Background: an optimization exercise with open tools, aiming at small area. Do not read the settings as production practice.
At most, simulation tests tie the RTL to the original design; equivalence was not proved.
Not every run is shown, and edits may drop behaviour that the tests do not exercise.
Only the layout flow was run in run 4; the RTL was not checked for function there.

==> flow/design.v <==
module y_huff(clk, rst, enable,
Y11, Y12, Y13, Y14, Y15, Y16, Y17, Y18, Y21, Y22, Y23, Y24, Y25, Y26, Y27, Y28,
Y31, Y32, Y33, Y34, Y35, Y36, Y37, Y38, Y41, Y42, Y43, Y44, Y45, Y46, Y47, Y48,
Y51, Y52, Y53, Y54, Y55, Y56, Y57, Y58, Y61, Y62, Y63, Y64, Y65, Y66, Y67, Y68,
Y71, Y72, Y73, Y74, Y75, Y76, Y77, Y78, Y81, Y82, Y83, Y84, Y85, Y86, Y87, Y88,
JPEG_bitstream, data_ready, output_reg_count, end_of_block_output,
 end_of_block_empty);
input		clk;
input		rst;
input		enable;
input  [10:0]  Y11, Y12, Y13, Y14, Y15, Y16, Y17, Y18, Y21, Y22, Y23, Y24;
input  [10:0]  Y25, Y26, Y27, Y28, Y31, Y32, Y33, Y34, Y35, Y36, Y37, Y38;
input  [10:0]  Y41, Y42, Y43, Y44, Y45, Y46, Y47, Y48, Y51, Y52, Y53, Y54;
input  [10:0]  Y55, Y56, Y57, Y58, Y61, Y62, Y63, Y64, Y65, Y66, Y67, Y68;
input  [10:0]  Y71, Y72, Y73, Y74, Y75, Y76, Y77, Y78, Y81, Y82, Y83, Y84;
input  [10:0]  Y85, Y86, Y87, Y88;
output	[31:0]	JPEG_bitstream;
output	data_ready;
output	[4:0] output_reg_count;
output	end_of_block_output;
output		end_of_block_empty;
wire ld = enable & ~rst;
wire [11*64-1:0] yin = {Y88, Y87, Y78, Y68, Y77, Y86, Y85, Y76, Y67, Y58, Y48, Y57, Y66, Y75, Y84, Y83, Y74, Y65, Y56, Y47, Y38, Y28, Y37, Y46, Y55, Y64, Y73, Y82, Y81, Y72, Y63, Y54, Y45, Y36, Y27, Y18, Y17, Y26, Y35, Y44, Y53, Y62, Y71, Y61, Y52, Y43, Y34, Y25, Y16, Y15, Y24, Y33, Y42, Y51, Y41, Y32, Y23, Y14, Y13, Y22, Y31, Y21, Y12, Y11};
reg  [11*77-1:0] ch;
always @(posedge clk) begin
	ch[11*13-1:0] <= ch[11*14-1:11];
	ch[11*77-1:11*13] <= (yin & {704{ld}}) | ({11'd0, ch[11*77-1:11*14]} & {704{~rst}});
end
wire [10:0] head = ch[10:0];
reg [6:0] bc;
always @(posedge clk) begin
	if (rst) bc <= 7'd127;
	else if (enable) bc <= 7'd0;
	else if (bc != 7'd127) bc <= bc + 7'd1;
end
wire is_dc  = bc == 7'd13;                  
wire is_ac  = bc >= 7'd14 && bc <= 7'd76;   
wire is_63  = bc == 7'd76;
wire is_64  = bc == 7'd77;
wire det1 = |ch[11*29 +: 11];
wire det2 = |ch[11*48 +: 11];
reg nz_a, nz_b, nz_c;
always @(posedge clk) begin
	if (ld) begin
		nz_a <= 1'b0; nz_b <= 1'b0; nz_c <= 1'b0;
	end else if (bc <= 7'd28) begin
		nz_a <= nz_a | det1 | det2;
		nz_b <= nz_b | det2 | (det1 & (bc >= 7'd16));
		nz_c <= nz_c | (det2 & (bc >= 7'd13));
	end
end
wire eobf = (bc <= 7'd42) ? ~nz_a : (bc <= 7'd58) ? ~nz_b : (bc <= 7'd75) ? ~nz_c : 1'b1;
reg [10:0] prev;    
always @(posedge clk) begin
	if (rst) prev <= 11'd0;
	else if (is_dc) prev <= head;
end
wire [11:0] val  = {head[10], head} - ({prev[10], prev} & {12{is_dc}});
wire        neg  = val[11];
wire [11:0] amp  = val - {11'd0, neg};
wire [10:0] mag  = amp[10:0] ^ {11{neg}};
reg  [3:0]  size;
integer k;
always @* begin
	size = 4'd0;
	for (k = 0; k < 11; k = k + 1)
		if (mag[k]) size = k + 1;
end
wire ez = head == 11'd0;
reg [3:0] zr;       
always @(posedge clk) zr <= (is_dc | ~ez) ? 4'd0 : zr + 4'd1;
wire [3:0] run = (is_63 & ez) ? 4'd0 : zr;
reg [20:0] hc;      
always @* begin
	casez ({is_dc, run, size})
      9'b0_0000_0000: hc = {5'd4, 16'b1010000000000000};
      9'b0_0000_0001: hc = {5'd2, 16'b0000000000000000};
      9'b0_0000_0010: hc = {5'd2, 16'b0100000000000000};
      9'b0_0000_0011: hc = {5'd3, 16'b1000000000000000};
      9'b0_0000_0100: hc = {5'd4, 16'b1011000000000000};
      9'b0_0000_0101: hc = {5'd5, 16'b1101000000000000};
      9'b0_0000_0110: hc = {5'd7, 16'b1111000000000000};
      9'b0_0000_0111: hc = {5'd8, 16'b1111100000000000};
      9'b0_0000_1000: hc = {5'd10, 16'b1111110110000000};
      9'b0_0000_1001: hc = {5'd16, 16'b1111111110000010};
      9'b0_0000_1010: hc = {5'd16, 16'b1111111110000011};
      9'b0_0001_0000: hc = {5'd2, 16'b0000000000000000};
      9'b0_0001_0001: hc = {5'd4, 16'b1100000000000000};
      9'b0_0001_0010: hc = {5'd5, 16'b1101100000000000};
      9'b0_0001_0011: hc = {5'd7, 16'b1111001000000000};
      9'b0_0001_0100: hc = {5'd9, 16'b1111101100000000};
      9'b0_0001_0101: hc = {5'd11, 16'b1111111011000000};
      9'b0_0001_0110: hc = {5'd16, 16'b1111111110000100};
      9'b0_0001_0111: hc = {5'd16, 16'b1111111110000101};
      9'b0_0001_1000: hc = {5'd16, 16'b1111111110000110};
      9'b0_0001_1001: hc = {5'd16, 16'b1111111110000111};
      9'b0_0001_1010: hc = {5'd16, 16'b1111111110001000};
      9'b0_0010_0000: hc = {5'd2, 16'b0000000000000000};
      9'b0_0010_0001: hc = {5'd5, 16'b1110000000000000};
      9'b0_0010_0010: hc = {5'd8, 16'b1111100100000000};
      9'b0_0010_0011: hc = {5'd10, 16'b1111110111000000};
      9'b0_0010_0100: hc = {5'd12, 16'b1111111101000000};
      9'b0_0010_0101: hc = {5'd16, 16'b1111111110001001};
      9'b0_0010_0110: hc = {5'd16, 16'b1111111110001010};
      9'b0_0010_0111: hc = {5'd16, 16'b1111111110001011};
      9'b0_0010_1000: hc = {5'd16, 16'b1111111110001100};
      9'b0_0010_1001: hc = {5'd16, 16'b1111111110001101};
      9'b0_0010_1010: hc = {5'd16, 16'b1111111110001110};
      9'b0_0011_0000: hc = {5'd2, 16'b0000000000000000};
      9'b0_0011_0001: hc = {5'd6, 16'b1110100000000000};
      9'b0_0011_0010: hc = {5'd9, 16'b1111101110000000};
      9'b0_0011_0011: hc = {5'd12, 16'b1111111101010000};
      9'b0_0011_0100: hc = {5'd16, 16'b1111111110001111};
      9'b0_0011_0101: hc = {5'd16, 16'b1111111110010000};
      9'b0_0011_0110: hc = {5'd16, 16'b1111111110010001};
      9'b0_0011_0111: hc = {5'd16, 16'b1111111110010010};
      9'b0_0011_1000: hc = {5'd16, 16'b1111111110010011};
      9'b0_0011_1001: hc = {5'd16, 16'b1111111110010100};
      9'b0_0011_1010: hc = {5'd16, 16'b1111111110010101};
      9'b0_0100_0000: hc = {5'd2, 16'b0000000000000000};
      9'b0_0100_0001: hc = {5'd6, 16'b1110110000000000};
      9'b0_0100_0010: hc = {5'd10, 16'b1111111000000000};
      9'b0_0100_0011: hc = {5'd16, 16'b1111111110010110};
      9'b0_0100_0100: hc = {5'd16, 16'b1111111110010111};
      9'b0_0100_0101: hc = {5'd16, 16'b1111111110011000};
      9'b0_0100_0110: hc = {5'd16, 16'b1111111110011001};
      9'b0_0100_0111: hc = {5'd16, 16'b1111111110011010};
      9'b0_0100_1000: hc = {5'd16, 16'b1111111110011011};
      9'b0_0100_1001: hc = {5'd16, 16'b1111111110011100};
      9'b0_0100_1010: hc = {5'd16, 16'b1111111110011101};
      9'b0_0101_0000: hc = {5'd2, 16'b0000000000000000};
      9'b0_0101_0001: hc = {5'd7, 16'b1111010000000000};
      9'b0_0101_0010: hc = {5'd11, 16'b1111111011100000};
      9'b0_0101_0011: hc = {5'd16, 16'b1111111110011110};
      9'b0_0101_0100: hc = {5'd16, 16'b1111111110011111};
      9'b0_0101_0101: hc = {5'd16, 16'b1111111110100000};
      9'b0_0101_0110: hc = {5'd16, 16'b1111111110100001};
      9'b0_0101_0111: hc = {5'd16, 16'b1111111110100010};
      9'b0_0101_1000: hc = {5'd16, 16'b1111111110100011};
      9'b0_0101_1001: hc = {5'd16, 16'b1111111110100100};
      9'b0_0101_1010: hc = {5'd16, 16'b1111111110100101};
      9'b0_0110_0000: hc = {5'd2, 16'b0000000000000000};
      9'b0_0110_0001: hc = {5'd7, 16'b1111011000000000};
      9'b0_0110_0010: hc = {5'd12, 16'b1111111101100000};
      9'b0_0110_0011: hc = {5'd16, 16'b1111111110100110};
      9'b0_0110_0100: hc = {5'd16, 16'b1111111110100111};
      9'b0_0110_0101: hc = {5'd16, 16'b1111111110101000};
      9'b0_0110_0110: hc = {5'd16, 16'b1111111110101001};
      9'b0_0110_0111: hc = {5'd16, 16'b1111111110101010};
      9'b0_0110_1000: hc = {5'd16, 16'b1111111110101011};
      9'b0_0110_1001: hc = {5'd16, 16'b1111111110101100};
      9'b0_0110_1010: hc = {5'd16, 16'b1111111110101101};
      9'b0_0111_0000: hc = {5'd2, 16'b0000000000000000};
      9'b0_0111_0001: hc = {5'd8, 16'b1111101000000000};
      9'b0_0111_0010: hc = {5'd12, 16'b1111111101110000};
      9'b0_0111_0011: hc = {5'd16, 16'b1111111110101110};
      9'b0_0111_0100: hc = {5'd16, 16'b1111111110101111};
      9'b0_0111_0101: hc = {5'd16, 16'b1111111110110000};
      9'b0_0111_0110: hc = {5'd16, 16'b1111111110110001};
      9'b0_0111_0111: hc = {5'd16, 16'b1111111110110010};
      9'b0_0111_1000: hc = {5'd16, 16'b1111111110110011};
      9'b0_0111_1001: hc = {5'd16, 16'b1111111110110100};
      9'b0_0111_1010: hc = {5'd16, 16'b1111111110110101};
      9'b0_1000_0000: hc = {5'd2, 16'b0000000000000000};
      9'b0_1000_0001: hc = {5'd9, 16'b1111110000000000};
      9'b0_1000_0010: hc = {5'd15, 16'b1111111110000000};
      9'b0_1000_0011: hc = {5'd16, 16'b1111111110110110};
      9'b0_1000_0100: hc = {5'd16, 16'b1111111110110111};
      9'b0_1000_0101: hc = {5'd16, 16'b1111111110111000};
      9'b0_1000_0110: hc = {5'd16, 16'b1111111110111001};
      9'b0_1000_0111: hc = {5'd16, 16'b1111111110111010};
      9'b0_1000_1000: hc = {5'd16, 16'b1111111110111011};
      9'b0_1000_1001: hc = {5'd16, 16'b1111111110111100};
      9'b0_1000_1010: hc = {5'd16, 16'b1111111110111101};
      9'b0_1001_0000: hc = {5'd2, 16'b0000000000000000};
      9'b0_1001_0001: hc = {5'd9, 16'b1111110010000000};
      9'b0_1001_0010: hc = {5'd16, 16'b1111111110111110};
      9'b0_1001_0011: hc = {5'd16, 16'b1111111110111111};
      9'b0_1001_0100: hc = {5'd16, 16'b1111111111000000};
      9'b0_1001_0101: hc = {5'd16, 16'b1111111111000001};
      9'b0_1001_0110: hc = {5'd16, 16'b1111111111000010};
      9'b0_1001_0111: hc = {5'd16, 16'b1111111111000011};
      9'b0_1001_1000: hc = {5'd16, 16'b1111111111000100};
      9'b0_1001_1001: hc = {5'd16, 16'b1111111111000101};
      9'b0_1001_1010: hc = {5'd16, 16'b1111111111000110};
      9'b0_1010_0000: hc = {5'd2, 16'b0000000000000000};
      9'b0_1010_0001: hc = {5'd9, 16'b1111110100000000};
      9'b0_1010_0010: hc = {5'd16, 16'b1111111111000111};
      9'b0_1010_0011: hc = {5'd16, 16'b1111111111001000};
      9'b0_1010_0100: hc = {5'd16, 16'b1111111111001001};
      9'b0_1010_0101: hc = {5'd16, 16'b1111111111001010};
      9'b0_1010_0110: hc = {5'd16, 16'b1111111111001011};
      9'b0_1010_0111: hc = {5'd16, 16'b1111111111001100};
      9'b0_1010_1000: hc = {5'd16, 16'b1111111111001101};
      9'b0_1010_1001: hc = {5'd16, 16'b1111111111001110};
      9'b0_1010_1010: hc = {5'd16, 16'b1111111111001111};
      9'b0_1011_0000: hc = {5'd2, 16'b0000000000000000};
      9'b0_1011_0001: hc = {5'd10, 16'b1111111001000000};
      9'b0_1011_0010: hc = {5'd16, 16'b1111111111010000};
      9'b0_1011_0011: hc = {5'd16, 16'b1111111111010001};
      9'b0_1011_0100: hc = {5'd16, 16'b1111111111010010};
      9'b0_1011_0101: hc = {5'd16, 16'b1111111111010011};
      9'b0_1011_0110: hc = {5'd16, 16'b1111111111010100};
      9'b0_1011_0111: hc = {5'd16, 16'b1111111111010101};
      9'b0_1011_1000: hc = {5'd16, 16'b1111111111010110};
      9'b0_1011_1001: hc = {5'd16, 16'b1111111111010111};
      9'b0_1011_1010: hc = {5'd16, 16'b1111111111011000};
      9'b0_1100_0000: hc = {5'd2, 16'b0000000000000000};
      9'b0_1100_0001: hc = {5'd10, 16'b1111111010000000};
      9'b0_1100_0010: hc = {5'd16, 16'b1111111111011001};
      9'b0_1100_0011: hc = {5'd16, 16'b1111111111011010};
      9'b0_1100_0100: hc = {5'd16, 16'b1111111111011011};
      9'b0_1100_0101: hc = {5'd16, 16'b1111111111011100};
      9'b0_1100_0110: hc = {5'd16, 16'b1111111111011101};
      9'b0_1100_0111: hc = {5'd16, 16'b1111111111011110};
      9'b0_1100_1000: hc = {5'd16, 16'b1111111111011111};
      9'b0_1100_1001: hc = {5'd16, 16'b1111111111100000};
      9'b0_1100_1010: hc = {5'd16, 16'b1111111111100001};
      9'b0_1101_0000: hc = {5'd2, 16'b0000000000000000};
      9'b0_1101_0001: hc = {5'd11, 16'b1111111100000000};
      9'b0_1101_0010: hc = {5'd16, 16'b1111111111100010};
      9'b0_1101_0011: hc = {5'd16, 16'b1111111111100011};
      9'b0_1101_0100: hc = {5'd16, 16'b1111111111100100};
      9'b0_1101_0101: hc = {5'd16, 16'b1111111111100101};
      9'b0_1101_0110: hc = {5'd16, 16'b1111111111100110};
      9'b0_1101_0111: hc = {5'd16, 16'b1111111111100111};
      9'b0_1101_1000: hc = {5'd16, 16'b1111111111101000};
      9'b0_1101_1001: hc = {5'd16, 16'b1111111111101001};
      9'b0_1101_1010: hc = {5'd16, 16'b1111111111101010};
      9'b0_1110_0000: hc = {5'd2, 16'b0000000000000000};
      9'b0_1110_0001: hc = {5'd16, 16'b1111111111101011};
      9'b0_1110_0010: hc = {5'd16, 16'b1111111111101100};
      9'b0_1110_0011: hc = {5'd16, 16'b1111111111101101};
      9'b0_1110_0100: hc = {5'd16, 16'b1111111111101110};
      9'b0_1110_0101: hc = {5'd16, 16'b1111111111101111};
      9'b0_1110_0110: hc = {5'd16, 16'b1111111111110000};
      9'b0_1110_0111: hc = {5'd16, 16'b1111111111110001};
      9'b0_1110_1000: hc = {5'd16, 16'b1111111111110010};
      9'b0_1110_1001: hc = {5'd16, 16'b1111111111110011};
      9'b0_1110_1010: hc = {5'd16, 16'b1111111111110100};
      9'b0_1111_0000: hc = {5'd11, 16'b1111111100100000};
      9'b0_1111_0001: hc = {5'd16, 16'b1111111111110101};
      9'b0_1111_0010: hc = {5'd16, 16'b1111111111110110};
      9'b0_1111_0011: hc = {5'd16, 16'b1111111111110111};
      9'b0_1111_0100: hc = {5'd16, 16'b1111111111111000};
      9'b0_1111_0101: hc = {5'd16, 16'b1111111111111001};
      9'b0_1111_0110: hc = {5'd16, 16'b1111111111111010};
      9'b0_1111_0111: hc = {5'd16, 16'b1111111111111011};
      9'b0_1111_1000: hc = {5'd16, 16'b1111111111111100};
      9'b0_1111_1001: hc = {5'd16, 16'b1111111111111101};
      9'b0_1111_1010: hc = {5'd16, 16'b1111111111111110};
      9'b1_????_0000: hc = {5'd2, 16'b0000000000000000};
      9'b1_????_0001: hc = {5'd2, 16'b0100000000000000};
      9'b1_????_0010: hc = {5'd2, 16'b1000000000000000};
      9'b1_????_0011: hc = {5'd3, 16'b1100000000000000};
      9'b1_????_0100: hc = {5'd4, 16'b1110000000000000};
      9'b1_????_0101: hc = {5'd5, 16'b1111000000000000};
      9'b1_????_0110: hc = {5'd6, 16'b1111100000000000};
      9'b1_????_0111: hc = {5'd7, 16'b1111110000000000};
      9'b1_????_1000: hc = {5'd8, 16'b1111111000000000};
      9'b1_????_1001: hc = {5'd9, 16'b1111111100000000};
      9'b1_????_1010: hc = {5'd10, 16'b1111111110000000};
      9'b1_????_1011: hc = {5'd11, 16'b1111111111000000};
      default: hc = 21'd0;
	endcase
end
wire [4:0]  hlen = hc[20:16];
wire [15:0] code = hc[15:0];
wire emit = is_dc | (is_ac & (~ez | ((zr == 4'd15) & ~eobf) | is_63));
wire [4:0] nbits = emit ? ({1'b0, size} + hlen) : 5'd0;
wire [10:0] ampl  = amp[10:0] << (4'd11 - size);
wire [25:0] field = {code, 10'd0} | ({ampl, 15'd0} >> hlen);
reg  [4:0]  pos;        
reg  [31:0] word;       
reg  [31:7] ovf;        
reg         wrapped;    
reg         eob_out;
wire [4:0]  p    = is_dc ? 5'd0 : pos;
wire [5:0]  sum  = {1'b0, p} + {1'b0, nbits};
wire [63:0] rot2 = {field, 6'd0, field, 6'd0} >> p;
wire [31:0] rot  = rot2[31:0];
wire [31:0] keep = 32'hffffffff << (6'd32 - {1'b0, p});
wire [31:0] old  = {wrapped ? ovf : word[31:7], word[6:0]};
always @(posedge clk) begin
	pos  <= sum[4:0];
	word <= (old & keep) | (rot & ~keep);
	ovf  <= rot[31:7];
	wrapped <= ~rst & (is_dc | is_ac) & sum[5];
	eob_out <= ~rst & is_64;
end
assign JPEG_bitstream = word;
assign data_ready = wrapped | eob_out;
assign output_reg_count = pos;
assign end_of_block_output = eob_out;
assign end_of_block_empty = eob_out & (pos == 5'd0);
endmodule
==> flow/run.sh <==
#!/bin/bash
# synth_recipe.tcl (not shown) runs the flow's synth.tcl, then flattens the netlist and writes it again
# the make line also repeats each setting of config.mk as NAME=value (left out here)
make -C /OpenROAD-flow-scripts/flow DESIGN_CONFIG=/design/flow/config.mk WORK_HOME=/design/flow/orfs CLKGATE_MAP_FILE= SYNTH_SCRIPT=/design/flow/synth_recipe.tcl finish
==> flow/config.mk <==
export PLATFORM = sky130hd
export DESIGN_NAME = y_huff
export DESIGN_NICKNAME = y_huff
export VERILOG_FILES = /design/flow/design.v
export SDC_FILE = /design/flow/constraint.sdc
export NUM_CORES = 4
export LEC_CHECK = 0
export CAP_MARGIN = 20
export CORE_MARGIN = 2
export CORE_UTILIZATION = 40
export SLEW_MARGIN = 20
==> flow/constraint.sdc <==
create_clock -name core_clock -period 10.0 [get_ports {clk}]
set_input_delay 2.0000 -clock core_clock [delete_from_list [all_inputs] [get_ports {clk}]]
set_output_delay 2.0000 -clock core_clock [all_outputs]
set_load 0.01 [all_outputs]
run_1/placement.png
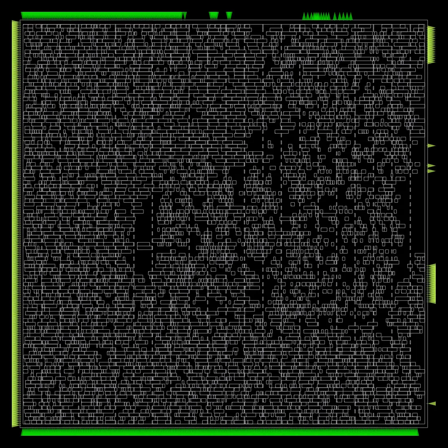
Core Area: 0.09001 mm²
sequential cells: 936
Tapcells: 1176
FILL cells: 8386
fraction of area in registers: 39.23%

run_1/layer_met1.png
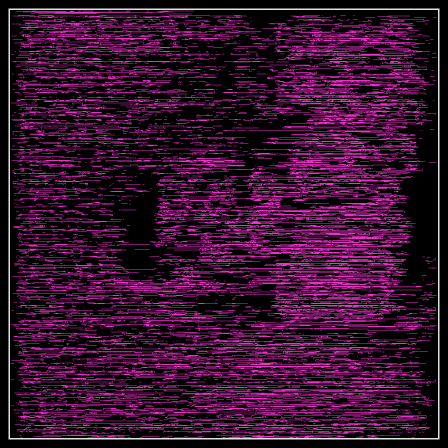
The wires run mostly horizontal. 5241 nets have wire on it. The longest straight run is 155 µm.

==> impl_results.md, run 1 <==
* Most common cell after layout, fill and taps aside: dfxtp_1
* Syn Nets at between 4000 and 5000
* Post-route setup TNS at 0 ns
* Clock buf count at around 140
* Non-clk invs at 38
* DRT iter0 DRCs at 3462
* Max-cap violations at 0
* Total Wirelength at 149.5 mm
* Die width at 305.3 µm
* Worst Hold Endpoint: ch[74]$_DFF_P_
* End-of-flow core utilization at 53.97%
* Fraction of area in multi-input gates at 33.16%
* Antenna Cells at 23
* Crit path depth at 35
* Worst-Margin Slew at 1.167 ns
* Met1 global-route usage at 40.73%
* Vias at around 34000
* HPWL Detailed at 112.7 mm
* CP endpoint kind: register
* Placed Instance Area at between 0.04 and 0.05 mm²
* Reg2reg setup slack at 0.59 ns
* Busiest grt layer: met2
* First-pass GRT wire length at 216.7 mm
* TritonCTS clock tree: yes
* Commonest cells after routing, fill and taps aside: dfxtp_1, nor2_1, a21oi_1
* Met2 usage at 49.86%
* Status: finished clean
* I/O Pins at 747
* PortBufs at 746
* Total congestion overflow at 0
* Full die area at 0.09319 mm²
* Clock Latency Late Sink at roughly 0.68 ns
* Clock Tree Root: clkbuf_16
* Ys flop type: dfxtp_1
* DR vias/cell at 5.555
* Post-CTS Setup Inserts at 0
* Non-Clock Buffer Count at 847
* Die Y at 305.3 µm
* Syn. warnings at 1
* Top Layer Used: met5
* Antenna violations before repair at 53
* Ranking of synthesized cells by area: dfxtp_1, a21oi_1, nor2_1, edfxtp_1, clkbuf_1
* M1 WL at 64.00 mm
* Final clock-cell share at 7.041%
* Final slew viol count at 0
* CP Launch Type: register
* Nets at ~5600
* Routed wl met3 at 12.80 mm
* Seq. cell area at 0.01906 mm²
* Tcrit/Tclk final at 94.07%
* Hold Crit Class: register to register
* Hold Vio Cnt, Final at 0
* Area Growth Syn to Fin at 33.82%
* Fin Hold WS at 0.3011 ns
* Met2 WL at 68.47 mm
* Largest area contributor in the netlist: dfxtp_1
* Synth async-reset ratio at 0%
* Worst EP arrival at 9.88 ns
* Synth Instances at roughly 4200
* Sequential fraction of the synthesis area at 52.50%
* Hold-fix buffers, CTS at 0
* CTS Buf Count at a little under 100
* Final setup viols at 0
* Top cell family by delay on the critical path: simple AND/OR/NAND/NOR gates
* Library cells used by synthesis at 123
* Clock tree sinks at 936
* # DRC at 0
* Multi-input logic area at 0.01611 mm²
* Tmin final at 9.407 ns
* DRT antenna net count at 0
* Hold_sp: ch[85]$_DFF_P_
* WHS Path Cells at 0
* Worst reg2reg startpoint: bc[4]$_SDFFE_PP1P_
* Fmax achieved at 106.3 MHz
* Number of flops mapped to enable cells by yosys at 32
* Largest stage delay, worst path at 0.50 ns
* Multi-input comb cells at 2912
* Worst r2r path cells at 35
* Critical Path Fanout Max at 25
* Largest cell class: registers
* Buf/Inv on CP at 4
* Synthesized area per cell at 8.729 µm²
* Vias in the first global route at between 30000 and 40000
* Top cells by count, synth: dfxtp_1, nor2_1, a21oi_1
* Setup WS pre-CTS at ~0.25 ns
* Worst Setup Path Type: register to register
* Met3 usage at 8.569%
* Cell total after placement at 5905
* Finished Layout Cells at 6108
* PostCTS Resize Cnt at 0
* Pin count of the biggest net entering global routing at between 150 and 200
* H-tree depth at 3
* Count leader, synth: dfxtp_1
run_1/detail.png
The bar under the picture is 20 µm long. Region (128, 189) to (178, 239) µm. Cells in gray, sequential cells in the stronger gray; small squares are vias.
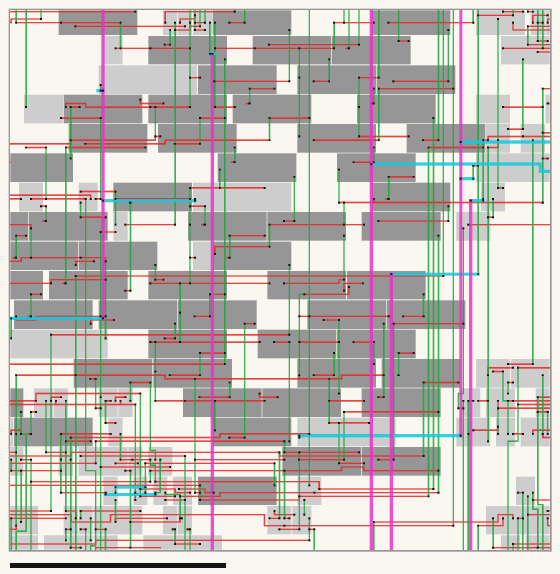
metal 4: marked magenta. metal 3: marked cyan. metal 2: marked green. metal 1: marked red.
Netlist names of flops here include ch (50), prev (3). Sequential cells in the window: 53. Most frequent: dfxtp_1 (53), nand2_1 (9), a21oi_1 (7). 112 logic cells have their middle in the window.

run 1: cell families (layout without fill, tap and decap cells):
| logic type | Yosys count | in the layout | synth area share (%) |
|---|---|---|---|
| adder cells (fa/ha/maj) | 37 | 37 | 1.330 |
| other | 0 | 23 | 0 |
| flip-flops | 936 | 936 | 52.50 |
| AND/OR/NAND/NOR | 1443 | 1443 | 17.60 |
| XOR/XNOR | 27 | 27 | 0.7100 |
| buffers and inverters | 311 | 1061 | 3.450 |
| multiplexers | 59 | 59 | 1.785 |
| AO/OA/AOI/OAI | 1346 | 1346 | 22.63 |
run 1: flip-flops by register name, indices dropped and copies added, names as in the netlist, named ones only:
| register | flops |
|---|---|
| nz_a | 1 |
| ovf | 25 |
| wrapped | 1 |
| nz_b | 1 |
| eob_out | 1 |
| zr | 4 |
| ch | 847 |
| bc | 7 |
| pos | 5 |
| prev | 11 |
| nz_c | 1 |
run_1/clock_tree.png
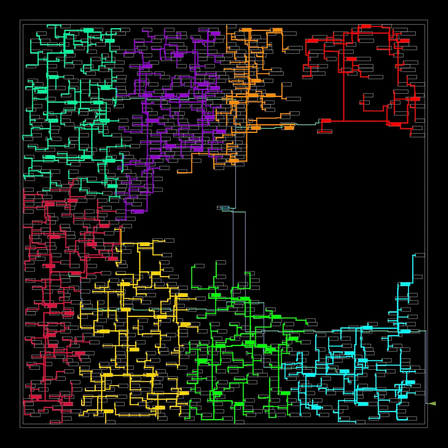

==> run 2, diff against run 1 <==
==> flow/flow/run.sh (new file) <==
#!/bin/bash
# Own layout flow: the standard flow (standard.sh, unchanged synthesis,
# floorplan, power grid, placement and routing) with two knobs changed:
#  - port buffers are sky130_fd_sc_hd__buf_1 instead of the default pick,
#  - the clock tree is built from clkbuf_4 cells without dummy loads.
# The full make output goes to standard_flow.log in this folder; ORFS's
# per-step logs stay under orfs/logs/.
set -euo pipefail
bash standard.sh \
  "BUFFER_PORTS_ARGS=-buffer_cell sky130_fd_sc_hd__buf_1" \
  "CTS_ARGS=-sink_clustering_enable -repair_clock_nets -dont_use_dummy_load -buf_list sky130_fd_sc_hd__clkbuf_4" \
  finish > standard_flow.log 2>&1
==> flow/standard.sh (new file) <==
#!/bin/bash
# synth_recipe.tcl (not shown) runs the flow's synth.tcl, then flattens the netlist and writes it again
# the make line also repeats each setting of config.mk as NAME=value (left out here)
make -C /OpenROAD-flow-scripts/flow DESIGN_CONFIG=/design/flow/config.mk WORK_HOME=/design/flow/orfs CLKGATE_MAP_FILE= SYNTH_SCRIPT=/design/flow/synth_recipe.tcl "${@:-finish}"
removed: flow/run.sh
run_2/clock_tree.png
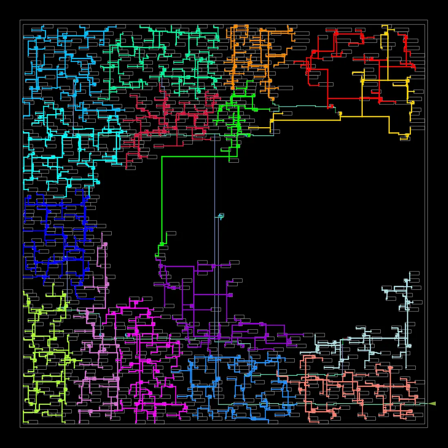
clock tree sinks: 936
CTS Buf Count: 228
H-tree depth: 4
Clock Tree Root: clkbuf_4

run_2/cell_density.png
The bar under the picture is 100 µm long. The die is cut into 31 by 31 equal tiles; dark purple is low, yellow is high, 0 to 100% covered.
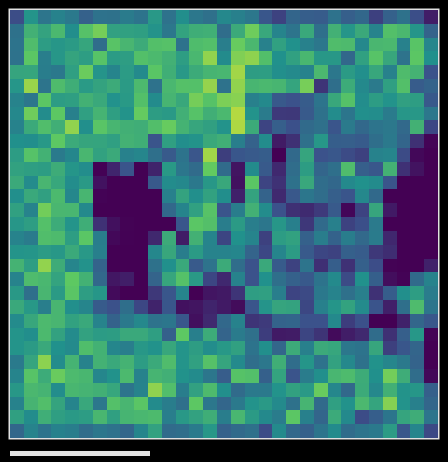
3.2% of the tiles are over 75% full. The emptiest ninth of the die: middle right. The mean over all tiles is 44%. The fullest tile reaches 89%. 6.8% of the tiles are nearly empty.

run_2/layer_met1.png
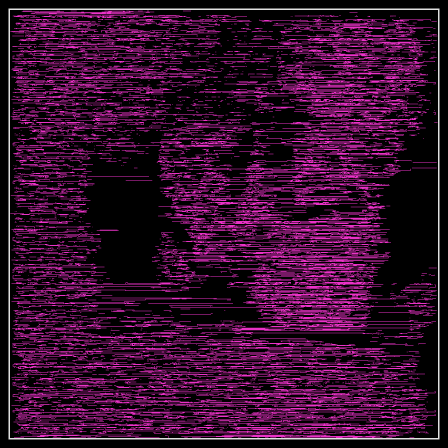
The wires run mostly horizontal. The longest straight run is 130 µm. The layer holds 42% of the routed length. 5342 nets have wire on it. The layer carries 61.0 mm of wire.

run_2/flops_by_reg.png
The bar under the picture is 100 µm long.
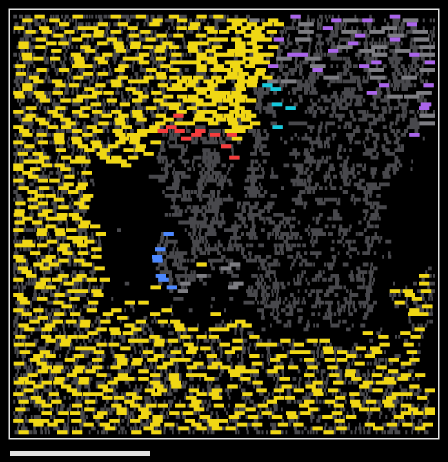
pos: marked cyan, flops 5. ch: marked yellow, flops 847, where widely spread. bc: marked blue, flops 7. ovf: marked purple, flops 25, where upper right. prev: marked red, flops 11.
Another 41 sequential cells are not colored.

==> run 2 against run 1 <==
Compared with the run above:
- still clean
- core utilization fell by 7.2 points
- sequential cell count stayed put
- die area did not move
- clock skew increased by 0.071 ns
- highest routed layer unchanged
==> impl_results.md, run 2 <==
* Syn Nets at 4902
* Worst endpoint required time at 10.84 ns
* Yosys reg bits at 936
* Tmin final at 9.318 ns
* First-pass GRT wire length at 211.2 mm
* Crit path launch: bc[4]$_SDFFE_PP1P_
* Worst Hold Endpoint: ch[80]$_DFF_P_
* Antenna violations before repair at 42
* Worst r2r path cells at 32
* Status: finished clean
* Vias at approximately 35000
* Finished Layout Cells at around 6000
* Hold_sp: ch[91]$_DFF_P_
* Full die area at 0.09319 mm²
* CP Launch Type: register
* Worst Setup Path Type: register to register
* Nets at about 5700
* Worst reg2reg startpoint: bc[4]$_SDFFE_PP1P_
* Area Growth Syn to Fin at 16.05%
* Synth async-reset ratio at 0%
* Clock Latency Late Sink at 1.11 ns
* Share of the synthesized area in the top cell type at between 40% and 50%
* Most common cell after layout, fill and taps aside: dfxtp_1
* Vias in the first global route at roughly 33000
* Design Area, Final at 0.04213 mm²
* Initial core utilization at 40.33%
* Critical Path Fanout Max at 24
* Number of flops mapped to enable cells by yosys at 32
* Ys flop type: dfxtp_1
* Pin count of the biggest net entering global routing at about 190
* Fin Hold WS at 0.2497 ns
* Final slew viol count at 0
* Core Area at around 0.090 mm²
* Skew final at 0.1194 ns
* Placed Instance Area at 0.04028 mm²
* Hold Vio Cnt, Final at 0
* Post-Syn Area at roughly 0.036 mm²
* Ranking of synthesized cells by area: dfxtp_1, a21oi_1, nor2_1, edfxtp_1, clkbuf_1
* Cell total after placement at 5906
* Syn. warnings at 1
* PortBufs at 746
* CP endpoint kind: register
* Tcrit/Tclk final at 93.18%
* RSZ-0062 raised after global routing: false
* WHS Path Cells at 0
* Max-cap violations at 0
* Buf/Inv on CP at 2
* Max FFs per register at ~850
* Worst EP arrival at 10.16 ns
* Final Wtd Congestion at 0.9692
* Die width at 305.3 µm
* CP most frequent cell: ha_1
* Worst-Margin Slew at 1.177 ns
* Post-route setup TNS at 0 ns
* Max clock buf depth at 3
* Top cells by count, synth: dfxtp_1, nor2_1, a21oi_1
* Final setup viols at 0
* TritonCTS clock tree: yes
* Hold-fix buffers, CTS at 0
* Detailed Routing Iterations Pass 1 at 6
* Total Wirelength at 145.1 mm
* Share of cells above drive strength 1 at a little under 9%
* Worst path slowest cell: nor2_1
* Total track usage at 30.05%
* Top cell family by delay on the critical path: simple AND/OR/NAND/NOR gates
* Reg2reg setup slack at 0.68 ns
* Library cells used by synthesis at 123
* Setup ws final at 0.6821 ns
* Setup WS pre-CTS at 0.4835 ns
* Largest stage delay, worst path at 0.47 ns
* Avg WL per Cell at between 20 and 25 µm
* Largest register by flop count: ch
* Sequential fraction of the synthesis area at between 50% and 60%
* DRT iter0 DRCs at 3841
* Hold Crit Class: register to register
* Commonest cells after routing, fill and taps aside: dfxtp_1, nor2_1, a21oi_1
* Worst slew margin at 21.33%
* # DRC at 0
* Synthesized area per cell at between 8 and 9 µm²
* Clk pin slew, worst setup/hold paths at 0.07 ns
* DRT antenna net count at 0
* DR vias/cell at 5.597
* Top flop regs: ch x847, ovf x25, prev x11
* Synth Instances at between 4000 and 5000
* HPWL Detailed at 108.2 mm
* Fmax achieved at 107.3 MHz
* Crit path depth at 32
* Rows at 110
* Count leader, synth: dfxtp_1
* Total congestion overflow at 0
* End-of-flow core utilization at between 40% and 50%
* Die Y at 305.3 µm
* I/O Pins at 747
* Largest area contributor in the netlist: dfxtp_1
[run 2: layout make-up]
class | count | area [µm²]
repair buffers | 847 | 3616
multi-input cells | 2912 | 16050
diodes | 34 | 85.08
inverters | 38 | 142.6
fillers | 9162 | 47880
well taps | 1176 | 1471
clock buffers | 228 | 1712
flip-flops and latches | 936 | 19060
[run 2: layer usage]
layer	global-route usage [%]	vias to the layer above	part of all wire [%]
met5	0	-	0.14
li1	-	16370	-
met4	11.26	32	3.2
met1	38.61	16230	42
met3	9.387	316	9.3
met2	47.28	1593	45
[run 2: what timing repair did]
action | 4_1_cts | 5_1_grt
gates resized for setup | 0 | 8
setup buffers | 0 | 3
setup endpoints to repair | 0 | 57
[run 2: logic make-up (layout without fill, tap and decap cells)]
family	count (synthesis)	after routing	synth area share, %
buffers and inverters	311	1113	3.450
adder cells (fa/ha/maj)	37	37	1.330
AND/OR/NAND/NOR	1443	1443	17.60
XOR/XNOR	27	27	0.7100
flip-flops	936	936	52.50
multiplexers	59	59	1.785
AO/OA/AOI/OAI	1346	1346	22.63
other	0	34	0
run_2/placement.png
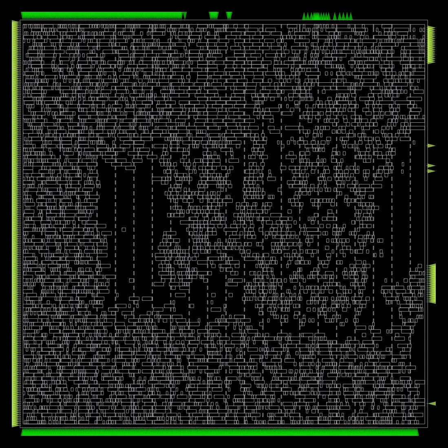

## Run 3: files that changed since run 2, shown whole
==> flow/design.v <==
module y_huff(clk, rst, enable,
Y11, Y12, Y13, Y14, Y15, Y16, Y17, Y18, Y21, Y22, Y23, Y24, Y25, Y26, Y27, Y28,
Y31, Y32, Y33, Y34, Y35, Y36, Y37, Y38, Y41, Y42, Y43, Y44, Y45, Y46, Y47, Y48,
Y51, Y52, Y53, Y54, Y55, Y56, Y57, Y58, Y61, Y62, Y63, Y64, Y65, Y66, Y67, Y68,
Y71, Y72, Y73, Y74, Y75, Y76, Y77, Y78, Y81, Y82, Y83, Y84, Y85, Y86, Y87, Y88,
JPEG_bitstream, data_ready, output_reg_count, end_of_block_output,
 end_of_block_empty);
input		clk;
input		rst;
input		enable;
input  [10:0]  Y11, Y12, Y13, Y14, Y15, Y16, Y17, Y18, Y21, Y22, Y23, Y24;
input  [10:0]  Y25, Y26, Y27, Y28, Y31, Y32, Y33, Y34, Y35, Y36, Y37, Y38;
input  [10:0]  Y41, Y42, Y43, Y44, Y45, Y46, Y47, Y48, Y51, Y52, Y53, Y54;
input  [10:0]  Y55, Y56, Y57, Y58, Y61, Y62, Y63, Y64, Y65, Y66, Y67, Y68;
input  [10:0]  Y71, Y72, Y73, Y74, Y75, Y76, Y77, Y78, Y81, Y82, Y83, Y84;
input  [10:0]  Y85, Y86, Y87, Y88;
output	[31:0]	JPEG_bitstream;
output	data_ready;
output	[4:0] output_reg_count;
output	end_of_block_output;
output		end_of_block_empty;
wire ld = enable & ~rst;
wire [11*64-1:0] yin = {Y88, Y87, Y78, Y68, Y77, Y86, Y85, Y76, Y67, Y58, Y48, Y57, Y66, Y75, Y84, Y83, Y74, Y65, Y56, Y47, Y38, Y28, Y37, Y46, Y55, Y64, Y73, Y82, Y81, Y72, Y63, Y54, Y45, Y36, Y27, Y18, Y17, Y26, Y35, Y44, Y53, Y62, Y71, Y61, Y52, Y43, Y34, Y25, Y16, Y15, Y24, Y33, Y42, Y51, Y41, Y32, Y23, Y14, Y13, Y22, Y31, Y21, Y12, Y11};
reg  [11*77-1:0] ch;
always @(posedge clk) begin
	ch[11*13-1:0] <= ch[11*14-1:11];
	ch[11*77-1:11*13] <= (yin & {704{ld}}) | ({11'd0, ch[11*77-1:11*14]} & {704{~rst}});
end
wire [10:0] head = ch[10:0];
reg [6:0] bc;
always @(posedge clk) begin
	if (rst) bc <= 7'd127;
	else if (enable) bc <= 7'd0;
	else if (bc != 7'd127) bc <= bc + 7'd1;
end
wire is_dc  = bc == 7'd13;                  
wire is_ac  = bc >= 7'd14 && bc <= 7'd76;   
wire is_63  = bc == 7'd76;
wire is_64  = bc == 7'd77;
wire det1 = |ch[11*29 +: 11];
wire det2 = |ch[11*48 +: 11];
reg nz_a, nz_b, nz_c;
always @(posedge clk) begin
	if (ld) begin
		nz_a <= 1'b0; nz_b <= 1'b0; nz_c <= 1'b0;
	end else if (bc <= 7'd28) begin
		nz_a <= nz_a | det1 | det2;
		nz_b <= nz_b | det2 | (det1 & (bc >= 7'd16));
		nz_c <= nz_c | (det2 & (bc >= 7'd13));
	end
end
wire eobf = (bc <= 7'd42) ? ~nz_a : (bc <= 7'd58) ? ~nz_b : (bc <= 7'd75) ? ~nz_c : 1'b1;
reg [10:0] prev;    
always @(posedge clk) begin
	if (rst) prev <= 11'd0;
	else if (is_dc) prev <= head;
end
wire [11:0] val  = {head[10], head} - ({prev[10], prev} & {12{is_dc}});
wire        neg  = val[11];
wire [11:0] amp  = val - {11'd0, neg};
wire [10:0] mag  = amp[10:0] ^ {11{neg}};
reg  [3:0]  size;
integer k;
always @* begin
	size = 4'd0;
	for (k = 0; k < 11; k = k + 1)
		if (mag[k]) size = k + 1;
end
wire ez = head == 11'd0;
reg [3:0] zr;       
always @(posedge clk) zr <= (is_dc | ~ez) ? 4'd0 : zr + 4'd1;
wire [3:0] run = (is_63 & ez) ? 4'd0 : zr;
reg [20:0] hc;      
always @* begin
	casez ({is_dc, run, size})
      9'b0_0000_0000: hc = {5'd4, 16'b1010000000000000};
      9'b0_0000_0001: hc = {5'd2, 16'b0000000000000000};
      9'b0_0000_0010: hc = {5'd2, 16'b0100000000000000};
      9'b0_0000_0011: hc = {5'd3, 16'b1000000000000000};
      9'b0_0000_0100: hc = {5'd4, 16'b1011000000000000};
      9'b0_0000_0101: hc = {5'd5, 16'b1101000000000000};
      9'b0_0000_0110: hc = {5'd7, 16'b1111000000000000};
      9'b0_0000_0111: hc = {5'd8, 16'b1111100000000000};
      9'b0_0000_1000: hc = {5'd10, 16'b1111110110000000};
      9'b0_0001_0000: hc = {5'd2, 16'b0000000000000000};
      9'b0_0001_0001: hc = {5'd4, 16'b1100000000000000};
      9'b0_0001_0010: hc = {5'd5, 16'b1101100000000000};
      9'b0_0001_0011: hc = {5'd7, 16'b1111001000000000};
      9'b0_0001_0100: hc = {5'd9, 16'b1111101100000000};
      9'b0_0001_0101: hc = {5'd11, 16'b1111111011000000};
      9'b0_0010_0000: hc = {5'd2, 16'b0000000000000000};
      9'b0_0010_0001: hc = {5'd5, 16'b1110000000000000};
      9'b0_0010_0010: hc = {5'd8, 16'b1111100100000000};
      9'b0_0010_0011: hc = {5'd10, 16'b1111110111000000};
      9'b0_0010_0100: hc = {5'd12, 16'b1111111101000000};
      9'b0_0011_0000: hc = {5'd2, 16'b0000000000000000};
      9'b0_0011_0001: hc = {5'd6, 16'b1110100000000000};
      9'b0_0011_0010: hc = {5'd9, 16'b1111101110000000};
      9'b0_0011_0011: hc = {5'd12, 16'b1111111101010000};
      9'b0_0100_0000: hc = {5'd2, 16'b0000000000000000};
      9'b0_0100_0001: hc = {5'd6, 16'b1110110000000000};
      9'b0_0100_0010: hc = {5'd10, 16'b1111111000000000};
      9'b0_0101_0000: hc = {5'd2, 16'b0000000000000000};
      9'b0_0101_0001: hc = {5'd7, 16'b1111010000000000};
      9'b0_0101_0010: hc = {5'd11, 16'b1111111011100000};
      9'b0_0110_0000: hc = {5'd2, 16'b0000000000000000};
      9'b0_0110_0001: hc = {5'd7, 16'b1111011000000000};
      9'b0_0110_0010: hc = {5'd12, 16'b1111111101100000};
      9'b0_0111_0000: hc = {5'd2, 16'b0000000000000000};
      9'b0_0111_0001: hc = {5'd8, 16'b1111101000000000};
      9'b0_0111_0010: hc = {5'd12, 16'b1111111101110000};
      9'b0_1000_0000: hc = {5'd2, 16'b0000000000000000};
      9'b0_1000_0001: hc = {5'd9, 16'b1111110000000000};
      9'b0_1000_0010: hc = {5'd15, 16'b1111111110000000};
      9'b0_1001_0000: hc = {5'd2, 16'b0000000000000000};
      9'b0_1001_0001: hc = {5'd9, 16'b1111110010000000};
      9'b0_1010_0000: hc = {5'd2, 16'b0000000000000000};
      9'b0_1010_0001: hc = {5'd9, 16'b1111110100000000};
      9'b0_1011_0000: hc = {5'd2, 16'b0000000000000000};
      9'b0_1011_0001: hc = {5'd10, 16'b1111111001000000};
      9'b0_1100_0000: hc = {5'd2, 16'b0000000000000000};
      9'b0_1100_0001: hc = {5'd10, 16'b1111111010000000};
      9'b0_1101_0000: hc = {5'd2, 16'b0000000000000000};
      9'b0_1101_0001: hc = {5'd11, 16'b1111111100000000};
      9'b0_1110_0000: hc = {5'd2, 16'b0000000000000000};
      9'b0_1111_0000: hc = {5'd11, 16'b1111111100100000};
      9'b1_????_0000: hc = {5'd2, 16'b0000000000000000};
      9'b1_????_0001: hc = {5'd2, 16'b0100000000000000};
      9'b1_????_0010: hc = {5'd2, 16'b1000000000000000};
      9'b1_????_0011: hc = {5'd3, 16'b1100000000000000};
      9'b1_????_0100: hc = {5'd4, 16'b1110000000000000};
      9'b1_????_0101: hc = {5'd5, 16'b1111000000000000};
      9'b1_????_0110: hc = {5'd6, 16'b1111100000000000};
      9'b1_????_0111: hc = {5'd7, 16'b1111110000000000};
      9'b1_????_1000: hc = {5'd8, 16'b1111111000000000};
      9'b1_????_1001: hc = {5'd9, 16'b1111111100000000};
      9'b1_????_1010: hc = {5'd10, 16'b1111111110000000};
      9'b1_????_1011: hc = {5'd11, 16'b1111111111000000};
      default: hc = 21'd0;
	endcase
end
reg [6:0] tb;
reg [3:0] fl;
always @* begin
	case (run)
      4'd0: begin tb = 7'd121; fl = 4'd9; end
      4'd1: begin tb = 7'd126; fl = 4'd6; end
      4'd2: begin tb = 7'd4; fl = 4'd5; end
      4'd3: begin tb = 7'd11; fl = 4'd4; end
      4'd4: begin tb = 7'd19; fl = 4'd3; end
      4'd5: begin tb = 7'd27; fl = 4'd3; end
      4'd6: begin tb = 7'd35; fl = 4'd3; end
      4'd7: begin tb = 7'd43; fl = 4'd3; end
      4'd8: begin tb = 7'd51; fl = 4'd3; end
      4'd9: begin tb = 7'd60; fl = 4'd2; end
      4'd10: begin tb = 7'd69; fl = 4'd2; end
      4'd11: begin tb = 7'd78; fl = 4'd2; end
      4'd12: begin tb = 7'd87; fl = 4'd2; end
      4'd13: begin tb = 7'd96; fl = 4'd2; end
      4'd14: begin tb = 7'd106; fl = 4'd1; end
      4'd15: begin tb = 7'd116; fl = 4'd1; end
	endcase
end
wire        aclong = ~is_dc & (size >= fl);
wire [6:0]  lcode  = tb + {3'd0, size};
wire [20:0] hcx    = aclong ? {5'd16, 9'h1ff, lcode} : hc;
wire [4:0]  hlen = hcx[20:16];
wire [15:0] code = hcx[15:0];
wire emit = is_dc | (is_ac & (~ez | ((zr == 4'd15) & ~eobf) | is_63));
reg  [4:0]  pos;        
reg  [31:0] word;       
reg  [31:7] ovf;        
reg         wrapped;    
reg         eob_out;
wire [4:0]  p    = is_dc ? 5'd0 : pos;
wire [5:0]  sum  = {1'b0, p} + {1'b0, hlen} + {2'b0, size};    
wire [10:0] ampm = amp[10:0] & ~(11'h7ff << size);
wire [63:0] rc2  = {code, 16'd0, code, 16'd0} >> p;
wire [63:0] ra2  = {21'd0, ampm, 21'd0, ampm} >> sum[4:0];
wire [31:0] rot  = rc2[31:0] | ra2[31:0];
wire [31:0] keep = 32'hffffffff << (6'd32 - {1'b0, p});
wire [31:0] old  = {wrapped ? ovf : word[31:7], word[6:0]};
always @(posedge clk) begin
	if (emit) pos <= sum[4:0];
	word <= (old & keep) | (rot & ~keep);
	ovf  <= rot[31:7];
	wrapped <= ~rst & emit & sum[5];
	eob_out <= ~rst & is_64;
end
assign JPEG_bitstream = word;
assign data_ready = wrapped | eob_out;
assign output_reg_count = pos;
assign end_of_block_output = eob_out;
assign end_of_block_empty = eob_out & (pos == 5'd0);
endmodule
==> flow/config.mk <==
export PLATFORM = sky130hd
export DESIGN_NAME = y_huff
export DESIGN_NICKNAME = y_huff
export VERILOG_FILES = /design/flow/design.v
export SDC_FILE = /design/flow/constraint.sdc
export NUM_CORES = 4
export LEC_CHECK = 0
export ABC_AREA = 1
export CAP_MARGIN = 20
export CORE_MARGIN = 2
export CORE_UTILIZATION = 55
export SLEW_MARGIN = 20
run_3/placement.png
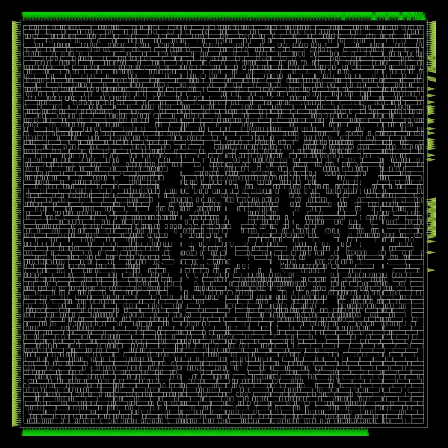
Finished Layout Cells: 5653
fraction of area in registers: 49.68%
FILL cells: 5574
Core Area: 0.06025 mm²
end-of-flow core utilization: 63.84%

run_3/layer_met1.png
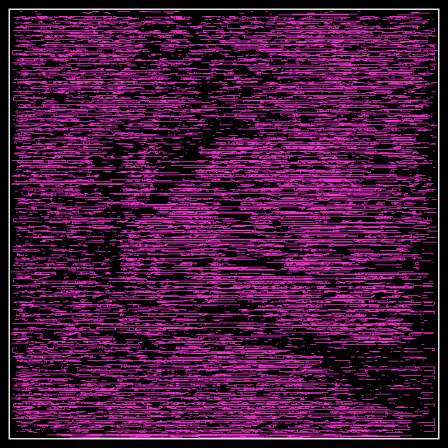
The layer holds 42% of the routed length. 5217 nets have wire on it. The layer carries 49.2 mm of wire. The wires run mostly horizontal.

==> run 3 against run 2 <==
Compared with the run above:
- sequential cell count did not move
- cell count is 8.4% lower
- critical path depth rose by 18
- fmax up 2.8%
- critical path type unchanged
- register-to-register slack improved by 0.26 ns
- worst setup slack improved by 0.26 ns
- synthesized cell count down 2.4%
- still clean on timing, DRC and antenna
- highest routed layer unchanged
- hold slack lost 0.013 ns
- clock skew rose by 0.0013 ns
- count of clock-buffer cells in the layout shrank 7
==> impl_results.md, run 3 <==
* Largest stage delay, worst path at 0.62 ns
* Met3 usage at between 10% and 20%
* DR vias/cell at between 5 and 6
* Initial core utilization at 55.61%
* Tcrit/Tclk final at about nine tenths
* PortBufs at 746
* Total Wirelength at 117.6 mm
* Met1 global-route usage at a little under half
* Placed Instance Area at 0.03673 mm²
* Worst Setup Path Type: register to register
* Library cells used by synthesis at 57
* Top Layer Used: met5
* Hold Vio Cnt, Final at 0
* Fin Hold WS at 0.2368 ns
* Area Growth Syn to Fin at 14.79%
* Largest area contributor in the netlist: dfxtp_1
* Full die area at 0.06291 mm²
* DRT antenna net count at 0
* Detailed Routing Iterations Pass 1 at 6
* I/O Pins at 747
* Synth Instances at 4060
* Seq. cell area at around 0.019 mm²
* Pin count of the biggest net entering global routing at 224
* Cell total after placement at approximately 5400
* Syn. warnings at 1
* WHS Path Cells at 0
* Total congestion overflow at 0
* Non-clk invs at 222
* Multi-input logic area at between 0.01 and 0.015 mm²
* TritonCTS clock tree: yes
* Tmin final at 9.063 ns
* Worst Hold Endpoint: ch[34]$_DFF_P_
* Avg WL per Cell at 20.80 µm
* Count leader, synth: dfxtp_1
* Met2 usage at between 50 and 60%
* Max FFs per register at 847
* Tapcells at 782
* Worst EP arrival at 9.74 ns
* Nets at 5603
* Clock buf count at around 220
* Max-cap violations at 0
* Worst path slowest cell: fa_1
* Setup ws final at between 0.9 and 1 ns
* Total track usage at between 30% and 40%
* CP endpoint kind: register
* Vias in the first global route at approximately 29000
* H-tree depth at 4
* Synth async-reset ratio at 0%
* Layout non-clock buf frac at 7.951%
* Final slew viol count at 0
* Most common cell after layout, fill and taps aside: dfxtp_1
* Worst reg2reg startpoint: bc[1]$_SDFFE_PP1P_
* Antenna violations before repair at 30
* Critical Path Fanout Max at 35
* Non-Clock Buffer Count at 771
* Clock Latency Late Sink at about 1.0 ns
* HPWL Detailed at 88.85 mm
* Vias at 30550
* Status: finished clean
* Number of flops mapped to enable cells by yosys at 37
* Sequential cells at 936
* Busiest grt layer: met2
* Hold-fix buffers, CTS at 0
run_3/cell_density.png
The bar under the picture is 100 µm long. The die is cut into 25 by 25 equal tiles; dark purple is low, yellow is high, 0 to 100% covered.
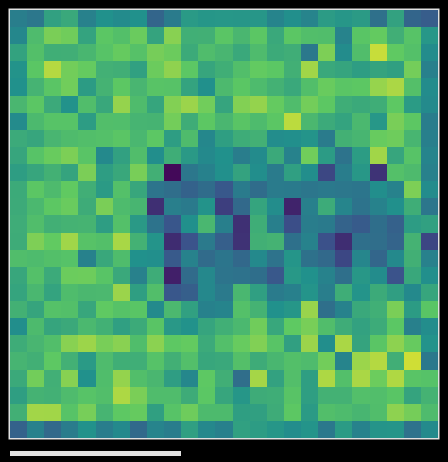
15% of the tiles are over 75% full. The fullest tile reaches 93%. The mean over all tiles is 60%.

run_3/flops_by_reg.png
The bar under the picture is 100 µm long.
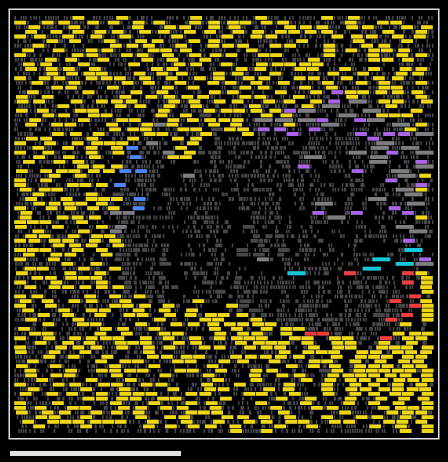
ovf: marked purple, flops 25. ch: marked yellow, flops 847, where widely spread. prev: marked red, flops 11. pos: marked cyan, flops 5, where middle right. bc: marked blue, flops 7.

-- run 3: changes by cell type after synthesis, moves of 20 or more --
cell | before | now
nor2_1 | 854 | 881
clkbuf_1 | 234 | 178
inv_1 | 28 | 204
a21o_1 | 21 | 1
a211oi_1 | 58 | 1
nand3_1 | 86 | 229
and2_1 | 37 | 0
and3_1 | 25 | 0
nand2_1 | 209 | 497
a21oi_1 | 831 | 726
mux2i_1 | 37 | 3
nand2_2 | 0 | 25
nor4_1 | 28 | 7
nor3_1 | 80 | 19
-- run 3: kinds of logic after synthesis --
group	Yosys count	synth area share, %
flops	936	57.03
buf+inv	431	4.963
fa+ha+maj	51	2.061
mux	3	0.08963
simple gates	1755	22.16
xor+xnor	6	0.1568
compound gates	878	13.54
-- run 3: worst max-delay path, delay by kind of cell (launching register included) --
family | cells | cell delay (ns)
simple gates | 31 | 3.34
flops | 1 | 0.40
fa+ha+maj | 8 | 2.56
compound gates | 3 | 0.92
buf+inv | 8 | 1.53
run_3/clock_tree.png
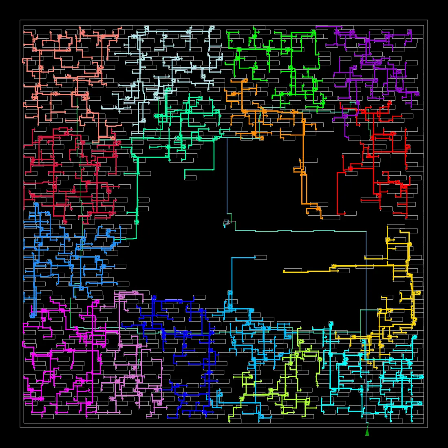

--- run 4: outline of the changes from run 3 ---
flow/design.v: 195 -> 2106 lines; modules unchanged: 0
  y_huff: edited, 195 -> 2106 lines
==> flow/run.sh (new file) <==
#!/bin/bash
# synth_recipe.tcl (not shown) runs the flow's synth.tcl, then flattens the netlist and writes it again
# the make line also repeats each setting of config.mk as NAME=value (left out here)
make -C /OpenROAD-flow-scripts/flow DESIGN_CONFIG=/design/flow/config.mk WORK_HOME=/design/flow/orfs CLKGATE_MAP_FILE= SYNTH_SCRIPT=/design/flow/synth_recipe.tcl finish
--- a/flow/config.mk
+++ b/flow/config.mk
@@ -6,7 +6,6 @@
 export NUM_CORES = 4
 export LEC_CHECK = 0
-export ABC_AREA = 1
 export CAP_MARGIN = 20
 export CORE_MARGIN = 2
-export CORE_UTILIZATION = 55
+export CORE_UTILIZATION = 40
 export SLEW_MARGIN = 20
removed: flow/flow/run.sh
removed: flow/standard.sh
run_4/clock_tree.png
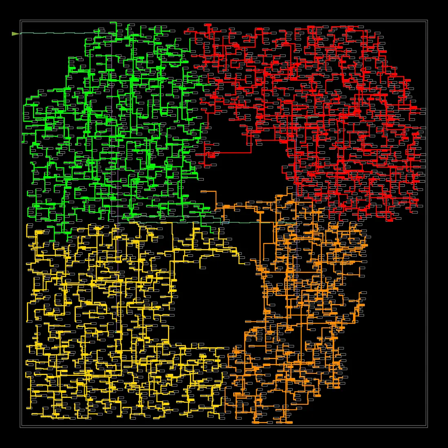
sequential cells: 2350
Clock Tree Root: clkbuf_16
clock tree sinks: 2350
H-tree depth: 5

run_4/layer_met1.png
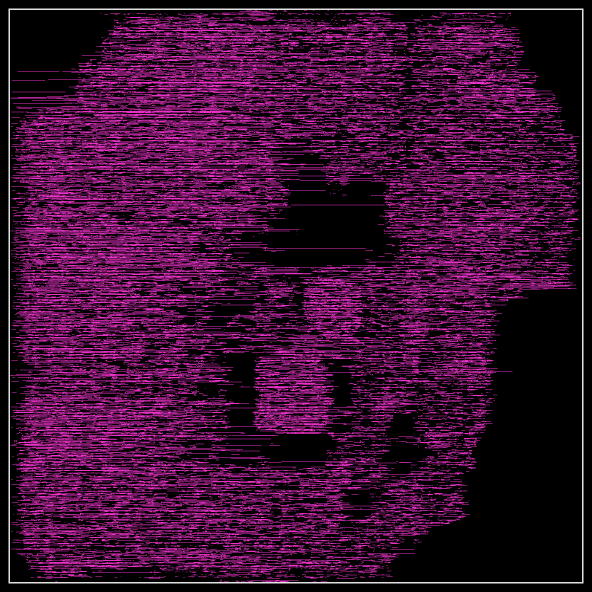
The layer carries 174 mm of wire. The longest straight run is 191 µm. The wires run mostly horizontal.

run_4/detail.png
The bar under the picture is 20 µm long. Region (244, 352) to (294, 402) µm. Cells in gray, sequential cells in the stronger gray; small squares are vias.
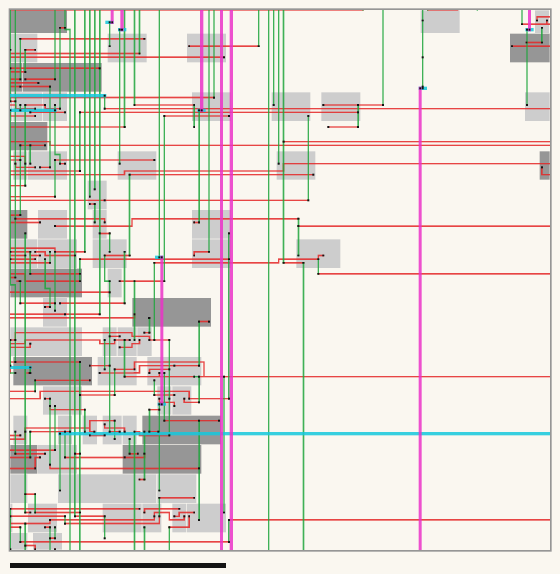
metal 1: marked red. metal 3: marked cyan. metal 4: marked magenta. metal 2: marked green.
Netlist names of flops here include Y82_neg (2). 59 logic cells have their middle in the window. Sequential cells in the window: 8. Most frequent: clkdlybuf4s50_1 (13), nor2_1 (11), mux2i_1 (9).

run_4/placement_by_type.png
The bar under the picture is 200 µm long.
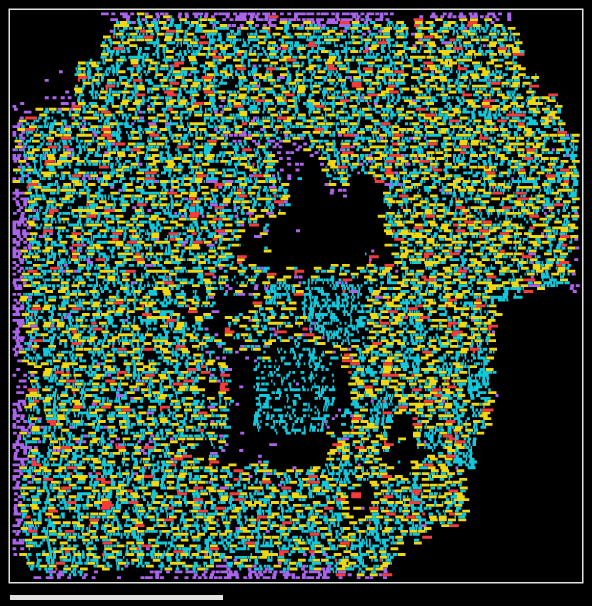
combinational and other logic: marked cyan, cells 9849. other buffers and delay cells: marked purple, cells 852. clock drivers and dummy loads: marked red, cells 487. flops: marked yellow, cells 2350.

==> run 4 against run 3 <==
Compared with the run above:
- hold slack better by 0.18 ns
- highest routed layer unchanged
- die area rose to 4.6 times the previous value
- fmax grew 100%
- largest cell class is now multi-input gates
- worst setup slack better by 4.5 ns
- first-iteration DRC count grew to 3.1 times the previous value
- register-to-register slack improved by 4.8 ns
- count of clock-buffer cells in the layout increased by 204
- global-route usage decreased by 9.9 points
==> impl_results.md, run 4 <==
* Status: finished clean
* Core Area at 0.2845 mm²
* Max-cap violations at 0
* TritonCTS clock tree: yes
* Number of flops mapped to enable cells by yosys at 0
* Antenna violations before repair at roughly 170
* Worst EP arrival at ~5.3 ns
* Top Layer Used: met5
* Hold-fix buffers, CTS at 0
* Largest family of logic cells by synthesized area: compound AO/OA/AOI/OAI gates
* Ys flop type: dfxtp_1
* Final setup viols at 0
* Finished Layout Cells at 17410
* Worst-Margin Slew at around 1.3 ns
* # DRC at 0
* CP endpoint kind: register
* Met1 global-route usage at 35.01%
* Full die area at just under 0.3 mm²
* DRT antenna net count at 0
* Ranking of synthesized cells by area: dfxtp_1, mux2i_1, a211oi_1, nor2_1, nor2b_1
* CTS Buf Count at 273
* PortBufs at ~750
* Setup ws final at approximately 5.5 ns
* Compound-Gate Fraction of Synth Area at 18.99%
* Sequential fraction of the synthesis area at 41.23%
* Synth Instances at roughly 13000
* DRT iter0 DRCs at between 9000 and 10000
* Yosys reg bits at 2350
* Clk pin slew, worst setup/hold paths at 0.06 ns
* Critical Path Fanout Max at 239
* Share of the synthesized area in the top cell type at about two fifths
* Total congestion overflow at 0
* Simple-gate share of the synthesized area at 17.66%
* Post-CTS Setup Inserts at 0
* Post-Synth Adder-Cell Area at 1.331%
* I/O Pins at 747
* Share of cells above drive strength 1 at 4.654%
* Worst reg2reg startpoint: enable_module$_SDFFE_PP0P_
* Count leader, synth: nor2_1
* Post-synthesis mux area share at between 10% and 20%
* HPWL Detailed at 286.6 mm
* CP Launch Type: primary input
* Synthesized area per cell at 8.583 µm²
* Placed Instance Area at 0.1232 mm²
* Hold Crit Class: register to register
* Max clock buf depth at 4
* Syn. warnings at 606
* Cell total after placement at 16810
* RSZ-0062 raised after global routing: false
* Met2 WL at roughly 190 mm
* Final slew viol count at 0
* Library cells used by synthesis at 95
* Routed wl met3 at 24.22 mm
* M1 WL at 173.6 mm
* Worst r2r path cells at 7
* Met2 usage at 42.31%
* Setup WS pre-CTS at around 4.8 ns
* Fmax achieved at around 220 MHz
* Final Wtd Congestion at about 1
* Worst path slowest cell: buf_4
* End-of-flow core utilization at 46.54%
* PostCTS Resize Cnt at 0
* Worst endpoint required time at 10.73 ns
* Largest stage delay, worst path at just under 0.8 ns
* Hold Vio Cnt, Final at 0
* XOR/XNOR Fraction of Synth Area at 3.899%
* Met3 usage at 4.097%
* Initial core utilization at 40.11%
* Skew final at 0.1007 ns
* Worst Setup Path Type: primary input to register
* Pin count of the biggest net entering global routing at 267
* Top cells by count, synth: nor2_1, dfxtp_1, a211oi_1
* Commonest cells after routing, fill and taps aside: nor2_1, dfxtp_1, a211oi_1
* Reg2reg setup slack at 5.78 ns
* Die Y at 538.1 µm
* Crit path depth at 7
* Rows at 196
* Total Wirelength at 402.4 mm
* Worst Hold Endpoint: Y11_JPEG_bits[12]$_SDFFE_PP0P_
* Worst slew margin at 10.64%
* WHS Path Cells at 2
[run 4: changes by cell type in the layout (fill, tap and decap cells not counted), moves of 685 or more]
cell	before	now
buf_1	744	0
a211oi_1	1	1677
nor2b_1	0	685
dfxtp_1	899	2344
nor2_1	880	2354
mux2i_1	3	1335
clkdlybuf4s50_1	0	744
[run 4: worst max-delay path by stage]
stage / from / end / slack, ns
floorplan: Y11[0] / Y11_diff[8]$_SDFFE_PP0P_ / 6.14
global placement: enable / Y25_pos[2]$_SDFFE_PP0P_ / 4.80
detailed placement: enable / Y25_et_zero$_SDFFE_PP0P_ / 4.75
CTS: enable / Y25_et_zero$_SDFFE_PP0P_ / 5.69
global route: enable / Y33_pos[3]$_SDFFE_PP0P_ / 5.29
finish: enable / Y16_pos[4]$_SDFFE_PP0P_ / 5.46
[run 4: cell type report]
class                      count  area [µm²]
timing repair buffer         852        8608
fill                       27760      152100
sequential                  2350       47060
clock buffer                 425        8275
multi-input combinational   9587       61820
inverter                     262       993.5
tap                         3762        4707
clock inverter                62       679.4
antenna                      107       267.8
run_4/cell_density.png
The bar under the picture is 200 µm long. The die is cut into 27 by 27 equal tiles; dark purple is low, yellow is high, 0 to 100% covered.
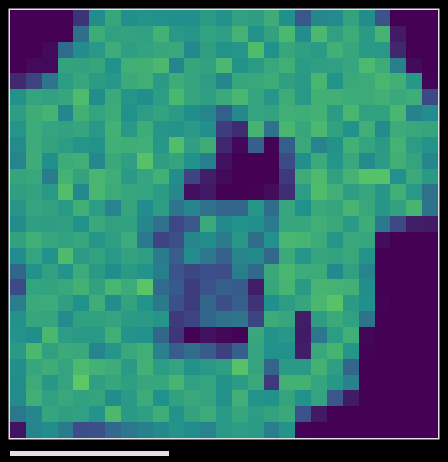

==> run 5: too many edits to list; what changed since run 4 <==
flow/design.v: 2106 -> 7891 lines; modules unchanged: 0
  y_huff: edited, 2106 -> 7891 lines
==> flow/flow/run.sh (new file) <==
#!/bin/bash
# Own layout flow: the standard flow (standard.sh, unchanged synthesis,
# floorplan, power grid, placement and routing) with two knobs changed:
#  - port buffers are sky130_fd_sc_hd__buf_1 instead of the default pick,
#  - the clock tree is built from clkbuf_4 cells without dummy loads.
# The full make output goes to standard_flow.log in this folder; ORFS's
# per-step logs stay under orfs/logs/.
set -euo pipefail
bash standard.sh \
  "BUFFER_PORTS_ARGS=-buffer_cell sky130_fd_sc_hd__buf_1" \
  "CTS_ARGS=-sink_clustering_enable -repair_clock_nets -dont_use_dummy_load -buf_list sky130_fd_sc_hd__clkbuf_4" \
  finish > standard_flow.log 2>&1
==> flow/standard.sh (new file) <==
#!/bin/bash
# synth_recipe.tcl (not shown) runs the flow's synth.tcl, then flattens the netlist and writes it again
# the make line also repeats each setting of config.mk as NAME=value (left out here)
make -C /OpenROAD-flow-scripts/flow DESIGN_CONFIG=/design/flow/config.mk WORK_HOME=/design/flow/orfs CLKGATE_MAP_FILE= SYNTH_SCRIPT=/design/flow/synth_recipe.tcl "${@:-finish}"
--- a/flow/config.mk
+++ b/flow/config.mk
@@ -6,6 +6,7 @@
 export NUM_CORES = 4
 export LEC_CHECK = 0
+export ABC_AREA = 1
 export CAP_MARGIN = 20
 export CORE_MARGIN = 2
-export CORE_UTILIZATION = 40
+export CORE_UTILIZATION = 55
 export SLEW_MARGIN = 20
removed: flow/run.sh
run_5/cell_density.png
The bar under the picture is 50 µm long. The die is cut into 24 by 24 equal tiles; dark purple is low, yellow is high, 0 to 100% covered.
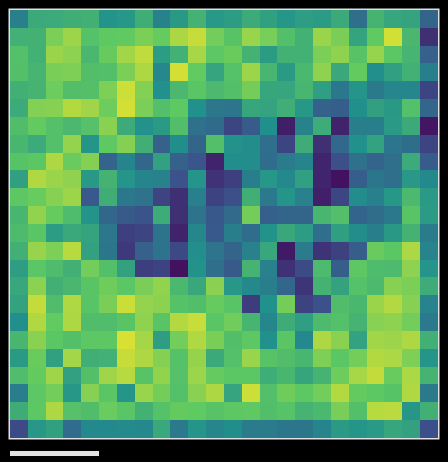
The fullest tile reaches 94%. The emptiest ninth of the die: center. The mean over all tiles is 60%. 26% of the tiles are over 75% full.

run_5/clock_tree.png
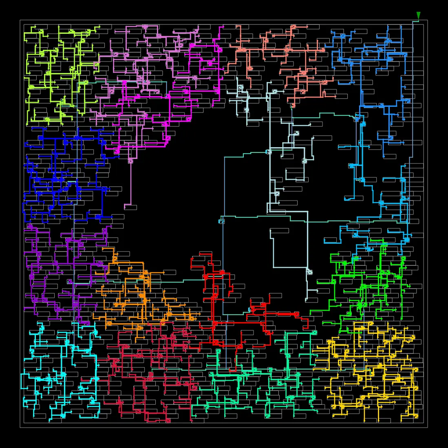
clock tree sinks: 941
H-tree depth: 4
CTS Buf Count: 215

run_5/layer_met1.png
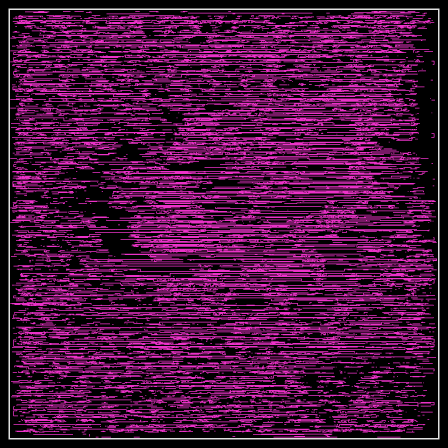
The wires run mostly horizontal. The layer carries 47.7 mm of wire.

run_5/detail.png
The bar under the picture is 20 µm long. Region (95, 142) to (145, 192) µm. Cells in gray, sequential cells in the stronger gray; small squares are vias.
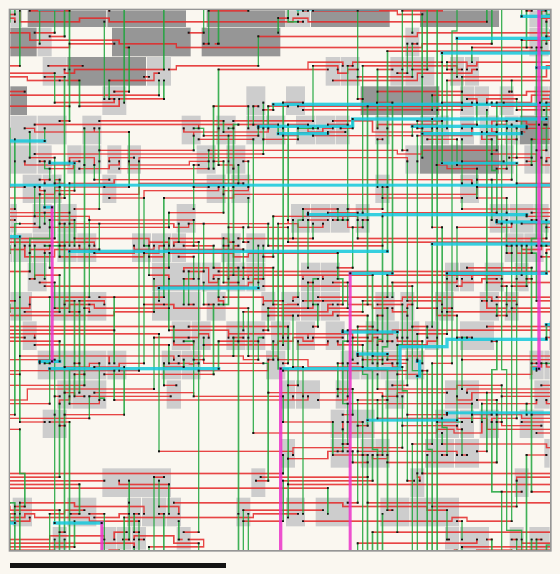
metal 3: marked cyan. metal 2: marked green. metal 1: marked red. metal 4: marked magenta.
Netlist names of flops here include ch (8). 179 logic cells have their middle in the window. Sequential cells in the window: 10. Most frequent: nand3_1 (68), nand2_1 (40), dfxtp_1 (10).

==> run 5 against run 4 <==
Compared with the run above:
- synthesized area fell by 73%
- fmax shrank 47%
- core utilization grew 18 points
- highest routed layer unchanged
- die area down 80%
- hold slack got worse by 0.17 ns
==> impl_results.md, run 5 <==
* PostCTS Resize Cnt at 0
* Syn. warnings at 1
* Commonest cells after routing, fill and taps aside: dfxtp_1, buf_1, o22ai_1
* Worst r2r path cells at 47
* Fraction of area in registers at 54.26%
* Top cell family by delay on the critical path: simple AND/OR/NAND/NOR gates
* Top cells by count, synth: dfxtp_1, o22ai_1, nand2_1
* Post-Syn Area at around 0.030 mm²
* Seq. cell area at 0.01913 mm²
* Met3 usage at 10.57%
* Hold-fix buffers, CTS at 0
* Number of flops mapped to enable cells by yosys at 29
* Sequential cells at 941
* Busiest grt layer: met2
* Most common cell after layout, fill and taps aside: dfxtp_1
* Max FFs per register at 847
* Clock buf count at 215
* Hold Crit Class: register to register
* Met2 WL at 47.64 mm
* Post-route setup TNS at 0 ns
* Max clock buf depth at 3
* Area Growth Syn to Fin at 15.79%
* Reg2reg setup slack at 1.48 ns
* Largest area contributor in the netlist: dfxtp_1
* First-pass GRT wire length at between 150 and 200 mm
* Largest family of logic cells by synthesized area: compound AO/OA/AOI/OAI gates
* RSZ-0062 raised after global routing: false
* XOR/XNOR Fraction of Synth Area at less than 1%
* Yosys reg bits at between 900 and 1000
* M1 WL at between 40 and 50 mm
* Hold_sp: ch[82]$_DFF_P_
* Post-CTS Setup Inserts at 0
* Antenna Cells at 12
* Status: finished clean
* Top flop regs: ch x847, word x32, ovf x25
* Fmax achieved at 117.4 MHz
* Final slew viol count at 0
* Layout non-clock buf frac at 8.525%
* Design Area, Final at 0.03525 mm²
* Rows at 86
* Nets at about 4600
* Tcrit/Tclk final at 85.18%
* Clk pin slew, worst setup/hold paths at 0.06 ns
* Cell total after placement at 4340
* Skew final at 0.1098 ns
* Non-Clock Buffer Count at between 700 and 800
* Worst Setup Path Type: register to register
* Largest stage delay, worst path at approximately 0.47 ns
* Detailed Routing Iterations Pass 1 at 6
* Vias at 27030
* Setup crit end: word[6]$_DFF_P_
* Finished Layout Cells at 4567
* Crit path depth at 47
* Synth async-reset ratio at 0%
* Post-synthesis mux area share at less than 1%
* Die Y at 239.3 µm
* Ys flop type: dfxtp_1
* Critical Path Fanout Max at 11
* DR vias/cell at around 5.9
* Sequential fraction of the synthesis area at between 60% and 70%
* Full die area at 0.05725 mm²
* PortBufs at 746
* Clock Latency Late Sink at ~1.1 ns
* Pin count of the biggest net entering global routing at 235
* Largest register by flop count: ch
* # DRC at 0
* Worst EP arrival at 9.43 ns
* Worst slew margin at 17.66%
* Fraction of area in multi-input gates at 27.89%
* Simple-gate share of the synthesized area at 11.13%
* Total congestion overflow at 0
* Multi-input comb cells at 1727
* Largest cell class: registers
* Post-Synth Adder-Cell Area at 2.170%
* Clock Tree Root: clkbuf_4
* Avg WL per Cell at 24.52 µm
* Initial core utilization at 55.48%
* Synthesized area per cell at between 9 and 10 µm²
* Final Wtd Congestion at 1.004
* Tapcells at about 700
* HPWL Detailed at 84.29 mm
* Core Area at 0.05488 mm²
* Worst endpoint required time at 10.91 ns
* Worst Hold Endpoint: ch[71]$_DFF_P_
* Top Layer Used: met5
* Final setup viols at 0
* Share of the synthesized area in the top cell type at 59.97%
* Syn Nets at 3815
* Total Wirelength at about 110 mm
* I/O Pins at between 700 and 800
* Met2 usage at between 50% and 60%
* Count leader, synth: dfxtp_1
* Synth Instances at 3057
* DRT iter0 DRCs at just over 3000
* CP Launch Type: register
* FILL cells at 4679
* CP endpoint kind: register
* Routed wl met3 at 12.98 mm
* DRT antenna net count at 0
* WHS Path Cells at 0
* Antenna violations before repair at 31
* TritonCTS clock tree: yes
* Placed Instance Area at approximately 0.034 mm²
[run 5: cell types whose count changed after synthesis, moves of 702 or more]
| cell | previous run | this run |
|---|---|---|
| dfxtp_1 | 2350 | 912 |
| mux2i_1 | 1335 | 2 |
| a211oi_1 | 1677 | 4 |
| clkbuf_1 | 882 | 180 |
| nor2_1 | 2357 | 143 |
| a21oi_1 | 775 | 40 |
[run 5: cell families after synthesis]
| logic type | after synthesis |
|---|---|
| buffers and inverters | 389 |
| AOI/OAI and AO/OA | 902 |
| xor gates and xnor gates | 21 |
| DFF | 941 |
| adders and majority gates | 51 |
| muxes | 2 |
| and+or+nand+nor | 751 |
[run 5: per-stage QoR]
stage / setup slack [ns] / utilization, % / hold WS, ns
final: 1.482 / 64.24 / 0.2429
after global routing: 0.9135 / 64.22 / 0.2304
after CTS: 1.700 / 64.18 / 0.2293
after detailed placement: 1.704 / 61.24 / 0.3121
after global placement: 1.845 / 61.24 / 0.3101
after floorplan: 2.909 / - / 0.3096
run_5/placement.png
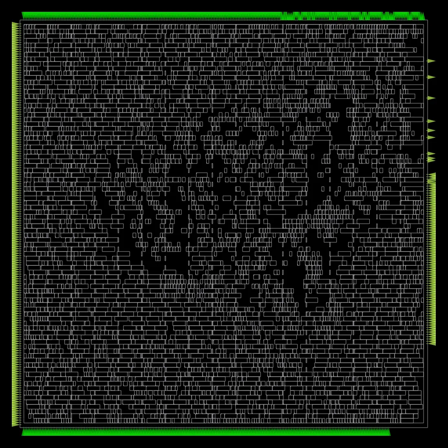

==> run 6, diff against run 5 <==
==> flow/flow/run.sh (replaced) <==
#!/bin/bash
# Own layout flow: the standard flow (standard.sh, unchanged synthesis,
# floorplan, power grid, placement and routing) with two knobs changed:
#  - port buffers are sky130_fd_sc_hd__buf_1 instead of the default pick,
#  - the clock tree is built from clkbuf_4 cells without dummy loads, with
#    sink clusters of up to 8 flip-flops within 40 um.
# The full make output goes to standard_flow.log in this folder; ORFS's
# per-step logs stay under orfs/logs/.
set -euo pipefail
bash standard.sh \
  "BUFFER_PORTS_ARGS=-buffer_cell sky130_fd_sc_hd__buf_1" \
  "CTS_ARGS=-sink_clustering_enable -repair_clock_nets -dont_use_dummy_load -buf_list sky130_fd_sc_hd__clkbuf_4 -sink_clustering_size 8 -sink_clustering_max_diameter 40 -sink_buffer_max_cap_derate 1.0" \
  finish > standard_flow.log 2>&1
run_6/placement.png
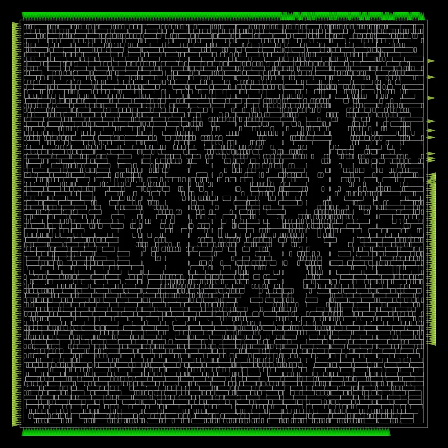
Core Area: 0.05488 mm²
FILL cells: 4744
sequential cells: 941
Tapcells: 704

run_6/clock_tree.png
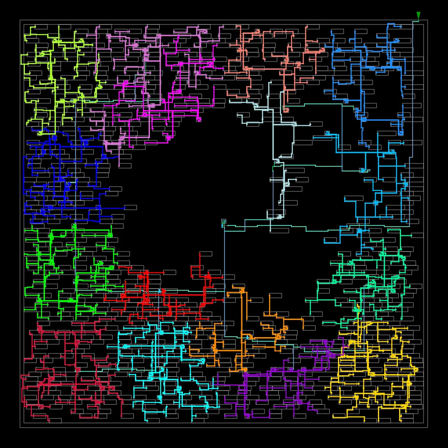
Clock Tree Root: clkbuf_4
CTS Buf Count: 141

run_6/detail.png
The bar under the picture is 20 µm long. Region (95, 142) to (145, 192) µm. Cells in gray, sequential cells in the stronger gray; small squares are vias.
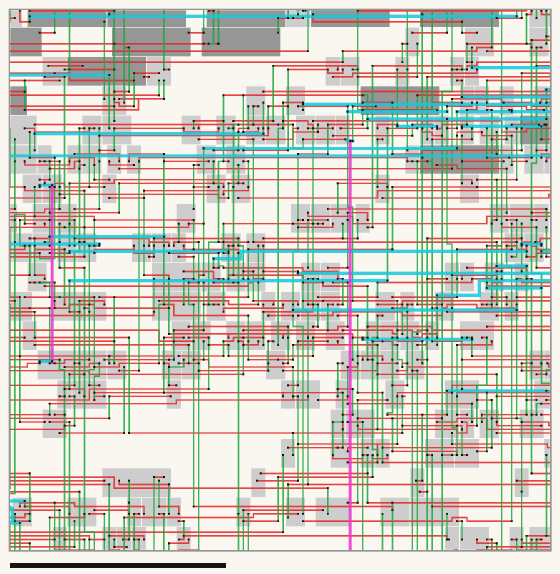
metal 4: marked magenta. metal 3: marked cyan. metal 2: marked green. metal 1: marked red.
Netlist names of flops here include ch (8). Sequential cells in the window: 10. 178 logic cells have their middle in the window. Most frequent: nand3_1 (68), nand2_1 (40), dfxtp_1 (10).

run_6/layer_met1.png
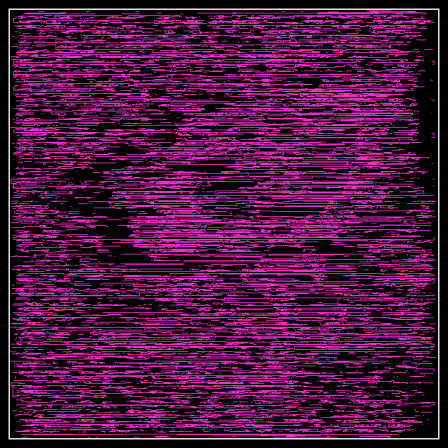
4171 nets have wire on it. The wires run mostly horizontal.

==> run 6 against run 5 <==
Compared with the run above:
- still clean on timing, DRC and antenna
- first-iteration DRC count is 0.94% higher
- worst setup slack gained 0.0016 ns
- cell count shrank 1.6%
- hold slack improved by 0.014 ns
- die area unchanged
- critical endpoint is now word[23]$_DFFE_PP_
- highest routed layer unchanged
==> impl_results.md, run 6 <==
* Status: finished clean
* Fmax achieved at about 120 MHz
* Clock Latency Late Sink at 1.00 ns
* Max FFs per register at 847
* Worst r2r path cells at 48
* Final Wtd Congestion at 1.004
* RSZ-0062 raised after global routing: false
* Number of flops mapped to enable cells by yosys at 29
* Vias at 26530
* Ys flop type: dfxtp_1
* Most common cell after layout, fill and taps aside: dfxtp_1
* CP Launch Type: register
* Finished Layout Cells at roughly 4500
* Buf/Inv on CP at 9
* Worst Setup Path Type: register to register
* Cell total after placement at roughly 4300
* Vias in the first global route at 25210
* Reg2reg setup slack at between 1 and 1.5 ns
* Worst Hold Endpoint: ch[109]$_DFF_P_
* Largest register by flop count: ch
* Tmin final at 8.516 ns
* End-of-flow core utilization at between 60% and 70%
* CP most frequent cell: nand2_1
* Clock tree sinks at roughly 940
* Top flop regs: ch x847, word x32, ovf x25
* Worst slew margin at between 10% and 20%
* Tcrit/Tclk final at 85.16%
* Ranking of synthesized cells by area: dfxtp_1, o22ai_1, nand2_1, edfxtp_1, nand3_1
* Total Wirelength at 111.4 mm
* Final setup viols at 0
* Sequential fraction of the synthesis area at 62.83%
* Reg2reg end: word[23]$_DFFE_PP_
* Library cells used by synthesis at 59
* Worst-Margin Slew at 1.328 ns
* Hold_sp: ch[120]$_DFF_P_
* Hold Vio Cnt, Final at 0
* Synth Instances at 3057
* Top cells by count, synth: dfxtp_1, o22ai_1, nand2_1
* Share of cells above drive strength 1 at under 10%
* Skew final at 0.09479 ns
* PostCTS Resize Cnt at 0
* Max-cap violations at 0
* Final slew viol count at 0
* Setup WS pre-CTS at 1.704 ns
* Initial core utilization at 55.48%
* Synthesized area per cell at 9.959 µm²
* Setup crit end: word[23]$_DFFE_PP_
* H-tree depth at 4
* Total congestion overflow at 0
* Post-route setup TNS at 0 ns
* Worst reg2reg startpoint: bc[0]$_DFF_P_
* Count leader, synth: dfxtp_1
* Largest stage delay, worst path at between 0.4 and 0.5 ns
* WHS Path Cells at 0
* CP endpoint kind: register
* I/O Pins at ~750
* Detailed Routing Iterations Pass 1 at 8
* Max clock buf depth at 3
* TritonCTS clock tree: yes
* DRT antenna net count at 0
* Post-CTS Setup Inserts at 0
* Worst EP arrival at approximately 9.3 ns
* Crit path launch: bc[0]$_DFF_P_
* Avg WL per Cell at 24.80 µm
* Worst path slowest cell: fa_1
* Hold Crit Class: register to register
* # DRC at 0
* Nets at between 4000 and 5000
* Worst endpoint required time at between 10 and 15 ns
* PortBufs at 746
* Post-Syn Area at just over 0.03 mm²
* Clk pin slew, worst setup/hold paths at about 0.09 ns
* Pin count of the biggest net entering global routing at 235
* Die width at 239.3 µm
* Rows at 86
* Top cell family by delay on the critical path: simple AND/OR/NAND/NOR gates
* DR vias/cell at slightly below 6
* Share of the synthesized area in the top cell type at 59.97%
* Die Y at 239.3 µm
* Yosys reg bits at 941
* Antenna violations before repair at 26
* Syn Nets at 3815
* Full die area at 0.05725 mm²
* Synth async-reset ratio at 0%
* Syn. warnings at 1
* Total track usage at between 30% and 40%
* Critical Path Fanout Max at 11
* DRT iter0 DRCs at 3120
* HPWL Detailed at about 84 mm
* First-pass GRT wire length at 156.5 mm
* Commonest cells after routing, fill and taps aside: dfxtp_1, buf_1, o22ai_1
* Hold-fix buffers, CTS at 0
* Area Growth Syn to Fin at 13.96%
* Crit path depth at 48
* Largest area contributor in the netlist: dfxtp_1
* Setup ws final at 1.484 ns
## run 6: changes by cell type in the layout (fill, tap and decap cells not counted)
| cell | before | now |
|---|---|---|
| diode_2 | 12 | 11 |
| clkbuf_4 | 215 | 141 |
## run 6: through the flow
step	hold WS [ns]	area, µm²
after floorplan	0.3096	30440
after global placement	0.3101	33610
after detailed placement	0.3121	33610
after CTS	0.2645	34670
after global routing	0.2609	34690
final	0.2569	34690
## run 6: layer usage
metal  wire (µm)  track usage, %
met5          62               0
met4        3278           13.66
met3       12620           12.08
met2       47450           53.77
met1       47980           53.53
## run 6: cells by family after synthesis
family | count (synthesis) | synth area share [%]
flip-flops | 941 | 62.83
AO/OA/AOI/OAI | 902 | 18.28
AND/OR/NAND/NOR | 751 | 11.13
buffers and inverters | 389 | 4.878
adder cells (fa/ha/maj) | 51 | 2.170
XOR/XNOR | 21 | 0.6493
multiplexers | 2 | 0.06576
## run 6: area by class of cell
type	instances	area, µm²	area share [%]
multi-input cells	1727	9833	28.34
diodes	11	27.53	0.07934
clock buffers	141	1059	3.051
inverters	198	760.7	2.193
repair buffers	770	3005	8.662
flip-flops and latches	941	19130	55.13
well taps	704	880.8	2.539
run_6/cell_density.png
The bar under the picture is 50 µm long. The die is cut into 24 by 24 equal tiles; dark purple is low, yellow is high, 0 to 100% covered.
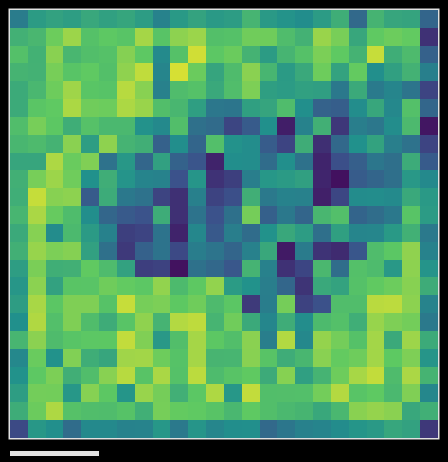

==> run 7, diff against run 6 <==
--- a/flow/config.mk
+++ b/flow/config.mk
@@ -9,4 +9,4 @@
 export CAP_MARGIN = 20
 export CORE_MARGIN = 2
-export CORE_UTILIZATION = 55
+export CORE_UTILIZATION = 68
 export SLEW_MARGIN = 20
run_7/cell_density.png
The bar under the picture is 50 µm long. The die is cut into 22 by 22 equal tiles; dark purple is low, yellow is high, 0 to 100% covered.
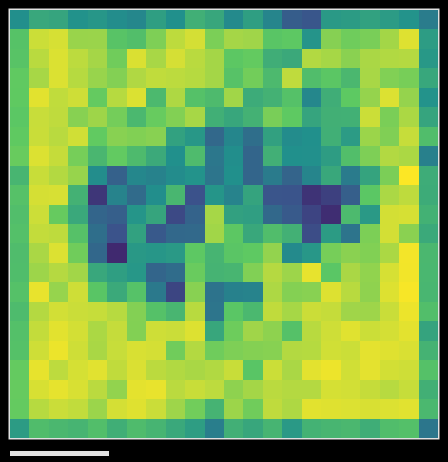
The fullest tile reaches 100%. The mean over all tiles is 73%. 54% of the tiles are over 75% full. The emptiest ninth of the die: center.

run_7/detail.png
The bar under the picture is 20 µm long. Region (83, 126) to (133, 176) µm. Cells in gray, sequential cells in the stronger gray; small squares are vias.
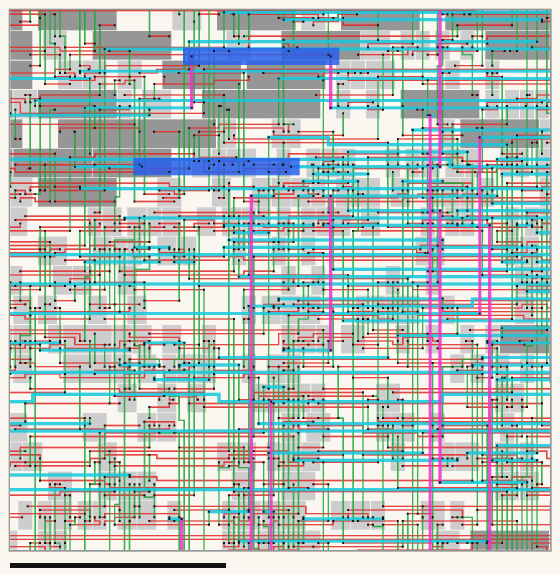
metal 5: marked blue. metal 3: marked cyan. metal 2: marked green. metal 1: marked red. metal 4: marked magenta.
232 logic cells have their middle in the window. Most frequent: nand2_1 (80), nand3_1 (67), dfxtp_1 (16). Sequential cells in the window: 19. Netlist names of flops here include ch (10), ovf (5), word (4).

==> run 7 against run 6 <==
Compared with the run above:
- hold slack improved by 0.013 ns
- sequential cell count did not move
- fmax fell by 6.0%
- synthesized area did not move
- still clean on timing, DRC and antenna
- synthesized cell count did not move
- cell count fell by 2.4%
==> impl_results.md, run 7 <==
* Antenna violations before repair at 22
* Post-CTS Setup Inserts at 0
* Final clock-cell share at roughly 3.0%
* Crit path launch: is_dc$_DFF_P_
* First-pass GRT wire length at ~160 mm
* Synthesized area per cell at 9.959 µm²
* DRT antenna net count at 0
* CP endpoint kind: register
* Clock tree sinks at 941
* Layout non-clock buf frac at 8.640%
* Buf/Inv on CP at 7
* Seq. cell area at about 0.019 mm²
* Ranking of synthesized cells by area: dfxtp_1, o22ai_1, nand2_1, edfxtp_1, nand3_1
* Clock Latency Late Sink at 1.04 ns
* Worst-Margin Slew at between 1 and 1.5 ns
* Final Wtd Congestion at approximately 1.1
* Clock buf count at 140
* Sequential cells at 941
* Worst Setup Path Type: register to register
* Rows at 77
* H-tree depth at 4
* # DRC at 0
* Total track usage at 46.64%
* Placed Instance Area at 0.03345 mm²
* Syn. warnings at 1
* Worst Hold Endpoint: ch[97]$_DFF_P_
* Worst endpoint required time at 10.86 ns
* Hold Crit Class: register to register
* Fmax achieved at approximately 110 MHz
* Clk pin slew, worst setup/hold paths at 0.09 ns
* Hold_sp: ch[108]$_DFF_P_
* Worst r2r path cells at 48
* Top cells by count, synth: dfxtp_1, o22ai_1, nand2_1
* Worst EP arrival at 9.92 ns
* TritonCTS clock tree: yes
* Worst path slowest cell: nor2_1
* Max clock buf depth at 3
* Initial core utilization at 68.85%
* Library cells used by synthesis at 59
* Setup crit end: word[23]$_DFFE_PP_
* Post-route setup TNS at 0 ns
* Post-Syn Area at 0.03044 mm²
* Final slew viol count at 0
* Detailed Routing Iterations Pass 1 at 8
* Max FFs per register at 847
* Die Y at ~220 µm
* Multi-input comb cells at 1727
* WHS Path Cells at 0
* Tcrit/Tclk final at 90.61%
* Most common cell after layout, fill and taps aside: dfxtp_1
* Largest cell class: registers
* I/O Pins at approximately 750
* Max-cap violations at 0
* Skew final at 0.1130 ns
* Synth Instances at about 3000
* Largest register by flop count: ch
* Status: finished clean
* Core Area at 0.04422 mm²
* PortBufs at 746
* Die width at 215.6 µm
* Count leader, synth: dfxtp_1
* Yosys reg bits at between 900 and 1000
run_7/placement.png
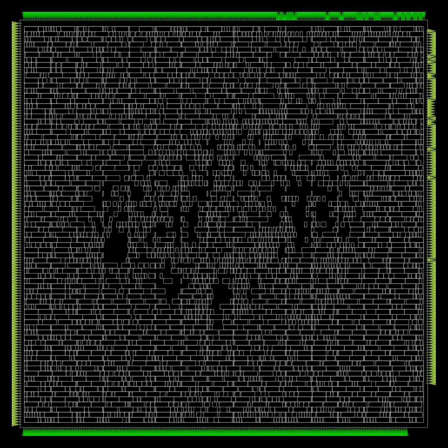
fraction of area in registers: 55.36%
Finished Layout Cells: 4384
Tapcells: 592
FILL cells: 2806

run_7/clock_tree.png
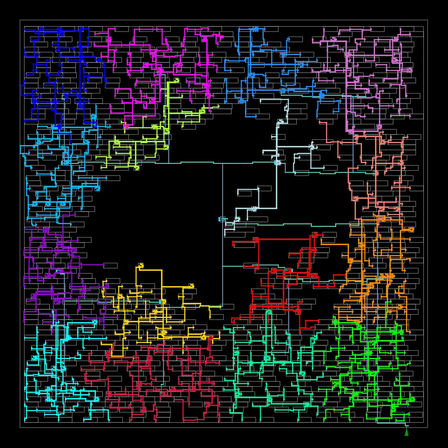
CTS Buf Count: 140

[run 7: cell counts after synthesis]
Identical to the previous run, type by type.
[run 7: logic make-up (layout without fill, tap and decap cells)]
| logic type | Yosys count | after routing | synth area share (%) |
|---|---|---|---|
| compound gates | 902 | 902 | 18.28 |
| xor+xnor | 21 | 21 | 0.6493 |
| fa+ha+maj | 51 | 51 | 2.170 |
| buf+inv | 389 | 1102 | 4.878 |
| flops | 941 | 941 | 62.83 |
| mux | 2 | 2 | 0.06576 |
| other cells | 0 | 22 | 0 |
| simple gates | 751 | 751 | 11.13 |
[run 7: per-stage QoR]
stage	instances	utilization (%)	setup WS, ns	hold WS (ns)
5_1_grt	4377	78.10	0.2777	0.2806
2_1_floorplan	3057	-	2.909	0.3096
3_3_place_gp	4222	75.64	1.422	0.3113
6_report	4384	78.14	0.9385	0.2697
3_5_place_dp	4222	75.64	1.084	0.3121
4_1_cts	4362	78.02	1.102	0.2778
[run 7: per-layer routing]
metal	GRT usage, %	routed length, µm
met1	60.84	42110
met2	67.29	47270
met3	19.18	16830
met4	22.60	5799
met5	0	97
==> run 8, diff against run 7 <==
--- a/flow/config.mk
+++ b/flow/config.mk
@@ -9,4 +9,4 @@
 export CAP_MARGIN = 20
 export CORE_MARGIN = 2
-export CORE_UTILIZATION = 68
+export CORE_UTILIZATION = 78
 export SLEW_MARGIN = 20
==> run 8 against run 7 <==
Compared with the run above:
- the flow now stops in 3_2_place_iop
- synthesized area unchanged
- synthesized cell count unchanged
==> impl_results.md, run 8 <==
* Syn Nets at 3815
* Syn. warnings at 1
* Synthesized area per cell at 9.959 µm²
* Halt Stage: 3_2_place_iop
* Stop err: [ERROR PPL-0024] Number of IO pins (747) exceeds maximum number of available positions (722). Increase the die perimeter from 806.24um to 1015.92um.
* Initial core utilization at 78.96%
* Library cells used by synthesis at 59
* Yosys reg bits at 941
* Largest area contributor in the netlist: dfxtp_1
* Die Y at 201.6 µm
* Post-Syn Area at 0.03044 mm²
* Status: stopped before the end
* Ys flop type: dfxtp_1
* Top cells by count, synth: dfxtp_1, o22ai_1, nand2_1
* Sequential fraction of the synthesis area at 62.83%
* Synth async-reset ratio at 0%
* Ranking of synthesized cells by area: dfxtp_1, o22ai_1, nand2_1, edfxtp_1, nand3_1
* Synth Instances at 3057
* Share of the synthesized area in the top cell type at 59.97%
* Count leader, synth: dfxtp_1
* Number of flops mapped to enable cells by yosys at 29
* Die width at 201.6 µm
* Rows at between 70 and 80
run 8: cell counts after synthesis:
No cell type changed its count.
run 8: kinds of logic after synthesis:
group                      Yosys count  synth area share [%]
AOI/OAI and AO/OA                  902                 18.28
muxes                                2               0.06576
buffers and inverters              389                 4.878
DFF                                941                 62.83
and+or+nand+nor                    751                 11.13
adders and majority gates           51                 2.170
xor gates and xnor gates            21                0.6493

==> static timing again, ports no longer ideal <==
In the flow no input, the clock included, has a driving cell. The finished layouts below were timed again as built, in two steps. Step 1 assumes that a clkbuf_16 drives the clock port and a buf_2 every other input. Step 2, shift: input delay + t, output delay - t, t = (earliest + latest rising clock arrival at the registers) / 2. This alone moves slack from input paths to output paths. Three values: ideal, step 1, step 2; two values: the first two.
| run | shift t [ns] | setup slack, ns | worst setup path after step 2 |
|---|---|---|---|
| run 1 | 0.732 | 0.593 / 0.593 / 0.593 | register to register |
| run 2 | 1.117 | 0.682 / 0.682 / 0.682 | register to register |
| run 3 | 1.019 | 0.937 / 0.937 / 0.937 | register to register |
| run 4 | 0.987 | 5.458 / 5.481 / 4.494 | input to register |
| run 5 | 1.096 | 1.482 / 1.482 / 1.482 | register to register |
| run 6 | 1.039 | 1.484 / 1.484 / 1.484 | register to register |
| run 7 | 1.046 | 0.939 / 0.939 / 0.939 | register to register |
After both steps every run listed still meets setup and hold. The setup slack of run 4, which loses most, moves by +0.023 ns with the drivers and by -0.964 ns with both steps.
